What follows belongs to an exercise in optimizing a design on an open flow for small area, a short achievable clock period and few clock cycles; a production flow would make more cautious choices.
The RTL was checked by simulation tests, not by an equivalence proof against the original design.
The series may have gaps, and a smaller design here may also do less where the tests do not look.

**Run 1: where the registers sit**

(1 px per µm) Other sequential cells in the stronger grey, the rest of the logic in the fainter grey.
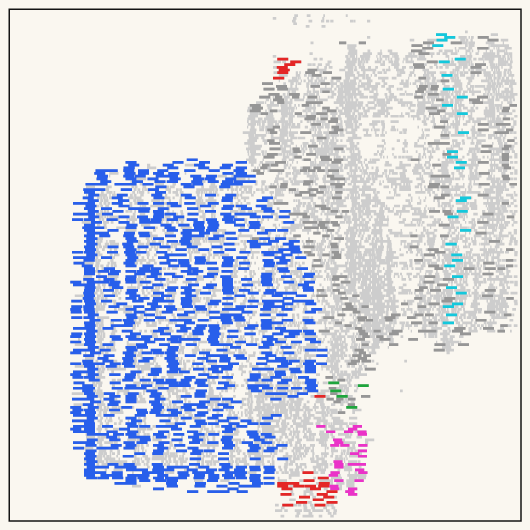
**Run 1: signal wires on met1**

(1 px per µm) Supply wires on this layer in grey.
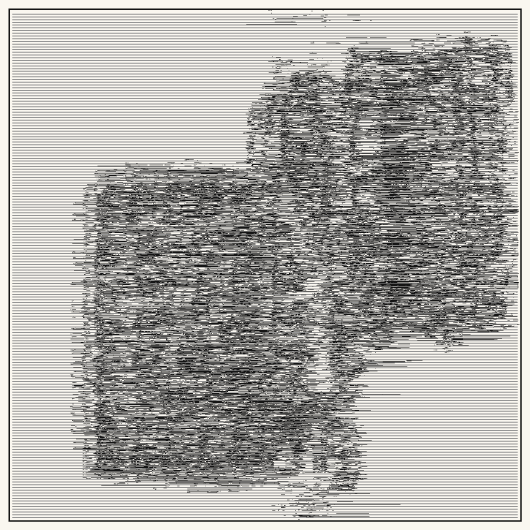
**Run 1: flops by top-level scope**

(1 px per µm) Other sequential cells in the stronger grey, the rest of the logic in the fainter grey.
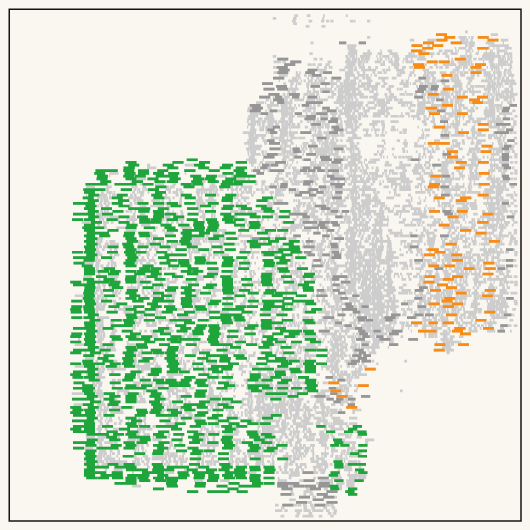
$ cat flow/run.sh
#!/bin/bash
set -euo pipefail
bash standard.sh SETUP_SLACK_MARGIN=8 finish > standard_make.log 2>&1
$ cat config.mk
export PLATFORM = sky130hd
export DESIGN_NAME = CHIP
export DESIGN_NICKNAME = CHIP
export VERILOG_FILES = /design/flow/design.v
export SDC_FILE = /design/flow/constraint.sdc
export NUM_CORES = 8
export LEC_CHECK = 0
export CAP_MARGIN = 20
export CORE_MARGIN = 2
export CORE_UTILIZATION = 30
export SETUP_SLACK_MARGIN = 1.0
export SLEW_MARGIN = 20
$ cat design.v
module CHIP(clk,
            rst_n,
            mem_wen_D,
            mem_addr_D,
            mem_wdata_D,
            mem_rdata_D,
            mem_addr_I,
            mem_rdata_I);
    input         clk, rst_n ;
    output        mem_wen_D  ;
    output [31:0] mem_addr_D ;
    output [31:0] mem_wdata_D;
    input  [31:0] mem_rdata_D;
    output [31:0] mem_addr_I ;
    input  [31:0] mem_rdata_I;
    reg  [31:0] pcF;
    reg         vD;
    reg  [31:0] irD, pcD;
    reg         vE;
    reg  [ 4:0] rdE;
    reg         wenE, loadE, storeE, brE, jalrE, mdE, divE;
    reg         brGE, brLT;
    reg         subE;
    reg         selAddE, selAndE, selOrE, selXorE, selSltE, selSllE, selSrlE;
    reg         fwdAE, fwdBE, fwdSE;
    reg  [31:0] opAE, opBE, sdE;
    reg         wenM, loadM, storeM;
    reg  [ 4:0] rdM;
    reg  [31:0] resM, sdM;
    assign mem_addr_I  = pcF;
    assign mem_addr_D  = resM;
    assign mem_wdata_D = sdM;
    assign mem_wen_D   = storeM;
    wire [4:0] opc  = irD[6:2];
    wire [4:0] rs1D = irD[19:15];
    wire [4:0] rs2D = irD[24:20];
    wire [4:0] rdD  = irD[11:7];
    wire [2:0] f3D  = irD[14:12];
    wire isOP    = (opc == 5'b01100);
    wire isOPIMM = (opc == 5'b00100);
    wire isLOAD  = (opc == 5'b00000);
    wire isSTORE = (opc == 5'b01000);
    wire isAUIPC = (opc == 5'b00101);
    wire isJAL   = (opc == 5'b11011);
    wire isJALR  = (opc == 5'b11001);
    wire isBR    = (opc == 5'b11000);
    wire opLogic = (f3D == 3'b111) || (f3D == 3'b110);
    wire isMD    = isOP & irD[25] & ~opLogic;
    wire isDIV   = (f3D == 3'b100);
    wire brSelf  = isBR & (rs1D == rs2D);
    wire usesRs1  = isOP | isOPIMM | isLOAD | isSTORE | isJALR | (isBR & ~brSelf);
    wire usesRs2  = isOP | isSTORE | (isBR & ~brSelf);
    wire writesRd = (isOP | isOPIMM | isLOAD | isAUIPC | isJAL | isJALR) & (rdD != 5'd0);
    wire [31:0] immI = {{20{irD[31]}}, irD[31:20]};
    wire [31:0] immS = {{20{irD[31]}}, irD[31:25], irD[11:7]};
    wire [31:0] immB = {{20{irD[31]}}, irD[7], irD[30:25], irD[11:8], 1'b0};
    wire [31:0] immU = {irD[31:12], 12'b0};
    wire [31:0] immJ = {{12{irD[31]}}, irD[19:12], irD[20], irD[30:21], 1'b0};
    wire dSub = isBR | (isOP & ~irD[25] & irD[30] & ~opLogic & ~isDIV);
    wire dAnd = isOP & (f3D == 3'b111);
    wire dOr  = isOP & (f3D == 3'b110);
    wire dXor = isOP & isDIV & ~irD[25];
    wire dSlt = isOPIMM & (f3D == 3'b010);
    wire dSll = isOPIMM & (f3D == 3'b001);
    wire dSrl = isOPIMM & (f3D == 3'b101);
    wire dAdd = ~(dAnd | dOr | dXor | dSlt | dSll | dSrl);
    wire [31:0] wbData = loadM ? mem_rdata_D : resM;
    wire [31:0] rf1, rf2;
    regfile rf0(
        .clk(clk), .rst_n(rst_n),
        .we(wenM), .wa(rdM), .wd(wbData),
        .ra1(rs1D), .ra2(rs2D),
        .q1(rf1), .q2(rf2));
    wire hitM1 = wenM & (rdM == rs1D);
    wire hitM2 = wenM & (rdM == rs2D);
    wire [31:0] rs1v = hitM1 ? wbData : rf1;
    wire [31:0] rs2v = hitM2 ? wbData : rf2;
    wire        mdBusy, mdDone, mdWen;
    wire [ 4:0] mdRd;
    wire [31:0] mdRes;
    wire        inject = mdDone & ~vE;
    wire        mdPend = mdBusy & ~inject & mdWen;
    wire hitE1 = (vE & wenE & ~mdE & (rdE == rs1D)) | (inject & mdWen & (mdRd == rs1D));
    wire hitE2 = (vE & wenE & ~mdE & (rdE == rs2D)) | (inject & mdWen & (mdRd == rs2D));
    wire loadUse = vE & loadE & wenE &
                   ((usesRs1 & (rdE == rs1D)) | (usesRs2 & (rdE == rs2D)));
    wire mdDepE  = vE & mdE & wenE &
                   ((usesRs1 & (rdE == rs1D)) | (usesRs2 & (rdE == rs2D)) | (writesRd & (rdE == rdD)));
    wire mdDepU  = mdPend &
                   ((usesRs1 & (mdRd == rs1D)) | (usesRs2 & (mdRd == rs2D)) | (writesRd & (mdRd == rdD)));
    wire stallD  = vD & (loadUse | mdDepE | mdDepU);
    wire        takenE;
    wire [31:0] aluSum;
    wire        mdReplay;
    wire        redirE = vE & (jalrE | (brE & takenE) | mdReplay);
    wire [31:0] redirTgtE = jalrE ? aluSum : sdE;
    wire        redirD = vD & (isJAL | brSelf) & ~stallD & ~redirE;
    wire [31:0] tgtD   = pcD + (isJAL ? immJ : immB);
    always @(posedge clk or negedge rst_n) begin
        if (!rst_n) begin
            pcF <= 32'h00010000;
            vD  <= 1'b0;
        end
        else begin
            if (redirE)       pcF <= redirTgtE;
            else if (redirD)  pcF <= tgtD;
            else if (!stallD) pcF <= pcF + 32'd4;
            if (redirE | redirD) vD <= 1'b0;
            else if (!stallD)    vD <= 1'b1;
        end
    end
    always @(posedge clk) begin
        if (!stallD) begin
            irD <= mem_rdata_I;
            pcD <= pcF;
        end
    end
    wire goE = vD & ~stallD & ~redirE;    
    always @(posedge clk or negedge rst_n) begin
        if (!rst_n) begin
            vE <= 1'b0;
            wenE <= 1'b0;
            loadE <= 1'b0;
            storeE <= 1'b0;
            brE <= 1'b0;
            jalrE <= 1'b0;
            mdE <= 1'b0;
        end
        else begin
            vE     <= goE;
            wenE   <= goE & writesRd;
            loadE  <= goE & isLOAD;
            storeE <= goE & isSTORE;
            brE    <= goE & isBR & ~brSelf;
            jalrE  <= goE & isJALR;
            mdE    <= goE & isMD;
        end
    end
    always @(posedge clk) begin
        rdE   <= rdD;
        divE  <= isDIV;
        brGE  <= (f3D == 3'b101);
        brLT  <= (f3D == 3'b100);
        subE  <= dSub | dSlt | isMD;
        selAddE <= dAdd;
        selAndE <= dAnd;
        selOrE  <= dOr;
        selXorE <= dXor;
        selSltE <= dSlt;
        selSllE <= dSll;
        selSrlE <= dSrl;
        fwdAE <= usesRs1 & hitE1;
        fwdBE <= (isOP | isBR) & hitE2;
        fwdSE <= isSTORE & hitE2;
        opAE  <= (isAUIPC | isJAL) ? pcD : rs1v;
        opBE  <= (isOP | isBR) ? rs2v :
                 isJAL   ? 32'd4 :
                 isSTORE ? immS :
                 isAUIPC ? immU : immI;
        sdE   <= isBR ? tgtD : isMD ? pcD : rs2v;
    end
    wire [31:0] A  = fwdAE ? resM : opAE;
    wire [31:0] B  = fwdBE ? resM : opBE;
    wire [31:0] SD = fwdSE ? resM : sdE;
    wire [32:0] addOut = {1'b0, A} + {1'b0, subE ? ~B : B} + {32'd0, subE};
    assign aluSum = addOut[31:0];
    wire   geu    = addOut[32];           
    wire   eqE    = (A == B);
    assign takenE = eqE | (brGE & ~aluSum[31]) | (brLT & aluSum[31]);
    wire [31:0] Arev, shr, shl;
    genvar k;
    generate
        for (k = 0; k < 32; k = k + 1) begin : rev
            assign Arev[k] = A[31-k];
            assign shl[k]  = shr[31-k];
        end
    endgenerate
    wire [31:0] shIn = selSllE ? Arev : A;
    assign shr = shIn >> B[4:0];
    wire        aZero = (A == 32'd0);
    wire        bZero = (B == 32'd0);
    wire        mdQuick = divE ? (bZero | ~geu) : (aZero | bZero);
    assign      mdReplay = mdE & ~mdQuick & mdBusy;
    wire        mdStart = vE & mdE & ~mdQuick & ~mdBusy;
    wire        mdSel = vE & mdE;
    wire [31:0] resE = inject ? mdRes :
                       mdSel  ? {32{divE & bZero}} :
                       ({32{selAddE}} & aluSum)
                     | ({32{selAndE}} & (A & B))
                     | ({32{selOrE }} & (A | B))
                     | ({32{selXorE}} & (A ^ B))
                     | ({32{selSltE}} & {31'd0, ~geu})
                     | ({32{selSllE}} & shl)
                     | ({32{selSrlE}} & shr);
    muldiv md0(
        .clk(clk), .rst_n(rst_n),
        .start(mdStart), .div(divE), .swap(~geu), .rd(rdE), .wen(wenE),
        .a(A), .b(B), .ack(inject),
        .busy(mdBusy), .done(mdDone), .rdOut(mdRd), .wenOut(mdWen), .res(mdRes));
    always @(posedge clk or negedge rst_n) begin
        if (!rst_n) begin
            wenM   <= 1'b0;
            loadM  <= 1'b0;
            storeM <= 1'b0;
        end
        else begin
            wenM   <= (inject & mdWen) | (wenE & ~(mdE & ~mdQuick));
            loadM  <= loadE;
            storeM <= storeE;
        end
    end
    always @(posedge clk) begin
        rdM  <= inject ? mdRd : rdE;
        resM <= resE;
        sdM  <= SD;
    end
endmodule
module regfile(clk, rst_n, we, wa, wd, ra1, ra2, q1, q2);
    input         clk, rst_n, we;
    input  [ 4:0] wa, ra1, ra2;
    input  [31:0] wd;
    output [31:0] q1, q2;
    reg [31:0] r [0:31];
    reg [31:1] rv;
    integer i;
    always @(posedge clk) begin
        for (i = 1; i < 32; i = i + 1)
            if (we && wa == i) r[i] <= wd;
    end
    always @(posedge clk or negedge rst_n) begin
        if (!rst_n) rv <= 31'd0;
        else if (we && wa != 5'd0) rv[wa] <= 1'b1;
    end
    wire [31:0] rvx = {rv, 1'b0};
    wire [31:0] raw1 = r[ra1];
    wire [31:0] raw2 = r[ra2];
    wire [31:0] init1 = (ra1 == 5'd2) ? 32'hBFFFFFF0 : (ra1 == 5'd3) ? 32'h10008000 : 32'd0;
    wire [31:0] init2 = (ra2 == 5'd2) ? 32'hBFFFFFF0 : (ra2 == 5'd3) ? 32'h10008000 : 32'd0;
    assign q1 = rvx[ra1] ? raw1 : init1;
    assign q2 = rvx[ra2] ? raw2 : init2;
endmodule
module muldiv(clk, rst_n, start, div, swap, rd, wen, a, b, ack, busy, done, rdOut, wenOut, res);
    input         clk, rst_n;
    input         start, div, swap, wen, ack;
    input  [ 4:0] rd;
    input  [31:0] a, b;
    output        busy, done;
    output [ 4:0] rdOut;
    output        wenOut;
    output [31:0] res;
    localparam IDLE = 3'd0, MUL = 3'd1, NORM = 3'd2, DIV = 3'd3, DONE = 3'd4;
    reg  [ 2:0] st;
    reg  [31:0] x;       
    reg  [31:0] y;       
    reg  [31:0] p;       
    reg  [ 4:0] cnt;
    reg  [ 4:0] rdq;
    reg         wenq, isDiv;
    assign busy   = (st != IDLE);
    assign done   = (st == DONE);
    assign rdOut  = rdq;
    assign wenOut = wenq;
    assign res    = isDiv ? y : p;
    wire [31:0] pp0 = y[0] ? x : 32'd0;
    wire [31:0] pp1 = y[1] ? {x[30:0], 1'b0} : 32'd0;
    wire [31:0] pp2 = y[2] ? {x[29:0], 2'b0} : 32'd0;
    wire [31:0] mulNext = p + pp0 + pp1 + pp2;
    wire [31:0] xNext = {x[28:0], 3'b000};
    wire [31:0] yNext = {3'b000, y[31:3]};
    wire        mulLast = (yNext == 32'd0) | (xNext == 32'd0);
    wire [32:0] dif = {1'b0, p} - {1'b0, x};
    wire        qbit = ~dif[32];
    wire [31:0] qNext = {y[30:0], qbit};
    wire        divLast = (cnt == 5'd0);
    wire [31:0] sm;
    assign sm[31] = p[31];
    genvar g;
    generate
        for (g = 30; g >= 0; g = g - 1) begin : smear
            assign sm[g] = sm[g+1] | p[g];
        end
    endgenerate
    wire can1 = ~x[31] & ((({x[30:0], 1'b0}) & ~sm) == 32'd0);
    wire can4 = (x[31:28] == 4'd0) & ((({x[27:0], 4'b0}) & ~sm) == 32'd0);
    always @(posedge clk or negedge rst_n) begin
        if (!rst_n) st <= IDLE;
        else begin
            case (st)
                IDLE: if (start) st <= div ? NORM : MUL;
                MUL:  if (mulLast) st <= DONE;
                NORM: if (!can1 && divLast) st <= DONE;
                      else if (!can1) st <= DIV;
                DIV:  if (divLast) st <= DONE;
                DONE: if (ack) st <= IDLE;
                default: st <= IDLE;
            endcase
        end
    end
    always @(posedge clk) begin
        case (st)
            IDLE: begin
                cnt <= 5'd0;
                rdq <= rd;
                wenq <= wen;
                isDiv <= div;
                if (div) begin
                    p <= a;
                    x <= b;
                    y <= 32'd0;
                end
                else begin
                    p <= 32'd0;
                    x <= swap ? b : a;
                    y <= swap ? a : b;
                end
            end
            MUL: begin
                p <= mulNext;
                x <= xNext;
                y <= yNext;
            end
            NORM, DIV: begin
                if (st == NORM && can4) begin
                    x <= {x[27:0], 4'b0};
                    cnt <= cnt + 5'd4;
                end
                else if (st == NORM && can1) begin
                    x <= {x[30:0], 1'b0};
                    cnt <= cnt + 5'd1;
                end
                else begin
                    if (qbit) p <= dif[31:0];
                    y <= qNext;
                    x <= {1'b0, x[31:1]};
                    cnt <= cnt - 5'd1;
                end
            end
            default: begin
            end
        endcase
    end
endmodule
$ cat standard.sh
#!/bin/bash
# synth_recipe.tcl (not shown) runs the flow's synth.tcl, then flattens the netlist and writes it again
# the make line also repeats each setting of config.mk as NAME=value (left out here)
make -C /OpenROAD-flow-scripts/flow DESIGN_CONFIG=/design/flow/config.mk WORK_HOME=/design/flow/orfs CLKGATE_MAP_FILE= SYNTH_SCRIPT=/design/flow/synth_recipe.tcl "${@:-finish}"
$ cat constraint.sdc
create_clock -name core_clock -period 12.0 [get_ports {clk}]
set_input_delay 2.4000 -clock core_clock [delete_from_list [all_inputs] [get_ports {clk}]]
set_output_delay 2.4000 -clock core_clock [all_outputs]
set_load 0.01 [all_outputs]
==> results_dict.tcl, run 1 <==
set metrics [dict create \
    critical-path-top-cell-by-count "fa_1" \
    grt_use_met1_pct 35.1 \
    antenna_found_initial 57 \
    antenna_cells_inserted 38 \
    cts_sinks 1422 \
    biggestCellCategory "sequential cells" \
    ys_seq_elements 1422 \
    grt_util_all_layers_pct 31.6 \
    layout.comb_gates.multi_input 4732 \
    placed_cells 10100 \
    destination_of_the_critical_timing_path "md0.p[28]" \
    setup.worst_path.class "flip-flop to flip-flop" \
    die_w_um 510 \
    r2r_start "md0.y[0]" \
    setup_viol 0 \
    synth.distinct_cells 106 \
    cpPeakStageDelay_ns 0.55 \
    dpl-instance-area_um2 83100 \
    via_count 73800 \
    dpl.hpwl_um 250000 \
    clkLatencyLatePin_ns 0.88 \
    tap-cell-count 3366 \
    ctsHoldBuffers 0 \
    hold_depth 0 \
    critical_path.max_fanout 8 \
    timing.fmax_ghz 0.210 \
    critical_path_depth 18 \
    synth_area_leader_cell "edfxtp_1" \
    layout-area-overhead-vs-synth_pct 26.1 \
    worstPathBufferInverterCount 3 \
    number_of_global_route_vias_before_repair 68300 \
    grt_util_met3_pct 14.7 \
    largest_register_ffs 992 \
    largest-register "rf0.r" \
    synth_edf_count 1162 \
    synth_ff_type "edfxtp_1" \
    placement.io_buffers 160 \
    muxShareOfSynthArea_pct 5.06 \
    cts.clk_slew.worst_paths_ns 0.06 \
    cp_data_required_time_ns 12.58 \
    hold_start "storeE" \
    critical_path.startpoint_type "flip-flop" \
    rr_worst_depth 18 \
    layout-drive-gt1-share_pct 23.3 \
    antenna_left 0 \
    detailedRoute.firstIterationViolations 15800 \
    drv.max_cap_violation_count 0 \
    crit_arrival_ns 5.34 \
    cell_count_after_synthesis 6862 \
    routed_wirelength_um 428000 \
    multiInputGateArea_um2 37600 \
    clock-skew-final_ns 0.0711 \
    nonclk_buf_share_pct 8.50 \
    avgViaCountPerCell 6.80 \
    synth_adder_area_share_pct 5.05 \
    cp_cell_sequence "buf_12, nand2_4, fa_1, inv_2, fa_1, ha_2, fa_2, a21oi_4, o21ai_4, a221o_2, o211ai_1, buf_4, a31oi_4, a41oi_4, nand2b_1, a21oi_2, xnor2_2, a221o_1" \
    ys_seq_area_share_pct 52.7 \
    fin_crit_sh_pct 39.6 \
    synth_fp_nets 7199 \
    hold_viol_final 0 \
    wl_met1_um 134000 \
    drt_drc_violations_left 0 \
    worst_hold_path_type "flip-flop to flip-flop" \
    cp-startpoint "md0.y[0]" \
    timing.hold.ws_ns 0.369 \
    multi_input_area_share_pct 38.8 \
    simple_gate_fraction_of_synth_area_pct 10.4 \
    syn_avg_cell_area_um2 11.2 \
    placement_rows 185 \
    totalNegativeSetupSlack_ns 0 \
    slew-limit-headroom_pct 19.5 \
    cp_slowest_cell "fa_1" \
    numSequentialCells 1422 \
    count_of_buffers_not_belonging_to_the_clock_network_in_the_layout 795 \
    clk_share_pct 5.45 \
    post-synth-top-count-cell "edfxtp_1" \
    design.portCount 163 \
    synthDominantCellAreaShare_pct 45.4 \
    first_pass_grt_wire_length_um 571000 \
    grt_max_degree 78 \
    route.met3.wl_um 69300 \
    layout.cells.most_common "edfxtp_1" \
    route.top_layer_used "met5" \
    final_cell_area_um2 96900 \
    highest_utilization_routing_layer_at_the_global_route_stage "met2" \
    filler_cell_count 24200 \
    tritoncts "yes" \
    worst_slack_ns 7.25 \
    die_height_um 510 \
    async_reset_ff_share_pct 5.41 \
    non_clock_inverter_count 215 \
    crit_family "compound AO/OA/AOI/OAI gates" \
    post_cts_resized 910 \
    clock_tree.buffer_depth 3 \
    timing.hold.worst_endpoint "storeM" \
    start_util_pct 30.2 \
    post-cts-setup-buffers 294 \
    synth_top_family_by_area "compound AO/OA/AOI/OAI gates" \
    setup_repair_after_global_routing_missed_its_margin "yes" \
    result_of_the_run "complete, no violations" \
    finish.net_count 7658 \
    yosys_warnings 36 \
    use_met2_pct 45.1 \
    gp_congestion 1.03 \
    synth_xor_xnor_area_share_pct 2.26 \
    routedWlPerCell_um 39.4 \
    r2r_slack_ns 7.25 \
    synth_top_cells_by_count "edfxtp_1, a22oi_1, nand2_1, o21ai_0, a21oi_1" \
    htree_num_levels 4 \
    numCtsBuffers 155 \
    met2_length_um 175000 \
    slew_viol_final 0 \
    mappedNetlistArea_um2 76900 \
    rr_endpoint "md0.p[28]" \
    compound_cell_area_share_of_the_yosys_netlist_pct 20.9 \
    layout_min_cycle_time_ns 4.75 \
    post-place-ws_ns 5.64 \
    final.clkbuf_count 195 \
    max_slew.worst_pin.slew_ns 1.21 \
    globalRoute.totalOverflow 0 \
    fp.coreArea_um2 254000 \
    synthTopCellsByArea "edfxtp_1, a22oi_1, dfxtp_1, ha_1, nand2_1" \
    clock_tree.root_cell "clkbuf_16" \
    drt_first_pass_iters 10 \
    worstSetupEndpointType "flip-flop" \
    layout_common_cells "edfxtp_1, a22oi_1, nand2_1" \
]
Testbench counts for the RTL of run 1, summed over its fixed seeds: cycles 27,187.
About 'where the registers sit':
`md0.rdq`: marked green, sequential cells 5. `rf0.r`: marked blue, sequential cells 992. `rf0.rv`: marked magenta, sequential cells 31. `md0.x`: marked cyan, sequential cells 32. `irD`: marked red, sequential cells 30, where a column down the middle.
Another 332 sequential cells are not coloured.
Final Util: 38.1%
area taken by flip-flops and latches: 40600 µm²
fraction of area in registers: 41.9%

About 'signal wires on met1':
The layer holds 31% of the routed length. The wires run mostly horizontal. 7233 nets have wire on it. The longest straight run is 152 µm. The layer carries 134 mm of wire.

About 'flops by top-level scope':
`rf0`: marked green, sequential cells 1023. `md0`: marked orange, sequential cells 111.
filler-free cell count of the finished design: 10900
Die ar.: 260000 µm²

**Run 1: routing congestion**

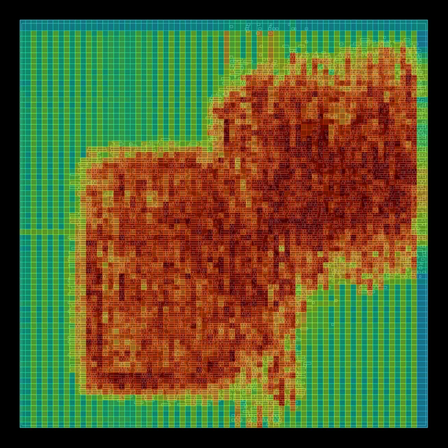

==> inputs of run 2 (changes only) <==
==> run.sh (new file) <==
#!/bin/bash
# synth_recipe.tcl (not shown) runs the flow's synth.tcl, then flattens the netlist and writes it again
# the make line also repeats each setting of config.mk as NAME=value (left out here)
make -C /OpenROAD-flow-scripts/flow DESIGN_CONFIG=/design/flow/config.mk WORK_HOME=/design/flow/orfs CLKGATE_MAP_FILE= SYNTH_SCRIPT=/design/flow/synth_recipe.tcl finish
removed: flow/run.sh
removed: standard.sh
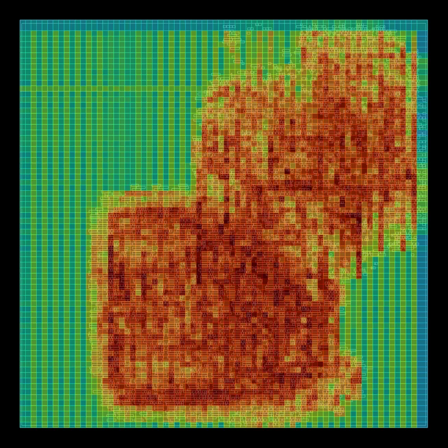
**Above:** run 2 (routing congestion).
highest-utilization routing layer at the global route stage: met2
Final Util: 34.7%

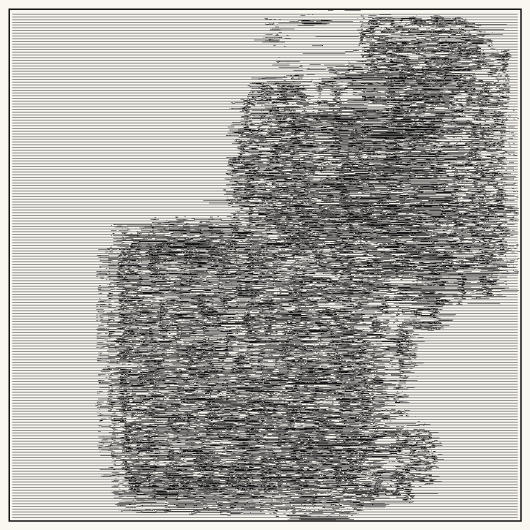
**Above:** run 2 (signal wires on met1).
(1 px per µm) Supply wires on this layer in grey.
Via Count: 70400
routing usage on met1: 36.8%

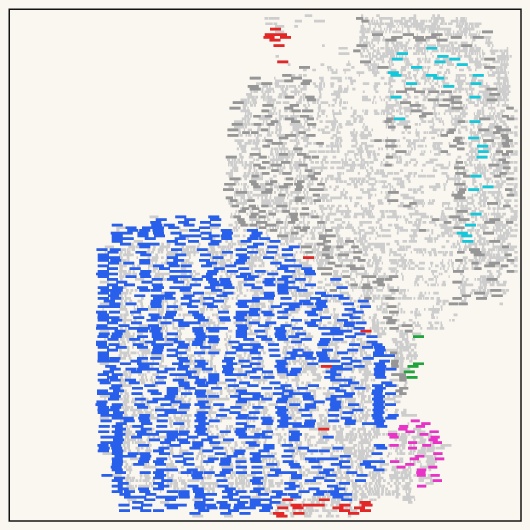
**Above:** run 2 (where the registers sit).
(1 px per µm) Other sequential cells in the stronger grey, the rest of the logic in the fainter grey.
`rf0.r`: marked blue, sequential cells 992. `md0.rdq`: marked green, sequential cells 5. `irD`: marked red, sequential cells 30, where a column down the middle. `rf0.rv`: marked magenta, sequential cells 31, where south-east. `md0.x`: marked cyan, sequential cells 32, where north-east.
area taken by flip-flops and latches: 40500 µm²
fraction of area in registers: 45.9%

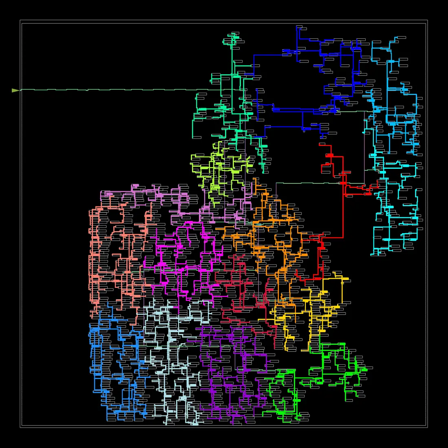
**Above:** run 2 (CTS result over the die).
clk sinks: 1422
Inserted Clock Buffers: 152
Root Driver: clkbuf_16

==> results_dict.tcl, run 2 <==
set metrics [dict create \
    syn_avg_cell_area_um2 11.2 \
    cts.clk_slew.worst_paths_ns 0.06 \
    setup_repair_after_global_routing_missed_its_margin "no" \
    ys_seq_area_share_pct 52.7 \
    synth_ff_type "edfxtp_1" \
    globalRoute.totalOverflow 0 \
    filler_cell_count 25000 \
    routed_wirelength_um 409000 \
    detailedRoute.firstIterationViolations 16500 \
    htree_num_levels 4 \
    tap-cell-count 3366 \
    nonclk_buf_share_pct 3.65 \
    antenna_cells_inserted 17 \
    muxShareOfSynthArea_pct 5.06 \
    destination_of_the_critical_timing_path "md0.y[0]" \
    hold_depth 0 \
    layout_common_cells "edfxtp_1, a22oi_1, nand2_1" \
    largest-register "rf0.r" \
    biggestCellCategory "sequential cells" \
    clock_tree.buffer_depth 3 \
    cpPeakStageDelay_ns 0.90 \
    slew_viol_final 0 \
    start_util_pct 30.2 \
    clock-skew-final_ns 0.0975 \
    drt_drc_violations_left 0 \
    setup_viol 0 \
    numSequentialCells 1422 \
    synth_top_cells_by_count "edfxtp_1, a22oi_1, nand2_1, o21ai_0, a21oi_1" \
    compound_cell_area_share_of_the_yosys_netlist_pct 20.9 \
    synth_edf_count 1162 \
    final_cell_area_um2 88300 \
    placed_cells 10100 \
    largest_register_ffs 992 \
    result_of_the_run "complete, no violations" \
    post-synth-top-count-cell "edfxtp_1" \
    count_of_buffers_not_belonging_to_the_clock_network_in_the_layout 376 \
    worstPathBufferInverterCount 3 \
    clk_share_pct 5.91 \
    post_cts_resized 0 \
    final.clkbuf_count 188 \
    max_slew.worst_pin.slew_ns 1.42 \
    synth_area_leader_cell "edfxtp_1" \
    worst_hold_path_type "flip-flop to flip-flop" \
    clkLatencyLatePin_ns 0.89 \
    design.portCount 163 \
    placement_rows 185 \
    worstSetupEndpointType "flip-flop" \
    rr_endpoint "md0.y[0]" \
    r2r_slack_ns 5.67 \
    synth_adder_area_share_pct 5.05 \
    layout.cells.most_common "edfxtp_1" \
    routedWlPerCell_um 39.3 \
    die_w_um 510 \
    avgViaCountPerCell 6.76 \
    simple_gate_fraction_of_synth_area_pct 10.4 \
    fin_cells 10400 \
    crit_arrival_ns 6.89 \
    drv.max_cap_violation_count 0 \
    number_of_global_route_vias_before_repair 65400 \
    route.met3.wl_um 69600 \
    critical_path.startpoint_type "flip-flop" \
    layout-drive-gt1-share_pct 11.1 \
    die_ar_um2 260000 \
    synthDominantCellAreaShare_pct 45.4 \
    crit_family "compound AO/OA/AOI/OAI gates" \
    use_met2_pct 42.5 \
    multi_input_area_share_pct 38.8 \
    layout-area-overhead-vs-synth_pct 14.8 \
    met2_length_um 163000 \
    finish.net_count 7234 \
    dpl-instance-area_um2 83000 \
    slew-limit-headroom_pct 4.61 \
    layout.comb_gates.multi_input 4730 \
    totalNegativeSetupSlack_ns 0 \
    first_pass_grt_wire_length_um 549000 \
    cp_cell_sequence "buf_4, mux2i_1, inv_1, fa_1, a21oi_1, o211a_1, o21bai_2, nand2_1, o211ai_2, o211ai_1, or2_1, a21o_2, buf_4, mux2i_1, a31oi_1, o21ai_0" \
    post-place-ws_ns 5.86 \
    dpl.hpwl_um 254000 \
    async_reset_ff_share_pct 5.41 \
    ctsHoldBuffers 0 \
    cp_slowest_cell "mux2i_1" \
    grt_max_degree 76 \
    antenna_left 0 \
    worst_slack_ns 5.67 \
    multiInputGateArea_um2 34300 \
    fin_crit_sh_pct 52.7 \
    r2r_start "fwdAE" \
    timing.hold.ws_ns 0.348 \
    cp_data_required_time_ns 12.56 \
]
**Run 2: flops by top-level scope**

(1 px per µm) Other sequential cells in the stronger grey, the rest of the logic in the fainter grey.
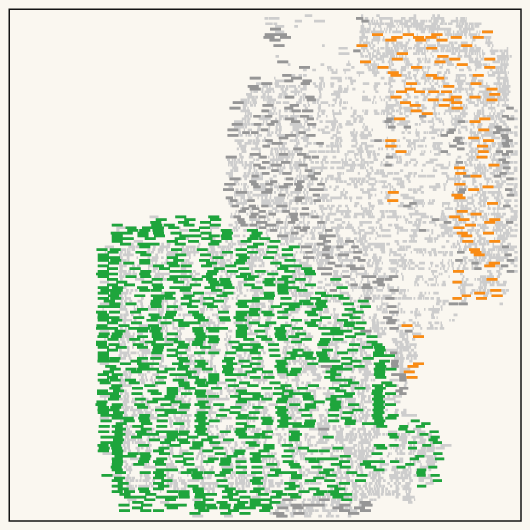

==> inputs of run 3 (changes only) <==
--- a/design.v
+++ b/design.v
@@ -17,5 +17,5 @@
     reg         vD;
     reg  [31:0] irD, pcD;
-    reg         vE;
+    reg         vE, killE;
     reg  [ 4:0] rdE;
     reg         wenE, loadE, storeE, brE, jalrE, mdE, divE;
@@ -23,5 +23,4 @@
     reg         subE;
     reg         selAddE, selAndE, selOrE, selXorE, selSltE, selSllE, selSrlE;
-    reg         fwdAE, fwdBE, fwdSE;
     reg  [31:0] opAE, opBE, sdE;
     reg         wenM, loadM, storeM;
@@ -76,14 +75,18 @@
     wire [31:0] rs1v = hitM1 ? wbData : rf1;
     wire [31:0] rs2v = hitM2 ? wbData : rf2;
+    wire vEff = vE & ~killE;
     wire        mdBusy, mdDone, mdWen;
     wire [ 4:0] mdRd;
     wire [31:0] mdRes;
-    wire        inject = mdDone & ~vE;
+    wire        inject = mdDone & ~vEff;
     wire        mdPend = mdBusy & ~inject & mdWen;
-    wire hitE1 = (vE & wenE & ~mdE & (rdE == rs1D)) | (inject & mdWen & (mdRd == rs1D));
-    wire hitE2 = (vE & wenE & ~mdE & (rdE == rs2D)) | (inject & mdWen & (mdRd == rs2D));
-    wire loadUse = vE & loadE & wenE &
+    wire hitE1 = (vEff & wenE & ~mdE & (rdE == rs1D)) | (inject & mdWen & (mdRd == rs1D));
+    wire hitE2 = (vEff & wenE & ~mdE & (rdE == rs2D)) | (inject & mdWen & (mdRd == rs2D));
+    wire [31:0] resE;
+    wire [31:0] rs1f = hitE1 ? resE : rs1v;
+    wire [31:0] rs2f = hitE2 ? resE : rs2v;
+    wire loadUse = vEff & loadE & wenE &
                    ((usesRs1 & (rdE == rs1D)) | (usesRs2 & (rdE == rs2D)));
-    wire mdDepE  = vE & mdE & wenE &
+    wire mdDepE  = vEff & mdE & wenE &
                    ((usesRs1 & (rdE == rs1D)) | (usesRs2 & (rdE == rs2D)) | (writesRd & (rdE == rdD)));
     wire mdDepU  = mdPend &
@@ -93,8 +96,8 @@
     wire [31:0] aluSum;
     wire        mdReplay;
-    wire        redirE = vE & (jalrE | (brE & takenE) | mdReplay);
+    wire        redirE = vEff & (jalrE | (brE & takenE) | mdReplay);
     wire [31:0] redirTgtE = jalrE ? aluSum : sdE;
-    wire        redirD = vD & (isJAL | brSelf) & ~stallD & ~redirE;
-    wire [31:0] tgtD   = pcD + (isJAL ? immJ : immB);
+    wire        redirD = vD & (isJAL | brSelf) & ~stallD;
+    wire [31:0] tgtD   = pcD + (irD[3] ? immJ : immB);
     always @(posedge clk or negedge rst_n) begin
         if (!rst_n) begin
@@ -116,8 +119,9 @@
         end
     end
-    wire goE = vD & ~stallD & ~redirE;    
+    wire goE = vD & ~stallD;
     always @(posedge clk or negedge rst_n) begin
         if (!rst_n) begin
             vE <= 1'b0;
+            killE <= 1'b0;
             wenE <= 1'b0;
             loadE <= 1'b0;
@@ -129,4 +133,5 @@
         else begin
             vE     <= goE;
+            killE  <= redirE;
             wenE   <= goE & writesRd;
             loadE  <= goE & isLOAD;
@@ -150,17 +155,14 @@
         selSllE <= dSll;
         selSrlE <= dSrl;
-        fwdAE <= usesRs1 & hitE1;
-        fwdBE <= (isOP | isBR) & hitE2;
-        fwdSE <= isSTORE & hitE2;
-        opAE  <= (isAUIPC | isJAL) ? pcD : rs1v;
-        opBE  <= (isOP | isBR) ? rs2v :
+        opAE  <= (isAUIPC | isJAL) ? pcD : rs1f;
+        opBE  <= (isOP | isBR) ? rs2f :
                  isJAL   ? 32'd4 :
                  isSTORE ? immS :
                  isAUIPC ? immU : immI;
-        sdE   <= isBR ? tgtD : isMD ? pcD : rs2v;
+        sdE   <= isBR ? tgtD : isMD ? pcD : rs2f;
     end
-    wire [31:0] A  = fwdAE ? resM : opAE;
-    wire [31:0] B  = fwdBE ? resM : opBE;
-    wire [31:0] SD = fwdSE ? resM : sdE;
+    wire [31:0] A  = opAE;
+    wire [31:0] B  = opBE;
+    wire [31:0] SD = sdE;
     wire [32:0] addOut = {1'b0, A} + {1'b0, subE ? ~B : B} + {32'd0, subE};
     assign aluSum = addOut[31:0];
@@ -182,7 +184,7 @@
     wire        mdQuick = divE ? (bZero | ~geu) : (aZero | bZero);
     assign      mdReplay = mdE & ~mdQuick & mdBusy;
-    wire        mdStart = vE & mdE & ~mdQuick & ~mdBusy;
-    wire        mdSel = vE & mdE;
-    wire [31:0] resE = inject ? mdRes :
+    wire        mdStart = vEff & mdE & ~mdQuick & ~mdBusy;
+    wire        mdSel = mdE;
+    assign      resE = inject ? mdRes :
                        mdSel  ? {32{divE & bZero}} :
                        ({32{selAddE}} & aluSum)
@@ -205,7 +207,7 @@
         end
         else begin
-            wenM   <= (inject & mdWen) | (wenE & ~(mdE & ~mdQuick));
-            loadM  <= loadE;
-            storeM <= storeE;
+            wenM   <= (inject & mdWen) | (wenE & ~killE & ~(mdE & ~mdQuick));
+            loadM  <= loadE & ~killE;
+            storeM <= storeE & ~killE;
         end
     end
@@ -264,8 +266,7 @@
     wire [31:0] pp0 = y[0] ? x : 32'd0;
     wire [31:0] pp1 = y[1] ? {x[30:0], 1'b0} : 32'd0;
-    wire [31:0] pp2 = y[2] ? {x[29:0], 2'b0} : 32'd0;
-    wire [31:0] mulNext = p + pp0 + pp1 + pp2;
-    wire [31:0] xNext = {x[28:0], 3'b000};
-    wire [31:0] yNext = {3'b000, y[31:3]};
+    wire [31:0] mulNext = p + pp0 + pp1;
+    wire [31:0] xNext = {x[29:0], 2'b00};
+    wire [31:0] yNext = {2'b00, y[31:2]};
     wire        mulLast = (yNext == 32'd0) | (xNext == 32'd0);
     wire [32:0] dif = {1'b0, p} - {1'b0, x};
==> flow/run.sh (new file) <==
#!/bin/bash
set -euo pipefail
bash standard.sh SETUP_SLACK_MARGIN=8 finish > standard_make.log 2>&1
==> standard.sh (new file) <==
#!/bin/bash
# synth_recipe.tcl (not shown) runs the flow's synth.tcl, then flattens the netlist and writes it again
# the make line also repeats each setting of config.mk as NAME=value (left out here)
make -C /OpenROAD-flow-scripts/flow DESIGN_CONFIG=/design/flow/config.mk WORK_HOME=/design/flow/orfs CLKGATE_MAP_FILE= SYNTH_SCRIPT=/design/flow/synth_recipe.tcl "${@:-finish}"
removed: run.sh
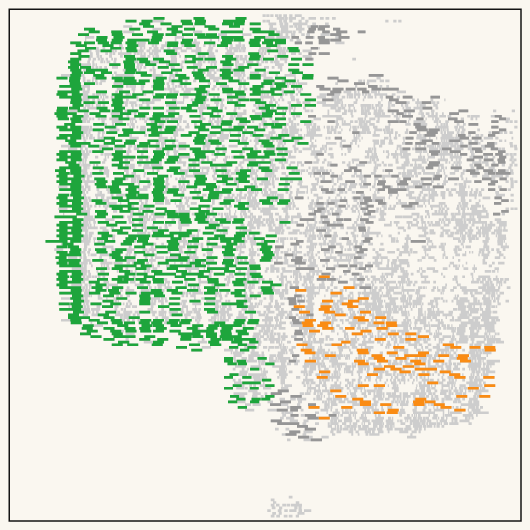
**Above:** run 3 (flops by top-level scope).
(1 px per µm) Other sequential cells in the stronger grey, the rest of the logic in the fainter grey.
`rf0`: marked green, sequential cells 1023. `md0`: marked orange, sequential cells 111.
Another 286 sequential cells are not coloured.
Final Util: 36.6%
Die ar.: 260000 µm²

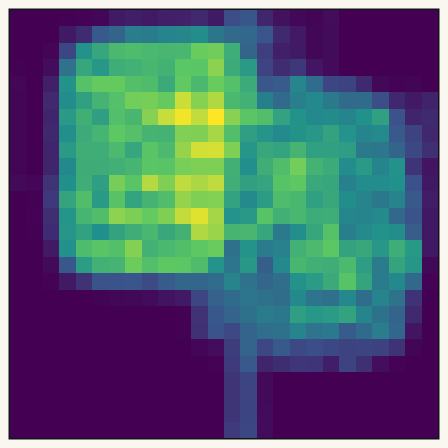
**Above:** run 3 (signal metal coverage by tile).
The die is cut into 26 by 26 equal tiles; dark purple is low, yellow is high, scaled to the fullest tile. Values are wire area over tile area, all layers added.
33% of the tiles are over half the peak. The fullest tile reaches 0.99. The emptiest ninth of the die: south-west. The densest ninth of the die: centre.

==> results_dict.tcl, run 3 <==
set metrics [dict create \
    setup.worst_path.class "flip-flop to flip-flop" \
    mappedNetlistArea_um2 76900 \
    multiInputGateArea_um2 36200 \
    post-cts-setup-buffers 108 \
    cts_sinks 1420 \
    hold_viol_final 0 \
    clock_tree.buffer_depth 3 \
    placement_rows 185 \
    critical_path.startpoint_type "flip-flop" \
    antenna_found_initial 35 \
    async_reset_ff_share_pct 5.49 \
    synth_area_leader_cell "edfxtp_1" \
    number_of_global_route_vias_before_repair 67500 \
    destination_of_the_critical_timing_path "sdE[25]" \
    drv.max_cap_violation_count 0 \
    final_cell_area_um2 93100 \
    die_height_um 510 \
    multi_input_area_share_pct 38.9 \
    r2r_start "irD[22]" \
    grt_util_all_layers_pct 30.5 \
    post-place-ws_ns 6.30 \
    crit_family "compound AO/OA/AOI/OAI gates" \
    yosys_warnings 36 \
    cp_cell_sequence "buf_12, or3_1, nor2_4, buf_6, buf_6, a22oi_1, o21ai_0, nor3_1, a211oi_4, o221ai_1, o311a_1, a21oi_1, a21o_1" \
    layout_common_cells "edfxtp_1, a22oi_1, nand2_1" \
    cts.clk_slew.worst_paths_ns 0.06 \
    clk_share_pct 5.86 \
    htree_num_levels 4 \
    numSequentialCells 1420 \
    count_of_buffers_not_belonging_to_the_clock_network_in_the_layout 570 \
    critical_path.max_fanout 29 \
    cp_slowest_cell "or3_1" \
    placement.io_buffers 160 \
    ctsHoldBuffers 0 \
    die_w_um 510 \
    avgViaCountPerCell 6.86 \
    start_util_pct 30.2 \
    clkLatencyLatePin_ns 0.89 \
    routed_wirelength_um 416000 \
    synth_ff_type "edfxtp_1" \
    rr_endpoint "sdE[25]" \
    met2_length_um 166000 \
    synth_xor_xnor_area_share_pct 2.05 \
    setup_viol 0 \
    route.top_layer_used "met5" \
    synth_fp_nets 7288 \
    max_slew.worst_pin.slew_ns 1.31 \
    clock-skew-final_ns 0.0776 \
    synth.distinct_cells 93 \
    antenna_cells_inserted 29 \
    drt_drc_violations_left 0 \
    nonclk_buf_share_pct 5.86 \
    synth_top_family_by_area "compound AO/OA/AOI/OAI gates" \
    placed_cells 10200 \
    finish.net_count 7529 \
    syn_avg_cell_area_um2 11.0 \
    tritoncts "yes" \
    worst_hold_path_type "flip-flop to flip-flop" \
    synthDominantCellAreaShare_pct 45.4 \
    cpPeakStageDelay_ns 0.56 \
    r2r_slack_ns 7.65 \
    muxShareOfSynthArea_pct 4.59 \
    result_of_the_run "complete, no violations" \
    ys_seq_area_share_pct 52.6 \
    cp_data_required_time_ns 12.79 \
    timing.hold.worst_endpoint "sdM[26]" \
    wl_met1_um 140000 \
    biggestCellCategory "sequential cells" \
    numCtsBuffers 157 \
    simple_gate_fraction_of_synth_area_pct 11.3 \
    worst_slack_ns 7.65 \
    critical_path_depth 13 \
    rr_worst_depth 13 \
    filler_cell_count 24700 \
    synth_top_cells_by_count "edfxtp_1, a22oi_1, nand2_1, nor2_1, clkbuf_1" \
    synth_adder_area_share_pct 4.28 \
    hold_depth 0 \
    highest_utilization_routing_layer_at_the_global_route_stage "met2" \
    post_cts_resized 518 \
    synthTopCellsByArea "edfxtp_1, a22oi_1, dfxtp_1, ha_1, dfrtp_1" \
    timing.hold.ws_ns 0.352 \
    timing.fmax_ghz 0.230 \
    cell_count_after_synthesis 6981 \
    totalNegativeSetupSlack_ns 0 \
    slew_viol_final 0 \
    worstSetupEndpointType "flip-flop" \
    detailedRoute.firstIterationViolations 16100 \
    critical-path-top-cell-by-count "buf_6" \
    gp_congestion 1.02 \
    ys_seq_elements 1420 \
    globalRoute.totalOverflow 0 \
    worstPathBufferInverterCount 3 \
    fin_cells 10700 \
    cp-startpoint "irD[22]" \
    layout.comb_gates.multi_input 4788 \
    drt_first_pass_iters 13 \
    fin_crit_sh_pct 36.3 \
    use_met2_pct 42.7 \
    grt_util_met3_pct 13.3 \
    fraction_of_area_in_registers_pct 43.6 \
    route.met3.wl_um 69000 \
    antenna_left 0 \
    clock_tree.root_cell "clkbuf_16" \
    post-synth-top-count-cell "edfxtp_1" \
    ff_latch_area_um2 40600 \
    grt_max_degree 58 \
    layout.cells.most_common "edfxtp_1" \
    first_pass_grt_wire_length_um 556000 \
    hold_start "sdE[26]" \
    dpl-instance-area_um2 83100 \
    design.portCount 163 \
    routedWlPerCell_um 38.7 \
]
Testbench counts for the RTL of run 3, summed over its fixed seeds: cycles 27,649.
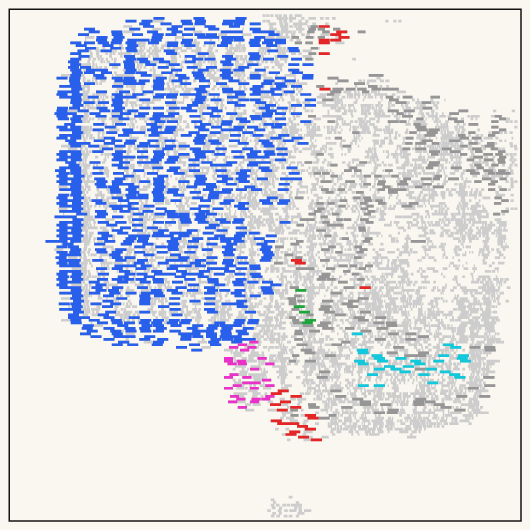
**Above:** run 3 (where the registers sit).
(1 px per µm) Other sequential cells in the stronger grey, the rest of the logic in the fainter grey.
`md0.x`: marked cyan, sequential cells 32. `rf0.rv`: marked magenta, sequential cells 31, where south. `irD`: marked red, sequential cells 30, where a column down the middle. `rf0.r`: marked blue, sequential cells 992. `md0.rdq`: marked green, sequential cells 5, where centre.
Another 330 sequential cells are not coloured.

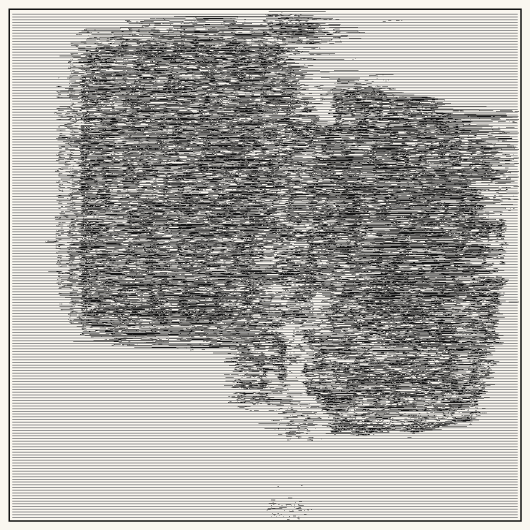
**Above:** run 3 (signal wires on met1).
(1 px per µm) Supply wires on this layer in grey.
The longest straight run is 116 µm. 7155 nets have wire on it. The wires run mostly horizontal.
Via Count: 73800
routing usage on met1: 36.9%

**Run 3: CTS result over the die**

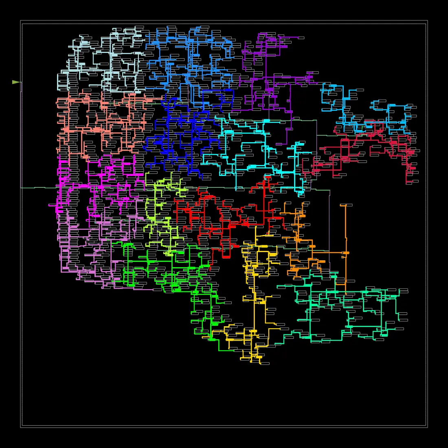

==> inputs of run 4 (changes only) <==
--- a/design.v
+++ b/design.v
@@ -20,5 +20,5 @@
     reg  [ 4:0] rdE;
     reg         wenE, loadE, storeE, brE, jalrE, mdE, divE;
-    reg         brGE, brLT;
+    reg         brGE, brLT, off4E, off8E;
     reg         subE;
     reg         selAddE, selAndE, selOrE, selXorE, selSltE, selSllE, selSrlE;
@@ -48,4 +48,6 @@
     wire isDIV   = (f3D == 3'b100);
     wire brSelf  = isBR & (rs1D == rs2D);
+    wire off4D   = ~irD[31] & ~irD[7] & (irD[30:25] == 6'd0) & (irD[11:8] == 4'd2);
+    wire off8D   = ~irD[31] & ~irD[7] & (irD[30:25] == 6'd0) & (irD[11:8] == 4'd4);
     wire usesRs1  = isOP | isOPIMM | isLOAD | isSTORE | isJALR | (isBR & ~brSelf);
     wire usesRs2  = isOP | isSTORE | (isBR & ~brSelf);
@@ -96,7 +98,8 @@
     wire [31:0] aluSum;
     wire        mdReplay;
-    wire        redirE = vEff & (jalrE | (brE & takenE) | mdReplay);
+    wire        redirE = vEff & (jalrE | (brE & takenE & ~off4E & ~off8E) | mdReplay);
+    wire        skipD  = vEff & brE & takenE & off8E;
     wire [31:0] redirTgtE = jalrE ? aluSum : sdE;
-    wire        redirD = vD & (isJAL | brSelf) & ~stallD;
+    wire        redirD = vD & (isJAL | (brSelf & ~off4D)) & ~stallD;
     wire [31:0] tgtD   = pcD + (irD[3] ? immJ : immB);
     always @(posedge clk or negedge rst_n) begin
@@ -106,9 +109,9 @@
         end
         else begin
-            if (redirE)       pcF <= redirTgtE;
-            else if (redirD)  pcF <= tgtD;
-            else if (!stallD) pcF <= pcF + 32'd4;
-            if (redirE | redirD) vD <= 1'b0;
-            else if (!stallD)    vD <= 1'b1;
+            if (redirE)                pcF <= redirTgtE;
+            else if (redirD & ~skipD)  pcF <= tgtD;
+            else if (!stallD)          pcF <= pcF + 32'd4;
+            if (redirE | (redirD & ~skipD) | (skipD & stallD)) vD <= 1'b0;
+            else if (!stallD)                                  vD <= 1'b1;
         end
     end
@@ -133,5 +136,5 @@
         else begin
             vE     <= goE;
-            killE  <= redirE;
+            killE  <= redirE | skipD;
             wenE   <= goE & writesRd;
             loadE  <= goE & isLOAD;
@@ -147,4 +150,6 @@
         brGE  <= (f3D == 3'b101);
         brLT  <= (f3D == 3'b100);
+        off4E <= off4D;
+        off8E <= off8D;
         subE  <= dSub | dSlt | isMD;
         selAddE <= dAdd;
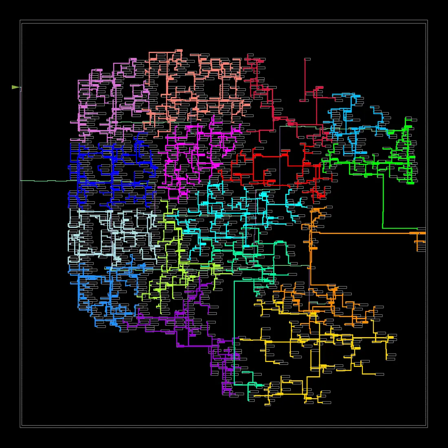
**Above:** run 4 (CTS result over the die).
Inserted Clock Buffers: 155
total number of sequential cells: 1422
H-tree lvl count: 4

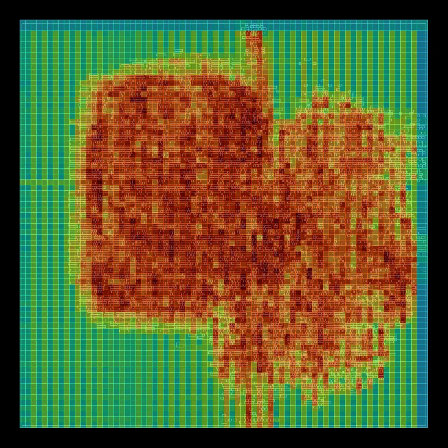
**Above:** run 4 (routing congestion).
met3 track demand over resource: 12.6%
routing usage on met1: 35.8%
global routing usage on met2: 44.0%
overall fraction of global-route tracks in use: 30.2%

==> results_dict.tcl, run 4 <==
set metrics [dict create \
    clkLatencyLatePin_ns 0.87 \
    setup_viol 0 \
    rr_endpoint "sdE[8]" \
    number_of_global_route_vias_before_repair 67200 \
    synth_adder_area_share_pct 4.27 \
    layout-drive-gt1-share_pct 17.4 \
    timing.hold.ws_ns 0.355 \
    grt_max_degree 65 \
    placement_rows 185 \
    hold_viol_final 0 \
    multiInputGateArea_um2 35500 \
    antenna_found_initial 27 \
    setup_repair_after_global_routing_missed_its_margin "yes" \
    cp_data_required_time_ns 12.68 \
    ctsHoldBuffers 0 \
    nonclk_buf_share_pct 5.72 \
    cell_count_after_synthesis 7030 \
    clock_tree.buffer_depth 3 \
    yosys_warnings 36 \
    synthDominantCellAreaShare_pct 45.4 \
    clock_tree.root_cell "clkbuf_16" \
    critical_path.max_fanout 29 \
    cp_slowest_cell "or4_1" \
    totalNegativeSetupSlack_ns 0 \
    fin_crit_sh_pct 34.7 \
    biggestCellCategory "sequential cells" \
    post-synth-top-count-cell "edfxtp_1" \
    muxShareOfSynthArea_pct 4.19 \
    result_of_the_run "complete, no violations" \
    tritoncts "yes" \
    antenna_cells_inserted 16 \
    synth_ff_type "edfxtp_1" \
    layout.cells.most_common "edfxtp_1" \
    die_w_um 510 \
    synth_xor_xnor_area_share_pct 2.17 \
    worstSetupEndpointType "flip-flop" \
    final_cell_area_um2 92100 \
    route.met3.wl_um 66300 \
    synth_area_leader_cell "edfxtp_1" \
    largest-register "rf0.r" \
    die_height_um 510 \
    post-cts-setup-buffers 76 \
    dpl.hpwl_um 250000 \
    wl_met1_um 138000 \
    start_util_pct 30.2 \
    count_of_buffers_not_belonging_to_the_clock_network_in_the_layout 554 \
    slew-limit-headroom_pct 14.3 \
    hold_start "sdE[23]" \
    highest_utilization_routing_layer_at_the_global_route_stage "met2" \
    largest_register_ffs 992 \
    compound_cell_area_share_of_the_yosys_netlist_pct 21.1 \
    synth_edf_count 1162 \
    synth_top_cells_by_count "edfxtp_1, a22oi_1, nand2_1, a21oi_1, nor2_1" \
    final.clkbuf_count 196 \
    worst_slack_ns 7.83 \
    multi_input_area_share_pct 38.6 \
    layout_common_cells "edfxtp_1, a22oi_1, nand2_1" \
    rr_worst_depth 13 \
    clk_share_pct 5.80 \
    non_clock_inverter_count 279 \
    max_slew.worst_pin.slew_ns 1.27 \
    cts.clk_slew.worst_paths_ns 0.06 \
    cp_cell_sequence "buf_12, and3b_1, buf_4, and2_2, buf_6, a22oi_1, nand4_1, or4_1, a31oi_2, a211oi_1, a21o_2, nor2_1, nor2_1" \
    antenna_left 0 \
    cpPeakStageDelay_ns 0.55 \
    cp-startpoint "irD[24]" \
    critical_path.startpoint_type "flip-flop" \
    placement.io_buffers 160 \
    ff_latch_area_um2 40600 \
    fraction_of_area_in_registers_pct 44.1 \
    synth.distinct_cells 100 \
    timing.fmax_ghz 0.240 \
    first_pass_grt_wire_length_um 550000 \
    crit_family "simple AND/OR/NAND/NOR gates" \
    dpl-instance-area_um2 82800 \
    drt_drc_violations_left 0 \
    routedWlPerCell_um 38.4 \
    syn_avg_cell_area_um2 10.9 \
    placed_cells 10300 \
    synthTopCellsByArea "edfxtp_1, a22oi_1, dfxtp_1, ha_1, a21oi_1" \
    filler_cell_count 24700 \
    setup.worst_path.class "flip-flop to flip-flop" \
    cts_sinks 1422 \
    fp.coreArea_um2 254000 \
    met2_length_um 171000 \
    drt_first_pass_iters 11 \
    timing.hold.worst_endpoint "sdM[23]" \
    avgViaCountPerCell 6.74 \
    worstPathBufferInverterCount 3 \
    r2r_start "irD[24]" \
    worst_hold_path_type "flip-flop to flip-flop" \
    mappedNetlistArea_um2 76800 \
    synth_fp_nets 7337 \
    critical_path_depth 13 \
    async_reset_ff_share_pct 5.49 \
    detailedRoute.firstIterationViolations 15800 \
    post-place-ws_ns 6.63 \
    hold_depth 0 \
    ys_seq_area_share_pct 52.7 \
    layout_min_cycle_time_ns 4.17 \
    finish.net_count 7531 \
    post_cts_resized 472 \
    design.portCount 163 \
]
Testbench counts for the RTL of run 4, summed over its fixed seeds: cycles 27,056.
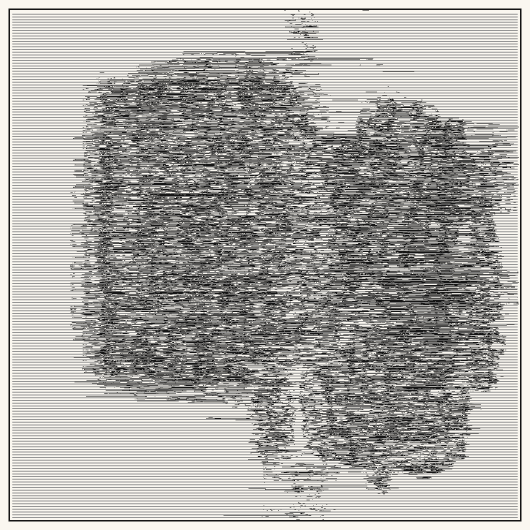
**Above:** run 4 (signal wires on met1).
(1 px per µm) Supply wires on this layer in grey.
Via Count: 72400
final WL: 412000 µm

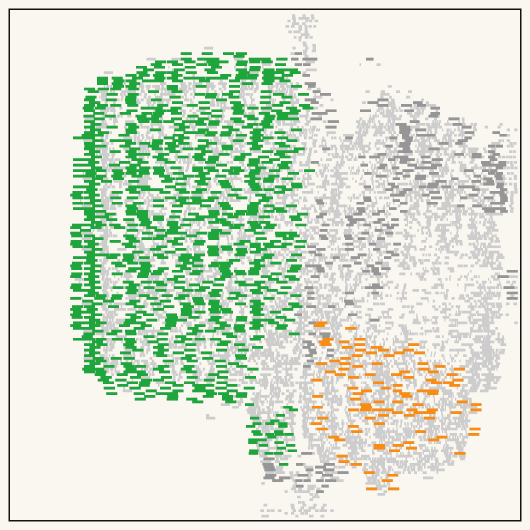
**Above:** run 4 (flops by top-level scope).
(1 px per µm) Other sequential cells in the stronger grey, the rest of the logic in the fainter grey.
Die ar.: 260000 µm²
Final Util: 36.2%

**Run 4: where the registers sit**

(1 px per µm) Other sequential cells in the stronger grey, the rest of the logic in the fainter grey.
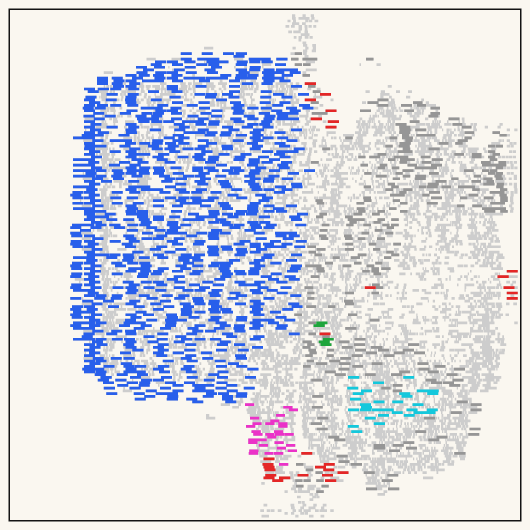

==> inputs of run 5 (changes only) <==
--- a/design.v
+++ b/design.v
@@ -15,5 +15,5 @@
     input  [31:0] mem_rdata_I;
     reg  [31:0] pcF;
-    reg         vD;
+    reg         vD, jumpedD;
     reg  [31:0] irD, pcD;
     reg         vE, killE;
@@ -98,9 +98,25 @@
     wire [31:0] aluSum;
     wire        mdReplay;
-    wire        redirE = vEff & (jalrE | (brE & takenE & ~off4E & ~off8E) | mdReplay);
-    wire        skipD  = vEff & brE & takenE & off8E;
+    wire        redirE = vEff & (jalrE | (brE & takenE & ~off4E & (~off8E | jumpedD)) | mdReplay);
+    wire        skipD  = vEff & brE & takenE & off8E & ~jumpedD;
     wire [31:0] redirTgtE = jalrE ? aluSum : sdE;
-    wire        redirD = vD & (isJAL | (brSelf & ~off4D)) & ~stallD;
+    wire [11:0] immLoD = irD[3] ? immJ[11:0] : immB[11:0];
+    wire [12:0] loD    = {1'b0, pcD[11:0]} + {1'b0, immLoD};
+    wire        hiMissD = (loD[12] != irD[31]);
+    wire        redirD = vD & ~stallD & (jumpedD ? hiMissD : (isJAL | (brSelf & ~off4D)));
+    wire [31:0] ir = mem_rdata_I;
+    wire        jalF  = (ir[6:2] == 5'b11011);
+    wire        selfF = (ir[6:2] == 5'b11000) & (ir[19:15] == ir[24:20]);
+    wire        fitF  = (ir[19:12] == {8{ir[31]}});
+    wire        jumpF = (jalF & fitF) | selfF;
+    wire [11:0] loJF  = pcF[11:0] + {ir[20], ir[30:21], 1'b0};
+    wire [11:0] loBF  = pcF[11:0] + {ir[7], ir[30:25], ir[11:8], 1'b0};
+    wire [31:0] tgtF  = {pcF[31:12], ir[3] ? loJF : loBF};
     wire [31:0] tgtD   = pcD + (irD[3] ? immJ : immB);
+    wire        keepF     = redirE | (redirD & ~skipD) | stallD;
+    wire        takeJumpF = jumpF & ~keepF;
+    wire [31:0] pcNext    = redirE ? redirTgtE :
+                            (redirD & ~skipD) ? tgtD :
+                            stallD ? pcF : pcF + 32'd4;
     always @(posedge clk or negedge rst_n) begin
         if (!rst_n) begin
@@ -109,7 +125,5 @@
         end
         else begin
-            if (redirE)                pcF <= redirTgtE;
-            else if (redirD & ~skipD)  pcF <= tgtD;
-            else if (!stallD)          pcF <= pcF + 32'd4;
+            pcF <= takeJumpF ? tgtF : pcNext;
             if (redirE | (redirD & ~skipD) | (skipD & stallD)) vD <= 1'b0;
             else if (!stallD)                                  vD <= 1'b1;
@@ -120,4 +134,5 @@
             irD <= mem_rdata_I;
             pcD <= pcF;
+            jumpedD <= jumpF;
         end
     end
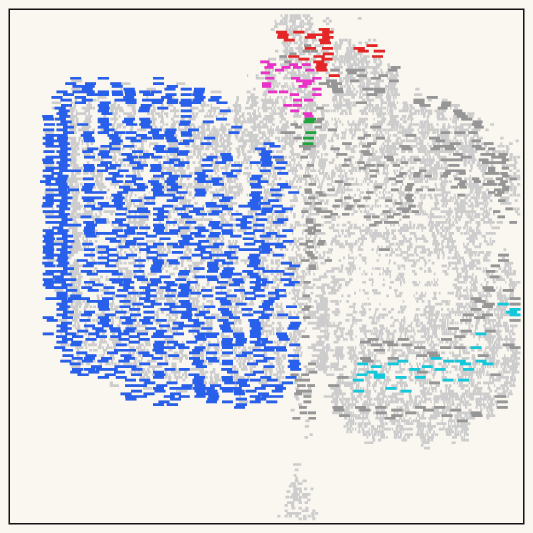
**Above:** run 5 (where the registers sit).
(1 px per µm) Other sequential cells in the stronger grey, the rest of the logic in the fainter grey.
`md0.rdq`: marked green, sequential cells 5, where north. `rf0.rv`: marked magenta, sequential cells 31, where north. `rf0.r`: marked blue, sequential cells 992. `irD`: marked red, sequential cells 30, where north. `md0.x`: marked cyan, sequential cells 32.
fraction of area in registers: 43.2%
area taken by flip-flops and latches: 40600 µm²
Final Util: 36.5%

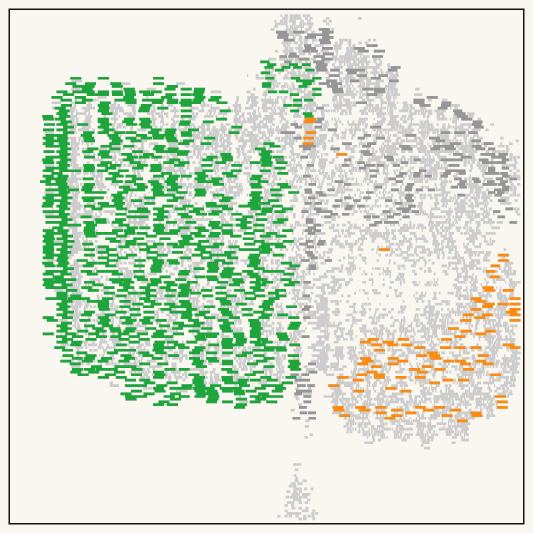
**Above:** run 5 (flops by top-level scope).
(1 px per µm) Other sequential cells in the stronger grey, the rest of the logic in the fainter grey.
`md0`: marked orange, sequential cells 111. `rf0`: marked green, sequential cells 1023.

==> results_dict.tcl, run 5 <==
set metrics [dict create \
    fin_crit_sh_pct 34.9 \
    placed_cells 10400 \
    rr_endpoint "opBE[11]" \
    worst_hold_path_type "flip-flop to flip-flop" \
    synthTopCellsByArea "edfxtp_1, a22oi_1, dfxtp_1, ha_1, nand2_1" \
    multiInputGateArea_um2 36900 \
    worst_slack_ns 7.81 \
    drt_drc_violations_left 0 \
    synth.distinct_cells 110 \
    synth_ff_type "edfxtp_1" \
    synthDominantCellAreaShare_pct 44.9 \
    fin_cells 10900 \
    totalNegativeSetupSlack_ns 0 \
    result_of_the_run "complete, no violations" \
    ys_seq_area_share_pct 52.1 \
    numSequentialCells 1423 \
    simple_gate_fraction_of_synth_area_pct 10.8 \
    r2r_slack_ns 7.81 \
    die_w_um 513 \
    hold_viol_final 0 \
    post-place-ws_ns 6.22 \
    synth_area_leader_cell "edfxtp_1" \
    dpl.hpwl_um 256000 \
    layout_common_cells "edfxtp_1, a22oi_1, nand2_1" \
    cts.clk_slew.worst_paths_ns 0.06 \
    post_cts_resized 462 \
    placement.io_buffers 160 \
    mappedNetlistArea_um2 77700 \
    cp-startpoint "irD[20]" \
    cp_data_required_time_ns 12.76 \
    nonclk_buf_share_pct 6.31 \
    synth_xor_xnor_area_share_pct 2.56 \
    slew_viol_final 0 \
    synth_top_family_by_area "compound AO/OA/AOI/OAI gates" \
    final.clkbuf_count 180 \
    layout-area-overhead-vs-synth_pct 20.9 \
    cp_cell_sequence "buf_12, mux4_2, nand2_1, a21oi_1, a221o_1, o221ai_1, a21oi_1, a21o_1, nor2_1, nor2_1" \
    antenna_left 0 \
    clk_share_pct 5.37 \
    tritoncts "yes" \
    met2_length_um 173000 \
    wl_met1_um 140000 \
    yosys_warnings 36 \
    worstPathBufferInverterCount 1 \
    dpl-instance-area_um2 84400 \
    number_of_global_route_vias_before_repair 68300 \
    setup.worst_path.class "flip-flop to flip-flop" \
    drt_first_pass_iters 11 \
    biggestCellCategory "sequential cells" \
    detailedRoute.firstIterationViolations 14800 \
    finish.net_count 7686 \
    timing.hold.worst_endpoint "sdM[28]" \
    critical_path_depth 10 \
    gp_congestion 1.03 \
    clock_tree.root_cell "clkbuf_16" \
    compound_cell_area_share_of_the_yosys_netlist_pct 21.4 \
    clkLatencyLatePin_ns 0.85 \
    destination_of_the_critical_timing_path "opBE[11]" \
    multi_input_area_share_pct 39.3 \
    drv.max_cap_violation_count 0 \
    non_clock_inverter_count 291 \
    tap-cell-count 3384 \
    post-synth-top-count-cell "edfxtp_1" \
    setup_repair_after_global_routing_missed_its_margin "yes" \
    placement_rows 186 \
    layout.cells.most_common "edfxtp_1" \
    die_ar_um2 263000 \
    layout.comb_gates.multi_input 4858 \
    post-cts-setup-buffers 111 \
]
Testbench counts for the RTL of run 5, summed over its fixed seeds: cycles 26,028.
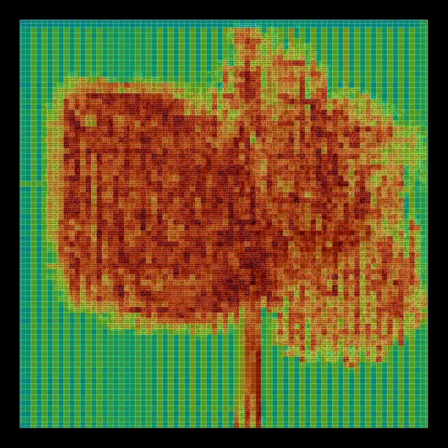
**Above:** run 5 (routing congestion).
routing usage on met1: 35.2%
average wire length per cell after detail routing: 38.5 µm
met3 track demand over resource: 13.7%
overall fraction of global-route tracks in use: 30.2%
global routing usage on met2: 43.6%

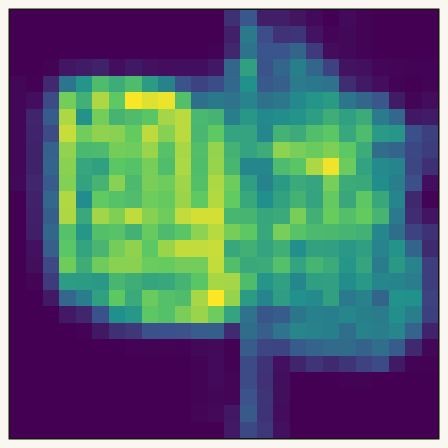
**Above:** run 5 (signal metal coverage by tile).
The die is cut into 26 by 26 equal tiles; dark purple is low, yellow is high, scaled to the fullest tile. Values are wire area over tile area, all layers added.
final WL: 419000 µm
Via Count: 73600

**Run 5: CTS result over the die**

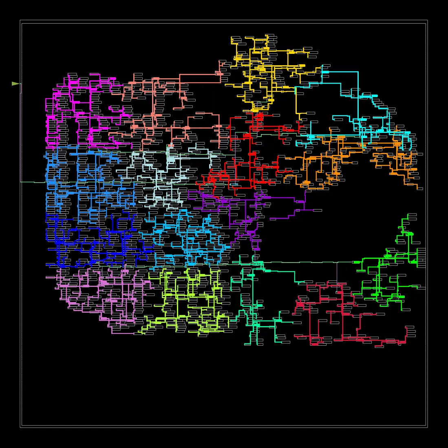

==> inputs of run 6 (changes only) <==
==> flow/run.sh (replaced) <==
#!/bin/bash
set -euo pipefail
bash standard.sh SETUP_SLACK_MARGIN=8 "BUFFER_PORTS_ARGS=-buffer_cell sky130_fd_sc_hd__buf_4" finish > standard_make.log 2>&1
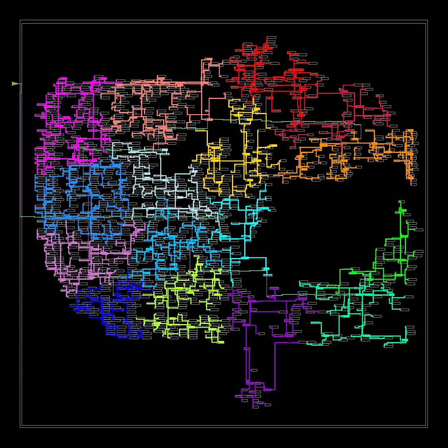
**Above:** run 6 (CTS result over the die).
total number of sequential cells: 1423
clk sinks: 1423
Inserted Clock Buffers: 157

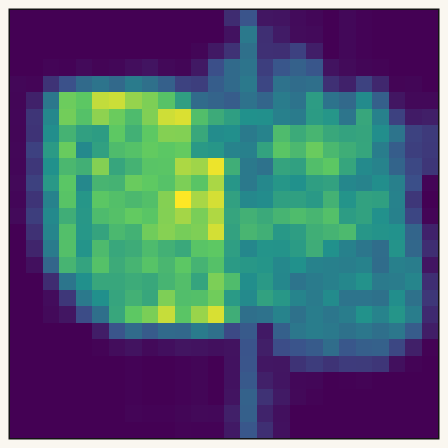
**Above:** run 6 (signal metal coverage by tile).
The die is cut into 26 by 26 equal tiles; dark purple is low, yellow is high, scaled to the fullest tile. Values are wire area over tile area, all layers added.
average wire length per cell after detail routing: 38.6 µm
Via Count: 73300

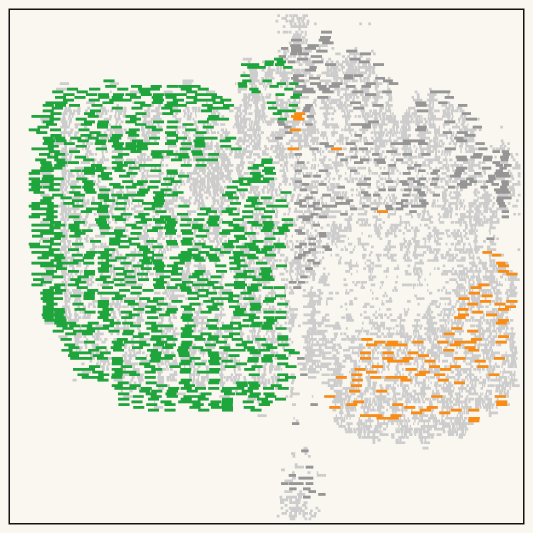
**Above:** run 6 (flops by top-level scope).
(1 px per µm) Other sequential cells in the stronger grey, the rest of the logic in the fainter grey.
`md0`: marked orange, sequential cells 111. `rf0`: marked green, sequential cells 1023.

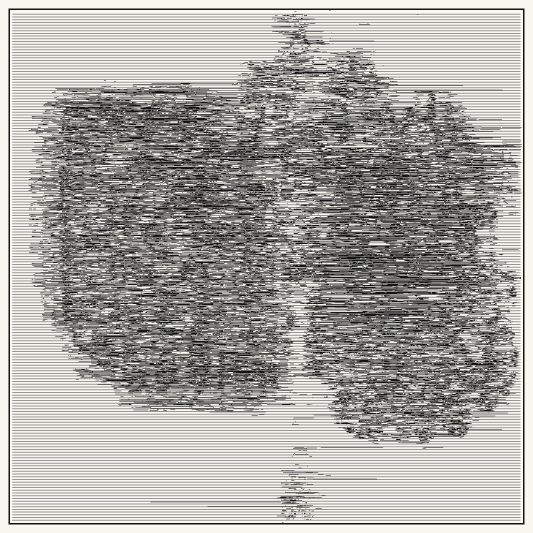
**Above:** run 6 (signal wires on met1).
(1 px per µm) Supply wires on this layer in grey.
The layer carries 143 mm of wire. The layer holds 34% of the routed length.
routing usage on met1: 36.2%
final WL: 420000 µm

==> results_dict.tcl, run 6 <==
set metrics [dict create \
    layout-area-overhead-vs-synth_pct 20.5 \
    clkLatencyLatePin_ns 0.89 \
    fin_crit_sh_pct 35.1 \
    synthDominantCellAreaShare_pct 44.9 \
    cp_data_required_time_ns 12.83 \
    non_clock_inverter_count 290 \
    worst_slack_ns 7.79 \
    layout.cells.most_common "edfxtp_1" \
    dpl.hpwl_um 259000 \
    synth_ff_type "edfxtp_1" \
    antenna_cells_inserted 25 \
    synthTopCellsByArea "edfxtp_1, a22oi_1, dfxtp_1, ha_1, nand2_1" \
    design.portCount 163 \
    die_ar_um2 263000 \
    layout.comb_gates.multi_input 4858 \
    slew_viol_final 0 \
    result_of_the_run "complete, no violations" \
    synth_edf_count 1163 \
    setup_repair_after_global_routing_missed_its_margin "yes" \
    r2r_slack_ns 7.79 \
    filler_cell_count 25000 \
    detailedRoute.firstIterationViolations 14900 \
    yosys_warnings 36 \
    crit_family "compound AO/OA/AOI/OAI gates" \
    dpl-instance-area_um2 84000 \
    drv.max_cap_violation_count 0 \
    synth_adder_area_share_pct 4.43 \
    number_of_global_route_vias_before_repair 67900 \
    crit_arrival_ns 5.03 \
    mappedNetlistArea_um2 77700 \
    setup_viol 0 \
    highest_utilization_routing_layer_at_the_global_route_stage "met2" \
    multiInputGateArea_um2 36800 \
    ff_latch_area_um2 40600 \
    max_slew.worst_pin.slew_ns 1.28 \
    timing.hold.ws_ns 0.364 \
    grt_util_all_layers_pct 30.3 \
    start_util_pct 30.2 \
    grt_max_degree 68 \
    fraction_of_area_in_registers_pct 43.3 \
    synth_top_cells_by_count "edfxtp_1, a22oi_1, nand2_1, a21oi_1, nor2_1" \
    cell_count_after_synthesis 7056 \
    layout_common_cells "edfxtp_1, a22oi_1, nand2_1" \
    destination_of_the_critical_timing_path "opBE[7]" \
    wl_met1_um 143000 \
    multi_input_area_share_pct 39.3 \
    synth_xor_xnor_area_share_pct 2.56 \
    finish.net_count 7643 \
    rr_worst_depth 11 \
    async_reset_ff_share_pct 5.48 \
    final_cell_area_um2 93700 \
    post-synth-top-count-cell "edfxtp_1" \
    tap-cell-count 3384 \
    slew-limit-headroom_pct 14.6 \
    ys_seq_elements 1423 \
    fin_cells 10900 \
    syn_avg_cell_area_um2 11.0 \
    cpPeakStageDelay_ns 0.80 \
    post_cts_resized 260 \
    totalNegativeSetupSlack_ns 0 \
    tritoncts "yes" \
    critical_path_depth 11 \
    largest_register_ffs 992 \
    count_of_buffers_not_belonging_to_the_clock_network_in_the_layout 594 \
    grt_util_met3_pct 13.0 \
    drt_first_pass_iters 15 \
    worst_hold_path_type "flip-flop to flip-flop" \
    layout_min_cycle_time_ns 4.21 \
    worstSetupEndpointType "flip-flop" \
    first_pass_grt_wire_length_um 560000 \
    biggestCellCategory "sequential cells" \
    fp.coreArea_um2 257000 \
    avgViaCountPerCell 6.75 \
    clk_share_pct 5.93 \
    hold_viol_final 0 \
    cp_slowest_cell "o31ai_1" \
    clock-skew-final_ns 0.0894 \
    globalRoute.totalOverflow 0 \
    layout-drive-gt1-share_pct 19.7 \
    simple_gate_fraction_of_synth_area_pct 10.8 \
    gp_congestion 1.02 \
    clock_tree.buffer_depth 3 \
    post-place-ws_ns 6.32 \
]
**Run 6: where the registers sit**

(1 px per µm) Other sequential cells in the stronger grey, the rest of the logic in the fainter grey.
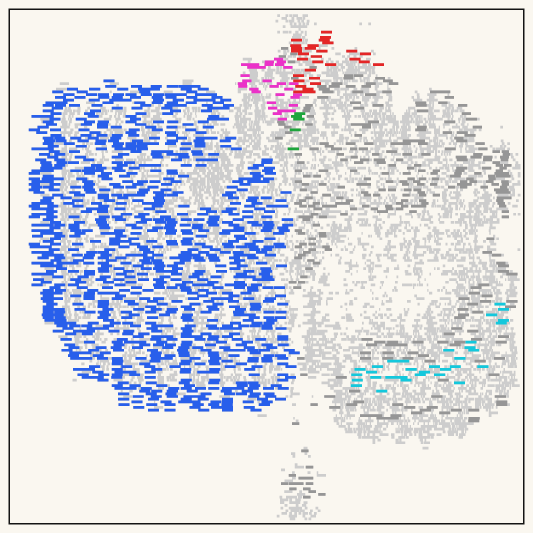

==> inputs of run 7 (changes only) <==
--- a/design.v
+++ b/design.v
@@ -15,9 +15,9 @@
     input  [31:0] mem_rdata_I;
     reg  [31:0] pcF;
-    reg         vD, jumpedD;
+    reg         vD, jumpedD, predD;
     reg  [31:0] irD, pcD;
     reg         vE, killE;
     reg  [ 4:0] rdE;
-    reg         wenE, loadE, storeE, brE, jalrE, mdE, divE;
+    reg         wenE, loadE, storeE, brE, jalrE, predE, mdE, divE;
     reg         brGE, brLT, off4E, off8E;
     reg         subE;
@@ -67,10 +67,10 @@
     wire dAdd = ~(dAnd | dOr | dXor | dSlt | dSll | dSrl);
     wire [31:0] wbData = loadM ? mem_rdata_D : resM;
-    wire [31:0] rf1, rf2;
+    wire [31:0] rf1, rf2, x1v;
     regfile rf0(
         .clk(clk), .rst_n(rst_n),
         .we(wenM), .wa(rdM), .wd(wbData),
         .ra1(rs1D), .ra2(rs2D),
-        .q1(rf1), .q2(rf2));
+        .q1(rf1), .q2(rf2), .x1(x1v));
     wire hitM1 = wenM & (rdM == rs1D);
     wire hitM2 = wenM & (rdM == rs2D);
@@ -98,6 +98,7 @@
     wire [31:0] aluSum;
     wire        mdReplay;
-    wire        redirE = vEff & (jalrE | (brE & takenE & ~off4E & (~off8E | jumpedD)) | mdReplay);
-    wire        skipD  = vEff & brE & takenE & off8E & ~jumpedD;
+    wire        jalrOk = predE & vD & (pcD == opAE);
+    wire        redirE = vEff & ((jalrE & ~jalrOk) | (brE & takenE & ~off4E & (~off8E | jumpedD | predD)) | mdReplay);
+    wire        skipD  = vEff & brE & takenE & off8E & ~jumpedD & ~predD;
     wire [31:0] redirTgtE = jalrE ? aluSum : sdE;
     wire [11:0] immLoD = irD[3] ? immJ[11:0] : immB[11:0];
@@ -113,7 +114,9 @@
     wire [11:0] loBF  = pcF[11:0] + {ir[7], ir[30:25], ir[11:8], 1'b0};
     wire [31:0] tgtF  = {pcF[31:12], ir[3] ? loJF : loBF};
+    wire        jalrF = (ir[6:2] == 5'b11001) & (ir[19:15] == 5'd1) & (ir[31:20] == 12'd0);
     wire [31:0] tgtD   = pcD + (irD[3] ? immJ : immB);
     wire        keepF     = redirE | (redirD & ~skipD) | stallD;
     wire        takeJumpF = jumpF & ~keepF;
+    wire        takeJalrF = jalrF & ~keepF;
     wire [31:0] pcNext    = redirE ? redirTgtE :
                             (redirD & ~skipD) ? tgtD :
@@ -125,5 +128,5 @@
         end
         else begin
-            pcF <= takeJumpF ? tgtF : pcNext;
+            pcF <= takeJumpF ? tgtF : takeJalrF ? x1v : pcNext;
             if (redirE | (redirD & ~skipD) | (skipD & stallD)) vD <= 1'b0;
             else if (!stallD)                                  vD <= 1'b1;
@@ -135,4 +138,5 @@
             pcD <= pcF;
             jumpedD <= jumpF;
+            predD   <= jalrF;
         end
     end
@@ -147,4 +151,5 @@
             brE <= 1'b0;
             jalrE <= 1'b0;
+            predE <= 1'b0;
             mdE <= 1'b0;
         end
@@ -157,4 +162,5 @@
             brE    <= goE & isBR & ~brSelf;
             jalrE  <= goE & isJALR;
+            predE  <= predD;
             mdE    <= goE & isMD;
         end
@@ -238,9 +244,10 @@
     end
 endmodule
-module regfile(clk, rst_n, we, wa, wd, ra1, ra2, q1, q2);
+module regfile(clk, rst_n, we, wa, wd, ra1, ra2, q1, q2, x1);
     input         clk, rst_n, we;
     input  [ 4:0] wa, ra1, ra2;
     input  [31:0] wd;
     output [31:0] q1, q2;
+    output [31:0] x1;       
     reg [31:0] r [0:31];
     reg [31:1] rv;
@@ -261,4 +268,5 @@
     assign q1 = rvx[ra1] ? raw1 : init1;
     assign q2 = rvx[ra2] ? raw2 : init2;
+    assign x1 = rv[1] ? r[1] : 32'd0;
 endmodule
 module muldiv(clk, rst_n, start, div, swap, rd, wen, a, b, ack, busy, done, rdOut, wenOut, res);
@@ -276,4 +284,5 @@
     reg  [31:0] y;       
     reg  [31:0] p;       
+    reg  [31:0] c;       
     reg  [ 4:0] cnt;
     reg  [ 4:0] rdq;
@@ -283,10 +292,16 @@
     assign rdOut  = rdq;
     assign wenOut = wenq;
-    assign res    = isDiv ? y : p;
+    assign res    = isDiv ? y : (p + c);
     wire [31:0] pp0 = y[0] ? x : 32'd0;
     wire [31:0] pp1 = y[1] ? {x[30:0], 1'b0} : 32'd0;
-    wire [31:0] mulNext = p + pp0 + pp1;
-    wire [31:0] xNext = {x[29:0], 2'b00};
-    wire [31:0] yNext = {2'b00, y[31:2]};
+    wire [31:0] pp2 = y[2] ? {x[29:0], 2'b0} : 32'd0;
+    wire [31:0] s1 = p ^ c ^ pp0;
+    wire [31:0] c1 = {(p[30:0] & c[30:0]) | (p[30:0] & pp0[30:0]) | (c[30:0] & pp0[30:0]), 1'b0};
+    wire [31:0] s2 = s1 ^ c1 ^ pp1;
+    wire [31:0] c2 = {(s1[30:0] & c1[30:0]) | (s1[30:0] & pp1[30:0]) | (c1[30:0] & pp1[30:0]), 1'b0};
+    wire [31:0] s3 = s2 ^ c2 ^ pp2;
+    wire [31:0] c3 = {(s2[30:0] & c2[30:0]) | (s2[30:0] & pp2[30:0]) | (c2[30:0] & pp2[30:0]), 1'b0};
+    wire [31:0] xNext = {x[28:0], 3'b000};
+    wire [31:0] yNext = {3'b000, y[31:3]};
     wire        mulLast = (yNext == 32'd0) | (xNext == 32'd0);
     wire [32:0] dif = {1'b0, p} - {1'b0, x};
@@ -325,4 +340,5 @@
                 wenq <= wen;
                 isDiv <= div;
+                c <= 32'd0;
                 if (div) begin
                     p <= a;
@@ -337,5 +353,6 @@
             end
             MUL: begin
-                p <= mulNext;
+                p <= s3;
+                c <= c3;
                 x <= xNext;
                 y <= yNext;
==> flow/run.sh (replaced) <==
#!/bin/bash
set -euo pipefail
bash standard.sh SETUP_SLACK_MARGIN=8 finish > standard_make.log 2>&1
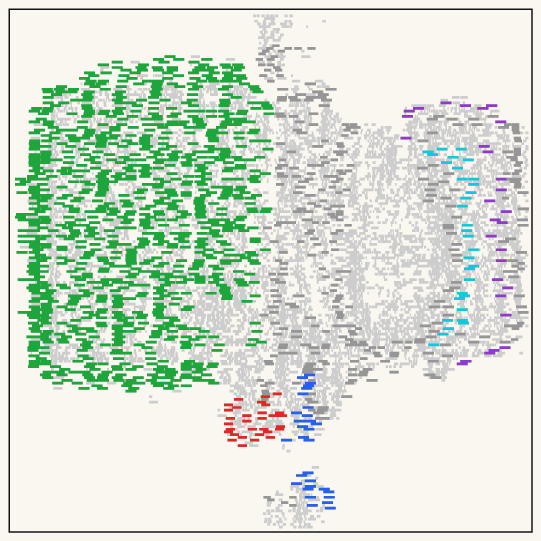
**Above:** run 7 (where the registers sit).
(1 px per µm) Other sequential cells in the stronger grey, the rest of the logic in the fainter grey.
area taken by flip-flops and latches: 41600 µm²
fraction of area in registers: 42.3%
Final Util: 37.1%

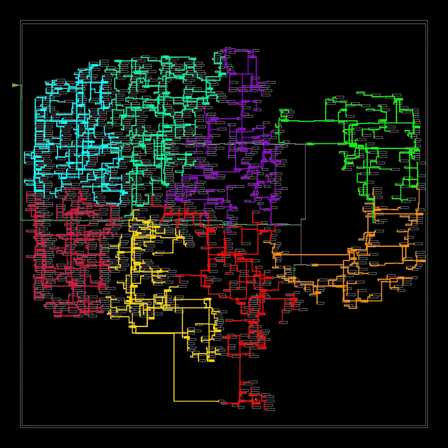
**Above:** run 7 (CTS result over the die).
Inserted Clock Buffers: 167
clk sinks: 1454
total number of sequential cells: 1454

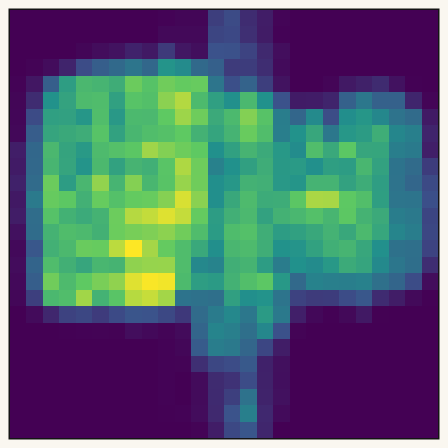
**Above:** run 7 (signal metal coverage by tile).
The die is cut into 26 by 26 equal tiles; dark purple is low, yellow is high, scaled to the fullest tile. Values are wire area over tile area, all layers added.
The fullest tile reaches 0.95. 35% of the tiles are over half the peak. The mean over all tiles is 0.30.
final WL: 428000 µm
average wire length per cell after detail routing: 37.6 µm

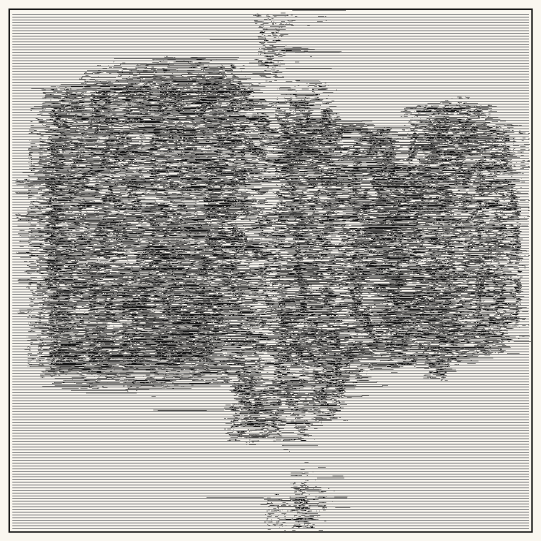
**Above:** run 7 (signal wires on met1).
(1 px per µm) Supply wires on this layer in grey.
Via Count: 76100
routing usage on met1: 33.3%

==> results_dict.tcl, run 7 <==
set metrics [dict create \
    clock_tree.root_cell "clkbuf_16" \
    simple_gate_fraction_of_synth_area_pct 11.4 \
    layout_min_cycle_time_ns 4.26 \
    post-synth-top-count-cell "edfxtp_1" \
    post-place-ws_ns 5.86 \
    finish.net_count 8096 \
    layout.comb_gates.multi_input 5085 \
    synth_area_leader_cell "edfxtp_1" \
    mappedNetlistArea_um2 80300 \
    ys_seq_elements 1454 \
    yosys_warnings 36 \
    critical_path_depth 14 \
    globalRoute.totalOverflow 0 \
    synth_fp_nets 7741 \
    destination_of_the_critical_timing_path "pcF[24]" \
    start_util_pct 30.2 \
    htree_num_levels 4 \
    multiInputGateArea_um2 39100 \
    tap-cell-count 3533 \
    ctsHoldBuffers 0 \
    synthDominantCellAreaShare_pct 44.6 \
    crit_arrival_ns 4.99 \
    rr_worst_depth 14 \
    setup_viol 0 \
    post_cts_resized 721 \
    first_pass_grt_wire_length_um 571000 \
    cpPeakStageDelay_ns 0.67 \
    biggestCellCategory "sequential cells" \
    slew-limit-headroom_pct 12.5 \
    antenna_cells_inserted 23 \
    worst_hold_path_type "flip-flop to flip-flop" \
    drt_drc_violations_left 0 \
    count_of_buffers_not_belonging_to_the_clock_network_in_the_layout 677 \
    layout-drive-gt1-share_pct 20.0 \
    multi_input_area_share_pct 39.7 \
    synthTopCellsByArea "edfxtp_1, a22oi_1, dfxtp_1, ha_1, nand2_1" \
    timing.fmax_ghz 0.235 \
    route.met3.wl_um 69800 \
    placement_rows 189 \
    cp_data_required_time_ns 12.73 \
    number_of_global_route_vias_before_repair 70500 \
    async_reset_ff_share_pct 5.43 \
    avgViaCountPerCell 6.68 \
    die_w_um 521 \
    totalNegativeSetupSlack_ns 0 \
    final.clkbuf_count 201 \
    synth.distinct_cells 102 \
    cts.clk_slew.worst_paths_ns 0.06 \
    cell_count_after_synthesis 7366 \
    detailedRoute.firstIterationViolations 16400 \
    syn_avg_cell_area_um2 10.9 \
    grt_max_degree 67 \
    clock-skew-final_ns 0.127 \
    layout.cells.most_common "edfxtp_1" \
    r2r_start "opAE[27]" \
    placement.io_buffers 160 \
    clkLatencyLatePin_ns 0.94 \
    dpl-instance-area_um2 87000 \
    muxShareOfSynthArea_pct 3.69 \
    max_slew.worst_pin.slew_ns 1.30 \
    clock_tree.buffer_depth 4 \
    compound_cell_area_share_of_the_yosys_netlist_pct 20.5 \
    fp.coreArea_um2 266000 \
    rr_endpoint "pcF[24]" \
    antenna_left 0 \
    layout_common_cells "edfxtp_1, a22oi_1, nand2_1" \
    setup.worst_path.class "flip-flop to flip-flop" \
    tritoncts "yes" \
    use_met2_pct 43.4 \
    fin_cells 11400 \
    gp_congestion 1.04 \
    cp-startpoint "opAE[27]" \
    nonclk_buf_share_pct 6.81 \
    route.top_layer_used "met5" \
    cp_cell_sequence "xor2_1, nor4_1, nand4_1, nor4_1, nand4_1, nand3_1, o31ai_4, buf_6, nor2_4, buf_12, buf_4, nor2_1, a2111oi_4, nor2_1" \
    dpl.hpwl_um 263000 \
    worstSetupEndpointType "flip-flop" \
    die_height_um 521 \
    worstPathBufferInverterCount 3 \
    hold_depth 0 \
    r2r_slack_ns 7.74 \
    wl_met1_um 136000 \
    crit_family "simple AND/OR/NAND/NOR gates" \
    drt_first_pass_iters 13 \
    fin_crit_sh_pct 35.5 \
    design.portCount 163 \
    die_ar_um2 272000 \
    final_cell_area_um2 98500 \
    clk_share_pct 5.38 \
    synth_edf_count 1193 \
    non_clock_inverter_count 336 \
    setup_repair_after_global_routing_missed_its_margin "yes" \
    worst_slack_ns 7.74 \
    synth_top_cells_by_count "edfxtp_1, a22oi_1, nand2_1, nor2_1, a21oi_1" \
    critical_path.startpoint_type "flip-flop" \
    synth_ff_type "edfxtp_1" \
    post-cts-setup-buffers 146 \
    antenna_found_initial 35 \
    critical_path.max_fanout 11 \
    largest_register_ffs 992 \
    hold_start "predD" \
    layout-area-overhead-vs-synth_pct 22.7 \
    met2_length_um 176000 \
    synth_xor_xnor_area_share_pct 2.83 \
    synth_adder_area_share_pct 5.70 \
    hold_viol_final 0 \
    slew_viol_final 0 \
    drv.max_cap_violation_count 0 \
    highest_utilization_routing_layer_at_the_global_route_stage "met2" \
    synth_top_family_by_area "compound AO/OA/AOI/OAI gates" \
    result_of_the_run "complete, no violations" \
    timing.hold.ws_ns 0.376 \
    grt_util_all_layers_pct 29.8 \
    filler_cell_count 25600 \
    grt_util_met3_pct 14.2 \
    cp_slowest_cell "dfxtp_2" \
    placed_cells 10800 \
    timing.hold.worst_endpoint "predE" \
]
Testbench counts for the RTL of run 7, summed over its fixed seeds: cycles 24,900.
**Run 7: flops by top-level scope**

(1 px per µm) Other sequential cells in the stronger grey, the rest of the logic in the fainter grey.
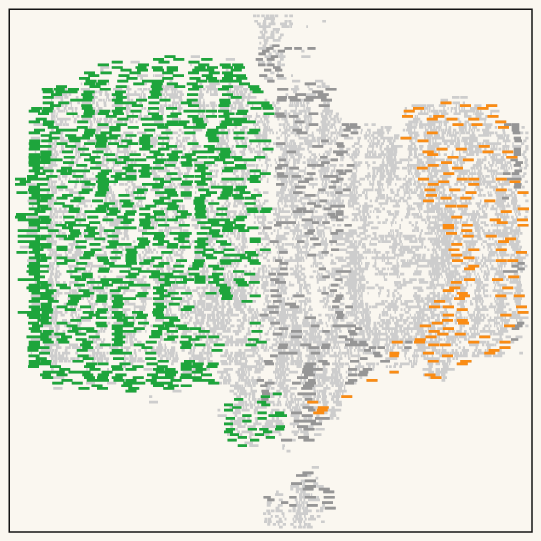

==> inputs of run 8 (changes only) <==
--- a/design.v
+++ b/design.v
@@ -15,5 +15,5 @@
     input  [31:0] mem_rdata_I;
     reg  [31:0] pcF;
-    reg         vD, jumpedD, predD;
+    reg         vD, jumpedD, predD, hiMissD;
     reg  [31:0] irD, pcD;
     reg         vE, killE;
@@ -102,7 +102,4 @@
     wire        skipD  = vEff & brE & takenE & off8E & ~jumpedD & ~predD;
     wire [31:0] redirTgtE = jalrE ? aluSum : sdE;
-    wire [11:0] immLoD = irD[3] ? immJ[11:0] : immB[11:0];
-    wire [12:0] loD    = {1'b0, pcD[11:0]} + {1'b0, immLoD};
-    wire        hiMissD = (loD[12] != irD[31]);
     wire        redirD = vD & ~stallD & (jumpedD ? hiMissD : (isJAL | (brSelf & ~off4D)));
     wire [31:0] ir = mem_rdata_I;
@@ -111,7 +108,8 @@
     wire        fitF  = (ir[19:12] == {8{ir[31]}});
     wire        jumpF = (jalF & fitF) | selfF;
-    wire [11:0] loJF  = pcF[11:0] + {ir[20], ir[30:21], 1'b0};
-    wire [11:0] loBF  = pcF[11:0] + {ir[7], ir[30:25], ir[11:8], 1'b0};
-    wire [31:0] tgtF  = {pcF[31:12], ir[3] ? loJF : loBF};
+    wire [12:0] loJF  = {1'b0, pcF[11:0]} + {1'b0, ir[20], ir[30:21], 1'b0};
+    wire [12:0] loBF  = {1'b0, pcF[11:0]} + {1'b0, ir[7], ir[30:25], ir[11:8], 1'b0};
+    wire [31:0] tgtF  = {pcF[31:12], ir[3] ? loJF[11:0] : loBF[11:0]};
+    wire        hiMissF = ((ir[3] ? loJF[12] : loBF[12]) != ir[31]);
     wire        jalrF = (ir[6:2] == 5'b11001) & (ir[19:15] == 5'd1) & (ir[31:20] == 12'd0);
     wire [31:0] tgtD   = pcD + (irD[3] ? immJ : immB);
@@ -138,4 +136,5 @@
             pcD <= pcF;
             jumpedD <= jumpF;
+            hiMissD <= hiMissF;
             predD   <= jalrF;
         end
@@ -295,13 +294,10 @@
     wire [31:0] pp0 = y[0] ? x : 32'd0;
     wire [31:0] pp1 = y[1] ? {x[30:0], 1'b0} : 32'd0;
-    wire [31:0] pp2 = y[2] ? {x[29:0], 2'b0} : 32'd0;
     wire [31:0] s1 = p ^ c ^ pp0;
     wire [31:0] c1 = {(p[30:0] & c[30:0]) | (p[30:0] & pp0[30:0]) | (c[30:0] & pp0[30:0]), 1'b0};
     wire [31:0] s2 = s1 ^ c1 ^ pp1;
     wire [31:0] c2 = {(s1[30:0] & c1[30:0]) | (s1[30:0] & pp1[30:0]) | (c1[30:0] & pp1[30:0]), 1'b0};
-    wire [31:0] s3 = s2 ^ c2 ^ pp2;
-    wire [31:0] c3 = {(s2[30:0] & c2[30:0]) | (s2[30:0] & pp2[30:0]) | (c2[30:0] & pp2[30:0]), 1'b0};
-    wire [31:0] xNext = {x[28:0], 3'b000};
-    wire [31:0] yNext = {3'b000, y[31:3]};
+    wire [31:0] xNext = {x[29:0], 2'b00};
+    wire [31:0] yNext = {2'b00, y[31:2]};
     wire        mulLast = (yNext == 32'd0) | (xNext == 32'd0);
     wire [32:0] dif = {1'b0, p} - {1'b0, x};
@@ -353,6 +349,6 @@
             end
             MUL: begin
-                p <= s3;
-                c <= c3;
+                p <= s2;
+                c <= c2;
                 x <= xNext;
                 y <= yNext;
==> flow/run.sh (replaced) <==
#!/bin/bash
set -euo pipefail
bash standard.sh SETUP_SLACK_MARGIN=8 "BUFFER_PORTS_ARGS=-buffer_cell sky130_fd_sc_hd__buf_4" finish > standard_make.log 2>&1
--- a/config.mk
+++ b/config.mk
@@ -8,5 +8,5 @@
 export CAP_MARGIN = 20
 export CORE_MARGIN = 2
-export CORE_UTILIZATION = 30
+export CORE_UTILIZATION = 55
 export SETUP_SLACK_MARGIN = 1.0
 export SLEW_MARGIN = 20
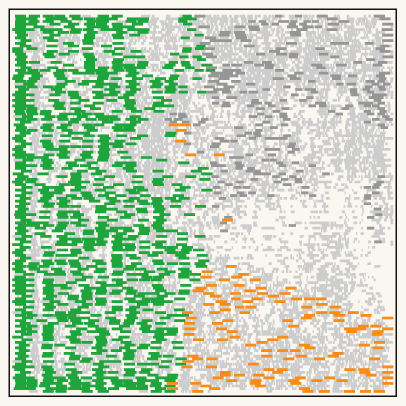
**Above:** run 8 (flops by top-level scope).
(1 px per µm) Other sequential cells in the stronger grey, the rest of the logic in the fainter grey.
`rf0`: marked green, sequential cells 1023. `md0`: marked orange, sequential cells 141.
Another 292 sequential cells are not coloured.

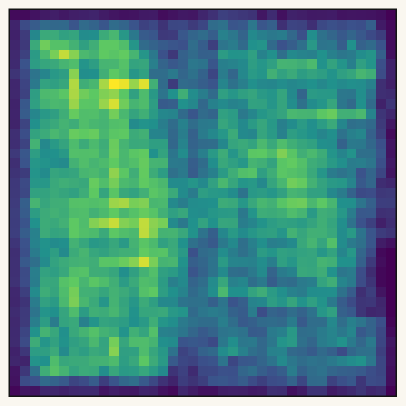
**Above:** run 8 (signal metal coverage by tile).
(1 px per µm) The die is cut into 39 by 39 equal tiles; dark purple is low, yellow is high, scaled to the fullest tile. Values are wire area over tile area, all layers added.
average wire length per cell after detail routing: 43.4 µm
overall fraction of global-route tracks in use: 53.9%

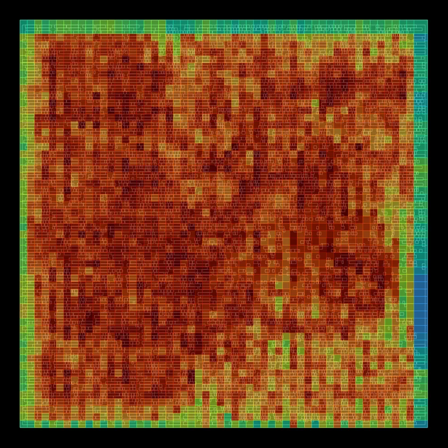
**Above:** run 8 (routing congestion).
global routing usage on met2: 73.2%
Final Util: 66.6%

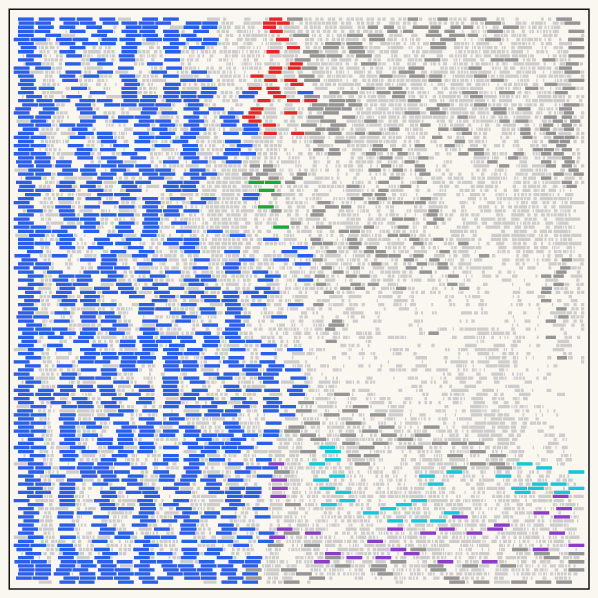
**Above:** run 8 (where the registers sit).
(1.5 px per µm) Other sequential cells in the stronger grey, the rest of the logic in the fainter grey.
`md0.x`: marked cyan, sequential cells 32. `rf0.rv`: marked red, sequential cells 31, where north. `rf0.r`: marked blue, sequential cells 992. `md0.rdq`: marked green, sequential cells 5. `md0.c`: marked purple, sequential cells 30.
Another 366 sequential cells are not coloured.
area taken by flip-flops and latches: 41600 µm²
fraction of area in registers: 43.3%

==> results_dict.tcl, run 8 <==
set metrics [dict create \
    result_of_the_run "complete, no violations" \
    timing.hold.ws_ns 0.334 \
    first_pass_grt_wire_length_um 553000 \
    placement_rows 139 \
    worstPathBufferInverterCount 3 \
    synthDominantCellAreaShare_pct 44.8 \
    post_cts_resized 402 \
    multi_input_area_share_pct 40.7 \
    placement.io_buffers 160 \
    avgViaCountPerCell 8.03 \
    grt_util_met3_pct 27.7 \
    slew-limit-headroom_pct 14.8 \
    layout-drive-gt1-share_pct 21.2 \
    cp_slowest_cell "o211ai_1" \
    grt_use_met1_pct 64.0 \
    post-place-ws_ns 5.67 \
    worst_slack_ns 7.67 \
    cts.clk_slew.worst_paths_ns 0.07 \
    mappedNetlistArea_um2 80100 \
    layout-area-overhead-vs-synth_pct 19.9 \
    dpl-instance-area_um2 84200 \
    hold_depth 0 \
    fin_cells 9625 \
    non_clock_inverter_count 281 \
    detailedRoute.firstIterationViolations 18100 \
    htree_num_levels 4 \
    fp.coreArea_um2 144000 \
    final_cell_area_um2 96000 \
    crit_arrival_ns 5.09 \
    async_reset_ff_share_pct 5.43 \
    yosys_warnings 36 \
    synth_top_family_by_area "compound AO/OA/AOI/OAI gates" \
    ys_seq_area_share_pct 51.8 \
    number_of_global_route_vias_before_repair 69900 \
    synth_ff_type "edfxtp_1" \
    met2_length_um 162000 \
    muxShareOfSynthArea_pct 4.47 \
    wl_met1_um 132000 \
    layout_common_cells "edfxtp_1, a22oi_1, buf_4" \
    cp_cell_sequence "buf_4, nand2_1, nor3_2, buf_4, nand4_1, o31ai_4, buf_6, a21boi_0, o211ai_1, o2bb2ai_1" \
    count_of_buffers_not_belonging_to_the_clock_network_in_the_layout 683 \
    rr_worst_depth 10 \
    post-synth-top-count-cell "edfxtp_1" \
    synthTopCellsByArea "edfxtp_1, a22oi_1, dfxtp_1, ha_1, a21oi_1" \
    biggestCellCategory "sequential cells" \
    clock_tree.root_cell "clkbuf_16" \
    antenna_left 0 \
    destination_of_the_critical_timing_path "sdE[14]" \
    largest_register_ffs 992 \
    drt_drc_violations_left 0 \
    route.met3.wl_um 77600 \
    nonclk_buf_share_pct 6.86 \
    layout.comb_gates.multi_input 5005 \
    hold_start "sdE[25]" \
    cp-startpoint "md0.st[2]" \
]
Testbench counts for the RTL of run 8, summed over its fixed seeds: cycles 25,374.
**Run 8: signal wires on met1**

(1.5 px per µm) Supply wires on this layer in grey.
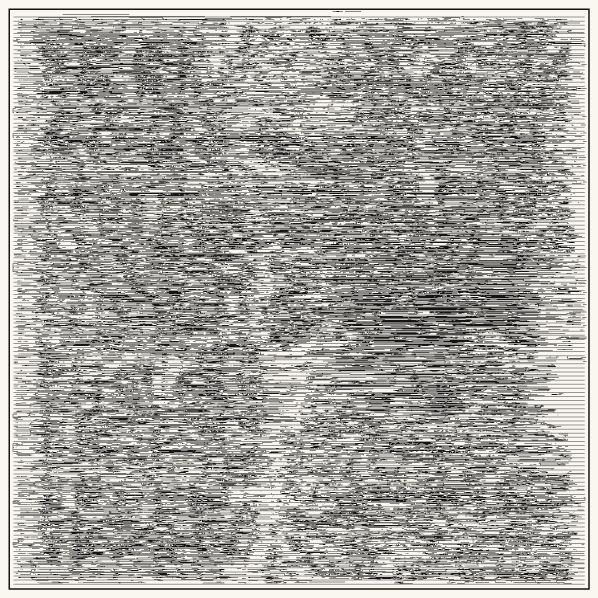

==> inputs of run 9 (changes only) <==
--- a/design.v
+++ b/design.v
@@ -210,4 +210,7 @@
     assign      mdReplay = mdE & ~mdQuick & mdBusy;
     wire        mdStart = vEff & mdE & ~mdQuick & ~mdBusy;
+    wire        mdSwap = ((A[31:8] == 24'd0) & (B[31:8] != 24'd0)) |
+                         ((A[31:16] == 16'd0) & (B[31:16] != 16'd0)) |
+                         ((A[31:24] == 8'd0) & (B[31:24] != 8'd0));
     wire        mdSel = mdE;
     assign      resE = inject ? mdRes :
@@ -222,5 +225,5 @@
     muldiv md0(
         .clk(clk), .rst_n(rst_n),
-        .start(mdStart), .div(divE), .swap(~geu), .rd(rdE), .wen(wenE),
+        .start(mdStart), .div(divE), .swap(mdSwap), .rd(rdE), .wen(wenE),
         .a(A), .b(B), .ack(inject),
         .busy(mdBusy), .done(mdDone), .rdOut(mdRd), .wenOut(mdWen), .res(mdRes));
@@ -282,5 +285,5 @@
     reg  [31:0] x;       
     reg  [31:0] y;       
-    reg  [31:0] p;       
+    reg  [32:0] p;       
     reg  [31:0] c;       
     reg  [ 4:0] cnt;
@@ -291,8 +294,8 @@
     assign rdOut  = rdq;
     assign wenOut = wenq;
-    assign res    = isDiv ? y : (p + c);
+    assign res    = isDiv ? y : (p[31:0] + c);
     wire [31:0] pp0 = y[0] ? x : 32'd0;
     wire [31:0] pp1 = y[1] ? {x[30:0], 1'b0} : 32'd0;
-    wire [31:0] s1 = p ^ c ^ pp0;
+    wire [31:0] s1 = p[31:0] ^ c ^ pp0;
     wire [31:0] c1 = {(p[30:0] & c[30:0]) | (p[30:0] & pp0[30:0]) | (c[30:0] & pp0[30:0]), 1'b0};
     wire [31:0] s2 = s1 ^ c1 ^ pp1;
@@ -301,10 +304,12 @@
     wire [31:0] yNext = {2'b00, y[31:2]};
     wire        mulLast = (yNext == 32'd0) | (xNext == 32'd0);
-    wire [32:0] dif = {1'b0, p} - {1'b0, x};
+    wire [32:0] xOp = {33{~p[32]}} ^ {1'b0, x};           
+    wire [33:0] difC = {p, 1'b1} + {xOp, ~p[32]};         
+    wire [32:0] dif = difC[33:1];
     wire        qbit = ~dif[32];
     wire [31:0] qNext = {y[30:0], qbit};
     wire        divLast = (cnt == 5'd0);
     wire [31:0] sm;
-    assign sm[31] = p[31];
+    assign sm[31] = p[31];    
     genvar g;
     generate
@@ -338,10 +343,10 @@
                 c <= 32'd0;
                 if (div) begin
-                    p <= a;
+                    p <= {1'b0, a};
                     x <= b;
                     y <= 32'd0;
                 end
                 else begin
-                    p <= 32'd0;
+                    p <= 33'd0;
                     x <= swap ? b : a;
                     y <= swap ? a : b;
@@ -349,5 +354,5 @@
             end
             MUL: begin
-                p <= s2;
+                p <= {1'b0, s2};
                 c <= c2;
                 x <= xNext;
@@ -364,5 +369,5 @@
                 end
                 else begin
-                    if (qbit) p <= dif[31:0];
+                    p <= dif;
                     y <= qNext;
                     x <= {1'b0, x[31:1]};
--- a/config.mk
+++ b/config.mk
@@ -9,4 +9,6 @@
 export CORE_MARGIN = 2
 export CORE_UTILIZATION = 55
+export CTS_CLUSTER_DIAMETER = 80
+export CTS_CLUSTER_SIZE = 25
 export SETUP_SLACK_MARGIN = 1.0
 export SLEW_MARGIN = 20
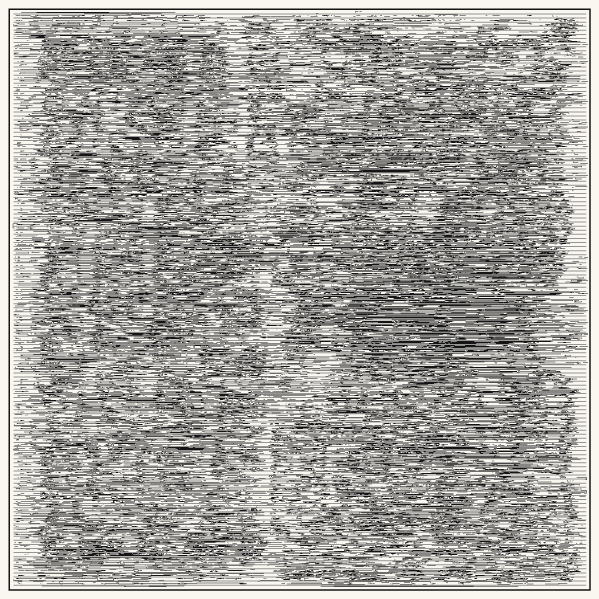
**Above:** run 9 (signal wires on met1).
(1.5 px per µm) Supply wires on this layer in grey.
The longest straight run is 132 µm. The layer holds 33% of the routed length. The wires run mostly horizontal. The layer carries 134 mm of wire. 7438 nets have wire on it.
routing usage on met1: 64.1%
Via Count: 75200
final WL: 409000 µm

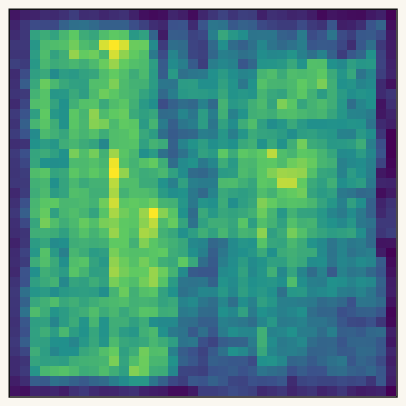
**Above:** run 9 (signal metal coverage by tile).
(1 px per µm) The die is cut into 39 by 39 equal tiles; dark purple is low, yellow is high, scaled to the fullest tile. Values are wire area over tile area, all layers added.
The emptiest ninth of the die: south-east. The mean over all tiles is 0.53. The fullest tile reaches 1.1. 0.50% of the tiles are nearly empty. 51% of the tiles are over half the peak.

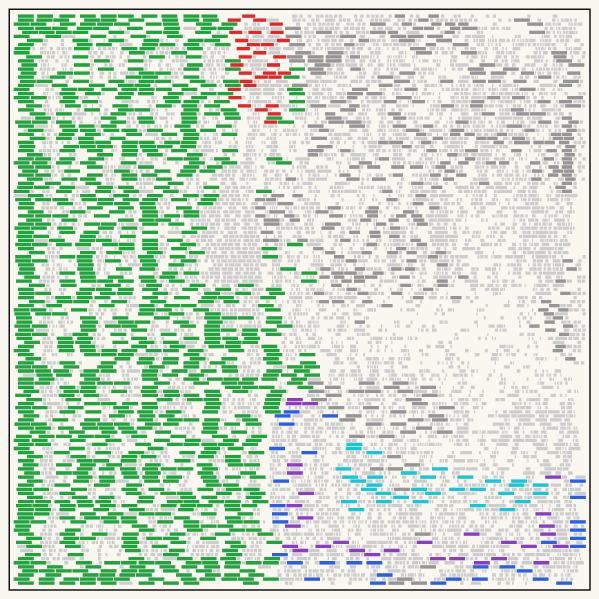
**Above:** run 9 (where the registers sit).
(1.5 px per µm) Other sequential cells in the stronger grey, the rest of the logic in the fainter grey.
`md0.c`: marked purple, sequential cells 30. `rf0.r`: marked green, sequential cells 992. `md0.p`: marked blue, sequential cells 33. `rf0.rv`: marked red, sequential cells 31, where north. `md0.x`: marked cyan, sequential cells 32.

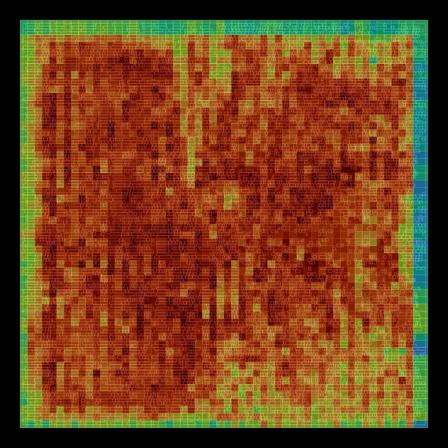
**Above:** run 9 (routing congestion).
Final Util: 63.3%
overall fraction of global-route tracks in use: 53.0%
global routing usage on met2: 72.7%

==> results_dict.tcl, run 9 <==
set metrics [dict create \
    result_of_the_run "complete, no violations" \
    synth_edf_count 1196 \
    post-cts-setup-buffers 113 \
    r2r_slack_ns 7.62 \
    layout_min_cycle_time_ns 4.61 \
    crit_family "simple AND/OR/NAND/NOR gates" \
    met2_length_um 161000 \
    cp_slowest_cell "or4_4" \
    synth_fp_nets 7700 \
    slew_viol_final 0 \
    slew-limit-headroom_pct 16.1 \
    synth_top_cells_by_count "edfxtp_1, a22oi_1, nand2_1, a21oi_1, nor2_1" \
    number_of_global_route_vias_before_repair 68900 \
    filler_cell_count 11700 \
    mappedNetlistArea_um2 80300 \
    clk_share_pct 3.03 \
    synth.distinct_cells 99 \
    final_cell_area_um2 92100 \
    tritoncts "yes" \
    fin_cells 9525 \
    totalNegativeSetupSlack_ns 0 \
    synthDominantCellAreaShare_pct 44.7 \
    detailedRoute.firstIterationViolations 16000 \
    cts.clk_slew.worst_paths_ns 0.11 \
    count_of_buffers_not_belonging_to_the_clock_network_in_the_layout 604 \
    placed_cells 9140 \
    cpPeakStageDelay_ns 0.54 \
    max_slew.worst_pin.slew_ns 1.25 \
    yosys_warnings 36 \
    worstPathBufferInverterCount 3 \
    timing.hold.ws_ns 0.355 \
    drv.max_cap_violation_count 0 \
    rr_endpoint "pcF[13]" \
    routedWlPerCell_um 42.9 \
    largest-register "rf0.r" \
    cp-startpoint "mem_rdata_I[24]" \
    synth_xor_xnor_area_share_pct 3.19 \
    critical-path-top-cell-by-count "buf_12" \
    r2r_start "irD[29]" \
    dpl.hpwl_um 258000 \
    route.top_layer_used "met5" \
    die_ar_um2 149000 \
    compound_cell_area_share_of_the_yosys_netlist_pct 20.9 \
    critical_path.startpoint_type "input pin" \
    clock-skew-final_ns 0.0494 \
    htree_num_levels 3 \
    nonclk_buf_share_pct 5.86 \
    simple_gate_fraction_of_synth_area_pct 11.3 \
    grt_max_degree 74 \
    layout.comb_gates.multi_input 5137 \
    fp.coreArea_um2 145000 \
    fraction_of_area_in_registers_pct 45.2 \
    cp_data_required_time_ns 12.69 \
    globalRoute.totalOverflow 0 \
    post-place-ws_ns 6.26 \
    multiInputGateArea_um2 38800 \
    antenna_cells_inserted 19 \
    cell_count_after_synthesis 7347 \
    clkLatencyLatePin_ns 0.77 \
    first_pass_grt_wire_length_um 547000 \
    dpl-instance-area_um2 84700 \
    ys_seq_area_share_pct 51.7 \
    avgViaCountPerCell 7.89 \
    die_w_um 386 \
    hold_depth 0 \
    antenna_left 0 \
    highest_utilization_routing_layer_at_the_global_route_stage "met2" \
    antenna_found_initial 27 \
    die_height_um 386 \
    multi_input_area_share_pct 42.2 \
    cts_sinks 1457 \
    worst_slack_ns 7.39 \
    async_reset_ff_share_pct 5.42 \
    post-synth-top-count-cell "edfxtp_1" \
    synth_top_family_by_area "compound AO/OA/AOI/OAI gates" \
    setup.worst_path.class "input pin to flip-flop" \
    placement.io_buffers 160 \
    layout_common_cells "edfxtp_1, a22oi_1, nand2_1" \
    synth_area_leader_cell "edfxtp_1" \
    ys_seq_elements 1457 \
    ctsHoldBuffers 0 \
    muxShareOfSynthArea_pct 4.16 \
    layout-area-overhead-vs-synth_pct 14.6 \
    setup_repair_after_global_routing_missed_its_margin "yes" \
    biggestCellCategory "sequential cells" \
    layout.cells.most_common "edfxtp_1" \
    placement_rows 140 \
    cp_cell_sequence "buf_12, or4_4, nor3_4, nand4_1, a311oi_4, o211ai_1, a211oi_2, buf_6, and2_4, buf_12, a22oi_1, o21ai_1" \
    tap-cell-count 1917 \
    gp_congestion 1.10 \
    non_clock_inverter_count 248 \
    rr_worst_depth 12 \
    timing.hold.worst_endpoint "sdM[27]" \
    final.clkbuf_count 98 \
    layout-drive-gt1-share_pct 18.2 \
    largest_register_ffs 992 \
    drt_drc_violations_left 0 \
    synth_ff_type "edfxtp_1" \
    destination_of_the_critical_timing_path "pcF[13]" \
]
Testbench counts for the RTL of run 9, summed over its fixed seeds: cycles 25,344.
**Run 9: flops by top-level scope**

(1 px per µm) Other sequential cells in the stronger grey, the rest of the logic in the fainter grey.
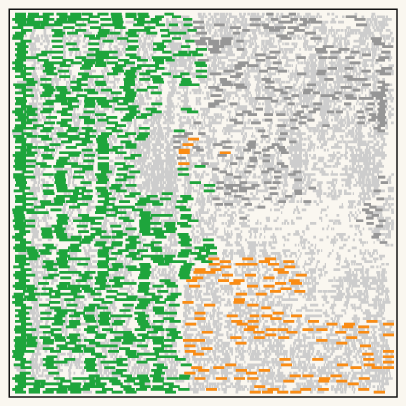

==> inputs of run 10 (changes only) <==
--- a/design.v
+++ b/design.v
@@ -66,4 +66,5 @@
     wire dSrl = isOPIMM & (f3D == 3'b101);
     wire dAdd = ~(dAnd | dOr | dXor | dSlt | dSll | dSrl);
+    wire dSubAll = dSub | dSlt | isMD;    
     wire [31:0] wbData = loadM ? mem_rdata_D : resM;
     wire [31:0] rf1, rf2, x1v;
@@ -81,5 +82,5 @@
     wire [ 4:0] mdRd;
     wire [31:0] mdRes;
-    wire        inject = mdDone & ~vEff;
+    wire        inject = mdDone & (~vEff | (~wenE & ~loadE & ~storeE & ~mdE));
     wire        mdPend = mdBusy & ~inject & mdWen;
     wire hitE1 = (vEff & wenE & ~mdE & (rdE == rs1D)) | (inject & mdWen & (mdRd == rs1D));
@@ -114,10 +115,11 @@
     wire        jalrF = (ir[6:2] == 5'b11001) & (ir[19:15] == 5'd1) & (ir[31:20] == 12'd0);
     wire [31:0] tgtD   = pcD + (irD[3] ? immJ : immB);
-    wire        keepF     = redirE | (redirD & ~skipD) | stallD;
-    wire        takeJumpF = jumpF & ~keepF;
-    wire        takeJalrF = jalrF & ~keepF;
-    wire [31:0] pcNext    = redirE ? redirTgtE :
-                            (redirD & ~skipD) ? tgtD :
-                            stallD ? pcF : pcF + 32'd4;
+    wire [31:0] pcSeq  = stallD ? pcF :
+                         jumpF  ? tgtF :
+                         jalrF  ? x1v : pcF + 32'd4;
+    wire [31:0] pcRest = redirD ? tgtD : pcSeq;
+    wire        useSeq = skipD & ~redirE;
+    wire        useRest = ~skipD & ~redirE;
+    wire [31:0] pcNext = ({32{redirE}} & redirTgtE) | ({32{useSeq}} & pcSeq) | ({32{useRest}} & pcRest);
     always @(posedge clk or negedge rst_n) begin
         if (!rst_n) begin
@@ -126,5 +128,5 @@
         end
         else begin
-            pcF <= takeJumpF ? tgtF : takeJalrF ? x1v : pcNext;
+            pcF <= pcNext;
             if (redirE | (redirD & ~skipD) | (skipD & stallD)) vD <= 1'b0;
             else if (!stallD)                                  vD <= 1'b1;
@@ -172,5 +174,5 @@
         off4E <= off4D;
         off8E <= off8D;
-        subE  <= dSub | dSlt | isMD;
+        subE  <= dSubAll;
         selAddE <= dAdd;
         selAndE <= dAnd;
@@ -181,17 +183,18 @@
         selSrlE <= dSrl;
         opAE  <= (isAUIPC | isJAL) ? pcD : rs1f;
-        opBE  <= (isOP | isBR) ? rs2f :
-                 isJAL   ? 32'd4 :
-                 isSTORE ? immS :
-                 isAUIPC ? immU : immI;
+        opBE  <= {32{dSubAll}} ^ ((isOP | isBR) ? rs2f :
+                                  isJAL   ? 32'd4 :
+                                  isSTORE ? immS :
+                                  isAUIPC ? immU : immI);
         sdE   <= isBR ? tgtD : isMD ? pcD : rs2f;
     end
     wire [31:0] A  = opAE;
-    wire [31:0] B  = opBE;
+    wire [31:0] Bx = opBE;                
+    wire [31:0] B  = ~Bx;                 
     wire [31:0] SD = sdE;
-    wire [32:0] addOut = {1'b0, A} + {1'b0, subE ? ~B : B} + {32'd0, subE};
+    wire [32:0] addOut = {1'b0, A} + {1'b0, Bx} + {32'd0, subE};
     assign aluSum = addOut[31:0];
     wire   geu    = addOut[32];           
-    wire   eqE    = (A == B);
+    wire   eqE    = &(A ^ Bx);            
     assign takenE = eqE | (brGE & ~aluSum[31]) | (brLT & aluSum[31]);
     wire [31:0] Arev, shr, shl;
@@ -204,7 +207,7 @@
     endgenerate
     wire [31:0] shIn = selSllE ? Arev : A;
-    assign shr = shIn >> B[4:0];
+    assign shr = shIn >> Bx[4:0];
     wire        aZero = (A == 32'd0);
-    wire        bZero = (B == 32'd0);
+    wire        bZero = (Bx == 32'hFFFFFFFF);    
     wire        mdQuick = divE ? (bZero | ~geu) : (aZero | bZero);
     assign      mdReplay = mdE & ~mdQuick & mdBusy;
@@ -217,7 +220,7 @@
                        mdSel  ? {32{divE & bZero}} :
                        ({32{selAddE}} & aluSum)
-                     | ({32{selAndE}} & (A & B))
-                     | ({32{selOrE }} & (A | B))
-                     | ({32{selXorE}} & (A ^ B))
+                     | ({32{selAndE}} & (A & Bx))
+                     | ({32{selOrE }} & (A | Bx))
+                     | ({32{selXorE}} & (A ^ Bx))
                      | ({32{selSltE}} & {31'd0, ~geu})
                      | ({32{selSllE}} & shl)
@@ -294,5 +297,5 @@
     assign rdOut  = rdq;
     assign wenOut = wenq;
-    assign res    = isDiv ? y : (p[31:0] + c);
+    assign res    = isDiv ? c : (p[31:0] + c);
     wire [31:0] pp0 = y[0] ? x : 32'd0;
     wire [31:0] pp1 = y[1] ? {x[30:0], 1'b0} : 32'd0;
@@ -308,5 +311,5 @@
     wire [32:0] dif = difC[33:1];
     wire        qbit = ~dif[32];
-    wire [31:0] qNext = {y[30:0], qbit};
+    wire [31:0] qNext = {c[30:0], qbit};
     wire        divLast = (cnt == 5'd0);
     wire [31:0] sm;
@@ -345,5 +348,5 @@
                     p <= {1'b0, a};
                     x <= b;
-                    y <= 32'd0;
+                    y <= b;
                 end
                 else begin
@@ -370,10 +373,13 @@
                 else begin
                     p <= dif;
-                    y <= qNext;
+                    c <= qNext;
                     x <= {1'b0, x[31:1]};
                     cnt <= cnt - 5'd1;
                 end
+                y <= yNext;      
             end
             default: begin
+                x <= xNext;      
+                y <= yNext;
             end
         endcase
--- a/config.mk
+++ b/config.mk
@@ -8,7 +8,5 @@
 export CAP_MARGIN = 20
 export CORE_MARGIN = 2
-export CORE_UTILIZATION = 55
-export CTS_CLUSTER_DIAMETER = 80
-export CTS_CLUSTER_SIZE = 25
+export CORE_UTILIZATION = 30
 export SETUP_SLACK_MARGIN = 1.0
 export SLEW_MARGIN = 20
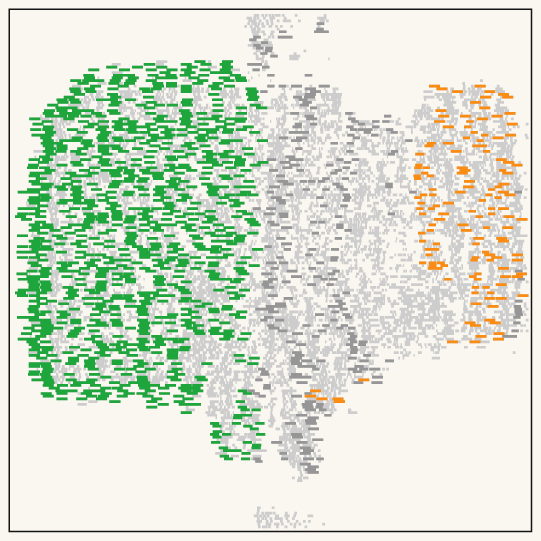
**Above:** run 10 (flops by top-level scope).
(1 px per µm) Other sequential cells in the stronger grey, the rest of the logic in the fainter grey.
Final Util: 36.6%
Die ar.: 271000 µm²
filler-free cell count of the finished design: 11400

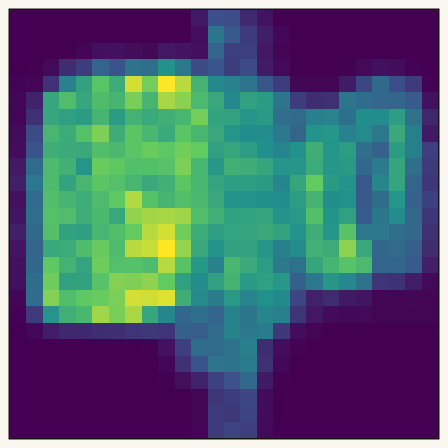
**Above:** run 10 (signal metal coverage by tile).
The die is cut into 26 by 26 equal tiles; dark purple is low, yellow is high, scaled to the fullest tile. Values are wire area over tile area, all layers added.
The emptiest ninth of the die: south-east. The fullest tile reaches 0.94. 32% of the tiles are nearly empty. The mean over all tiles is 0.29.

==> results_dict.tcl, run 10 <==
set metrics [dict create \
    result_of_the_run "complete, no violations" \
    globalRoute.totalOverflow 0 \
    synthTopCellsByArea "edfxtp_1, a22oi_1, dfxtp_1, ha_1, a21oi_1" \
    timing.hold.ws_ns 0.352 \
    design.portCount 163 \
    fraction_of_area_in_registers_pct 42.2 \
    setup.worst_path.class "flip-flop to flip-flop" \
    clock_tree.buffer_depth 3 \
    destination_of_the_critical_timing_path "pcF[31]" \
    max_slew.worst_pin.slew_ns 1.22 \
    fp.coreArea_um2 265000 \
    rr_endpoint "pcF[31]" \
    synth_top_cells_by_count "edfxtp_1, a22oi_1, nand2_1, nor2_1, a21oi_1" \
    highest_utilization_routing_layer_at_the_global_route_stage "met2" \
    slew_viol_final 0 \
    drt_drc_violations_left 0 \
    hold_depth 0 \
    setup_viol 0 \
    drv.max_cap_violation_count 0 \
    totalNegativeSetupSlack_ns 0 \
    worstSetupEndpointType "flip-flop" \
    synth_xor_xnor_area_share_pct 2.96 \
    layout_top_registers "rf0.r (992), md0.p (33)" \
    r2r_slack_ns 7.77 \
    ctsHoldBuffers 0 \
    clock_tree.root_cell "clkbuf_16" \
    hold_start "sdE[24]" \
    cpPeakStageDelay_ns 0.45 \
    async_reset_ff_share_pct 5.41 \
    filler_cell_count 25800 \
    yosys_warnings 36 \
    fin_crit_sh_pct 35.3 \
    crit_family "compound AO/OA/AOI/OAI gates" \
    tap-cell-count 3533 \
    cp_slowest_cell "o41a_1" \
    grt_util_all_layers_pct 29.8 \
    synth.distinct_cells 103 \
    met2_length_um 175000 \
    tritoncts "yes" \
    ff_latch_area_um2 41000 \
    wl_met1_um 141000 \
    detailedRoute.firstIterationViolations 15100 \
    cell_count_after_synthesis 7424 \
    largest_register_ffs 992 \
    simple_gate_fraction_of_synth_area_pct 11.8 \
    multiInputGateArea_um2 39100 \
    finish.net_count 8004 \
    layout_min_cycle_time_ns 4.23 \
    post_cts_resized 405 \
    r2r_start "irD[3]" \
    die_w_um 521 \
    crit_arrival_ns 4.96 \
    mappedNetlistArea_um2 80100 \
    layout.comb_gates.multi_input 5195 \
    nonclk_buf_share_pct 6.50 \
    worst_slack_ns 7.77 \
    numSequentialCells 1459 \
    ys_seq_area_share_pct 51.1 \
    largest-register "rf0.r" \
    syn_avg_cell_area_um2 10.8 \
    first_pass_grt_wire_length_um 571000 \
    layout-drive-gt1-share_pct 19.9 \
    worstPathBufferInverterCount 2 \
    placed_cells 10800 \
    dpl-instance-area_um2 86300 \
    placement.io_buffers 160 \
    grt_max_degree 82 \
    number_of_global_route_vias_before_repair 70500 \
    biggestCellCategory "sequential cells" \
    ys_seq_elements 1459 \
    synthDominantCellAreaShare_pct 42.5 \
    post-place-ws_ns 6.36 \
    post-cts-setup-buffers 154 \
    critical_path.startpoint_type "flip-flop" \
    multi_input_area_share_pct 40.3 \
    post-synth-top-count-cell "edfxtp_1" \
    slew-limit-headroom_pct 18.9 \
    cp-startpoint "irD[3]" \
    cts_sinks 1459 \
    cp_cell_sequence "buf_12, mux2_4, ha_4, fa_2, a211o_1, a21o_1, a2111oi_4, buf_4, o31ai_4, a21oi_4, nor3b_2, o41a_1, o21a_1, nor2_2, xnor3_1, a221o_1" \
    timing.fmax_ghz 0.236 \
    final_cell_area_um2 97200 \
    dpl.hpwl_um 259000 \
    layout_common_cells "edfxtp_1, a22oi_1, nand2_1" \
    synth_edf_count 1134 \
    antenna_found_initial 25 \
    setup_repair_after_global_routing_missed_its_margin "yes" \
    clk_share_pct 5.61 \
    critical_path_depth 16 \
    worst_hold_path_type "flip-flop to flip-flop" \
    synth_fp_nets 7750 \
    synth_ff_type "edfxtp_1" \
    avgViaCountPerCell 6.66 \
    clkLatencyLatePin_ns 0.89 \
    synth_top_family_by_area "compound AO/OA/AOI/OAI gates" \
    synth_adder_area_share_pct 4.70 \
    rr_worst_depth 16 \
    critical_path.max_fanout 4 \
    gp_congestion 1.02 \
    drt_first_pass_iters 14 \
    route.met3.wl_um 66000 \
    muxShareOfSynthArea_pct 4.35 \
    count_of_buffers_not_belonging_to_the_clock_network_in_the_layout 662 \
    synth_area_leader_cell "edfxtp_1" \
    numCtsBuffers 160 \
    antenna_left 0 \
    layout-area-overhead-vs-synth_pct 21.2 \
    cp_data_required_time_ns 12.73 \
    compound_cell_area_share_of_the_yosys_netlist_pct 21.2 \
    route.top_layer_used "met5" \
    antenna_cells_inserted 20 \
    final.clkbuf_count 206 \
    htree_num_levels 4 \
    timing.hold.worst_endpoint "sdM[24]" \
    die_height_um 521 \
    clock-skew-final_ns 0.0710 \
    start_util_pct 30.2 \
    hold_viol_final 0 \
    non_clock_inverter_count 200 \
    cts.clk_slew.worst_paths_ns 0.07 \
    placement_rows 189 \
    layout.cells.most_common "edfxtp_1" \
]
Testbench counts for the RTL of run 10, summed over its fixed seeds: cycles 25,228.
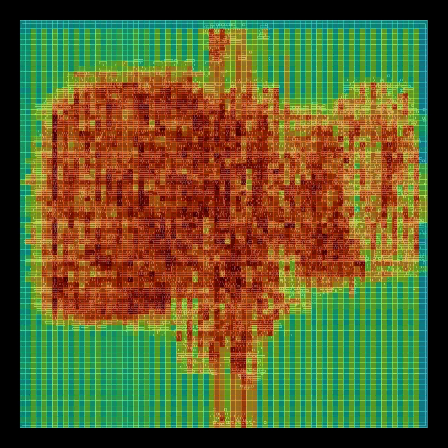
**Above:** run 10 (routing congestion).
average wire length per cell after detail routing: 37.3 µm
met3 track demand over resource: 12.8%
global routing usage on met2: 43.1%
routing usage on met1: 34.7%

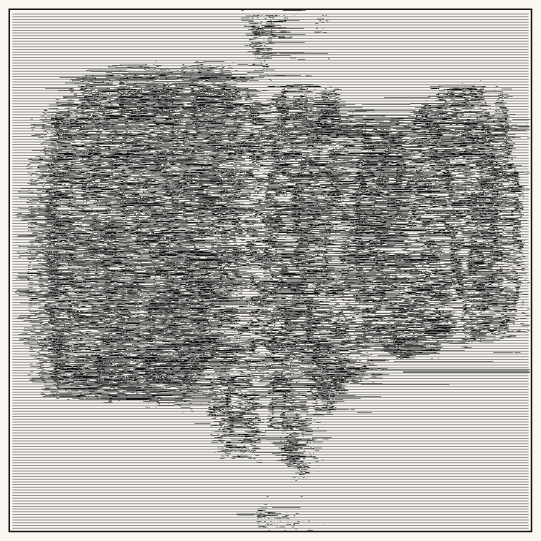
**Above:** run 10 (signal wires on met1).
(1 px per µm) Supply wires on this layer in grey.
Via Count: 75700
final WL: 425000 µm

## port drivers added, routing unchanged
How much do the figures lean on ideal ports? The routed layouts below were timed once more, with nothing changed but the port constraints.
Step 1: set_driving_cell puts a clkbuf_16 on clk and a buf_2 on each other input, an assumption about the parent block.
Step 2 moves the port delays by t, midway between the first and last clock arrival at a register: inputs arrive t later, outputs are due t later. That takes back most of the time a late clock gives input paths.
a / b / c = ideal / step 1 / step 2; a / b = the first two.
| run | shift t [ns] | setup slack, ns | hold WS [ns] | clock arrival spread, ns | slew at the worst register clock pin (ns) |
|---|---|---|---|---|---|
| run 1 | 0.944 | 7.247 / 7.247 / 7.023 | 0.369 / 0.369 / 0.369 | 0.074 / 0.073 | 0.07 / 0.07 |
| run 2 | 0.939 | 5.672 / 5.672 / 5.672 | 0.348 / 0.348 / 0.348 | 0.100 / 0.100 | 0.07 / 0.07 |
| run 3 | 0.944 | 7.645 / 7.645 / 6.851 | 0.352 / 0.352 / 0.352 | 0.077 / 0.078 | 0.07 / 0.07 |
| run 4 | 0.915 | 7.832 / 7.811 / 7.088 | 0.355 / 0.355 / 0.355 | 0.092 / 0.092 | 0.07 / 0.07 |
| run 5 | 0.913 | 7.811 / 7.811 / 7.021 | 0.347 / 0.347 / 0.347 | 0.062 / 0.062 | 0.07 / 0.07 |
| run 6 | 0.938 | 7.794 / 7.794 / 7.051 | 0.364 / 0.364 / 0.364 | 0.102 / 0.101 | 0.07 / 0.07 |
| run 7 | 0.962 | 7.740 / 7.740 / 6.951 | 0.376 / 0.376 / 0.376 | 0.134 / 0.133 | 0.07 / 0.07 |
| run 8 | 0.902 | 7.673 / 7.673 / 7.077 | 0.334 / 0.334 / 0.334 | 0.085 / 0.085 | 0.07 / 0.07 |
| run 9 | 0.831 | 7.395 / 7.429 / 6.598 | 0.355 / 0.355 / 0.355 | 0.054 / 0.054 | 0.11 / 0.11 |
| run 10 | 0.940 | 7.765 / 7.765 / 6.953 | 0.352 / 0.352 / 0.352 | 0.075 / 0.074 | 0.07 / 0.07 |
After both steps setup and hold are still met in every run listed. The setup slack of run 10, which loses most, moves by 0.000 ns with the drivers and by -0.812 ns with both steps.
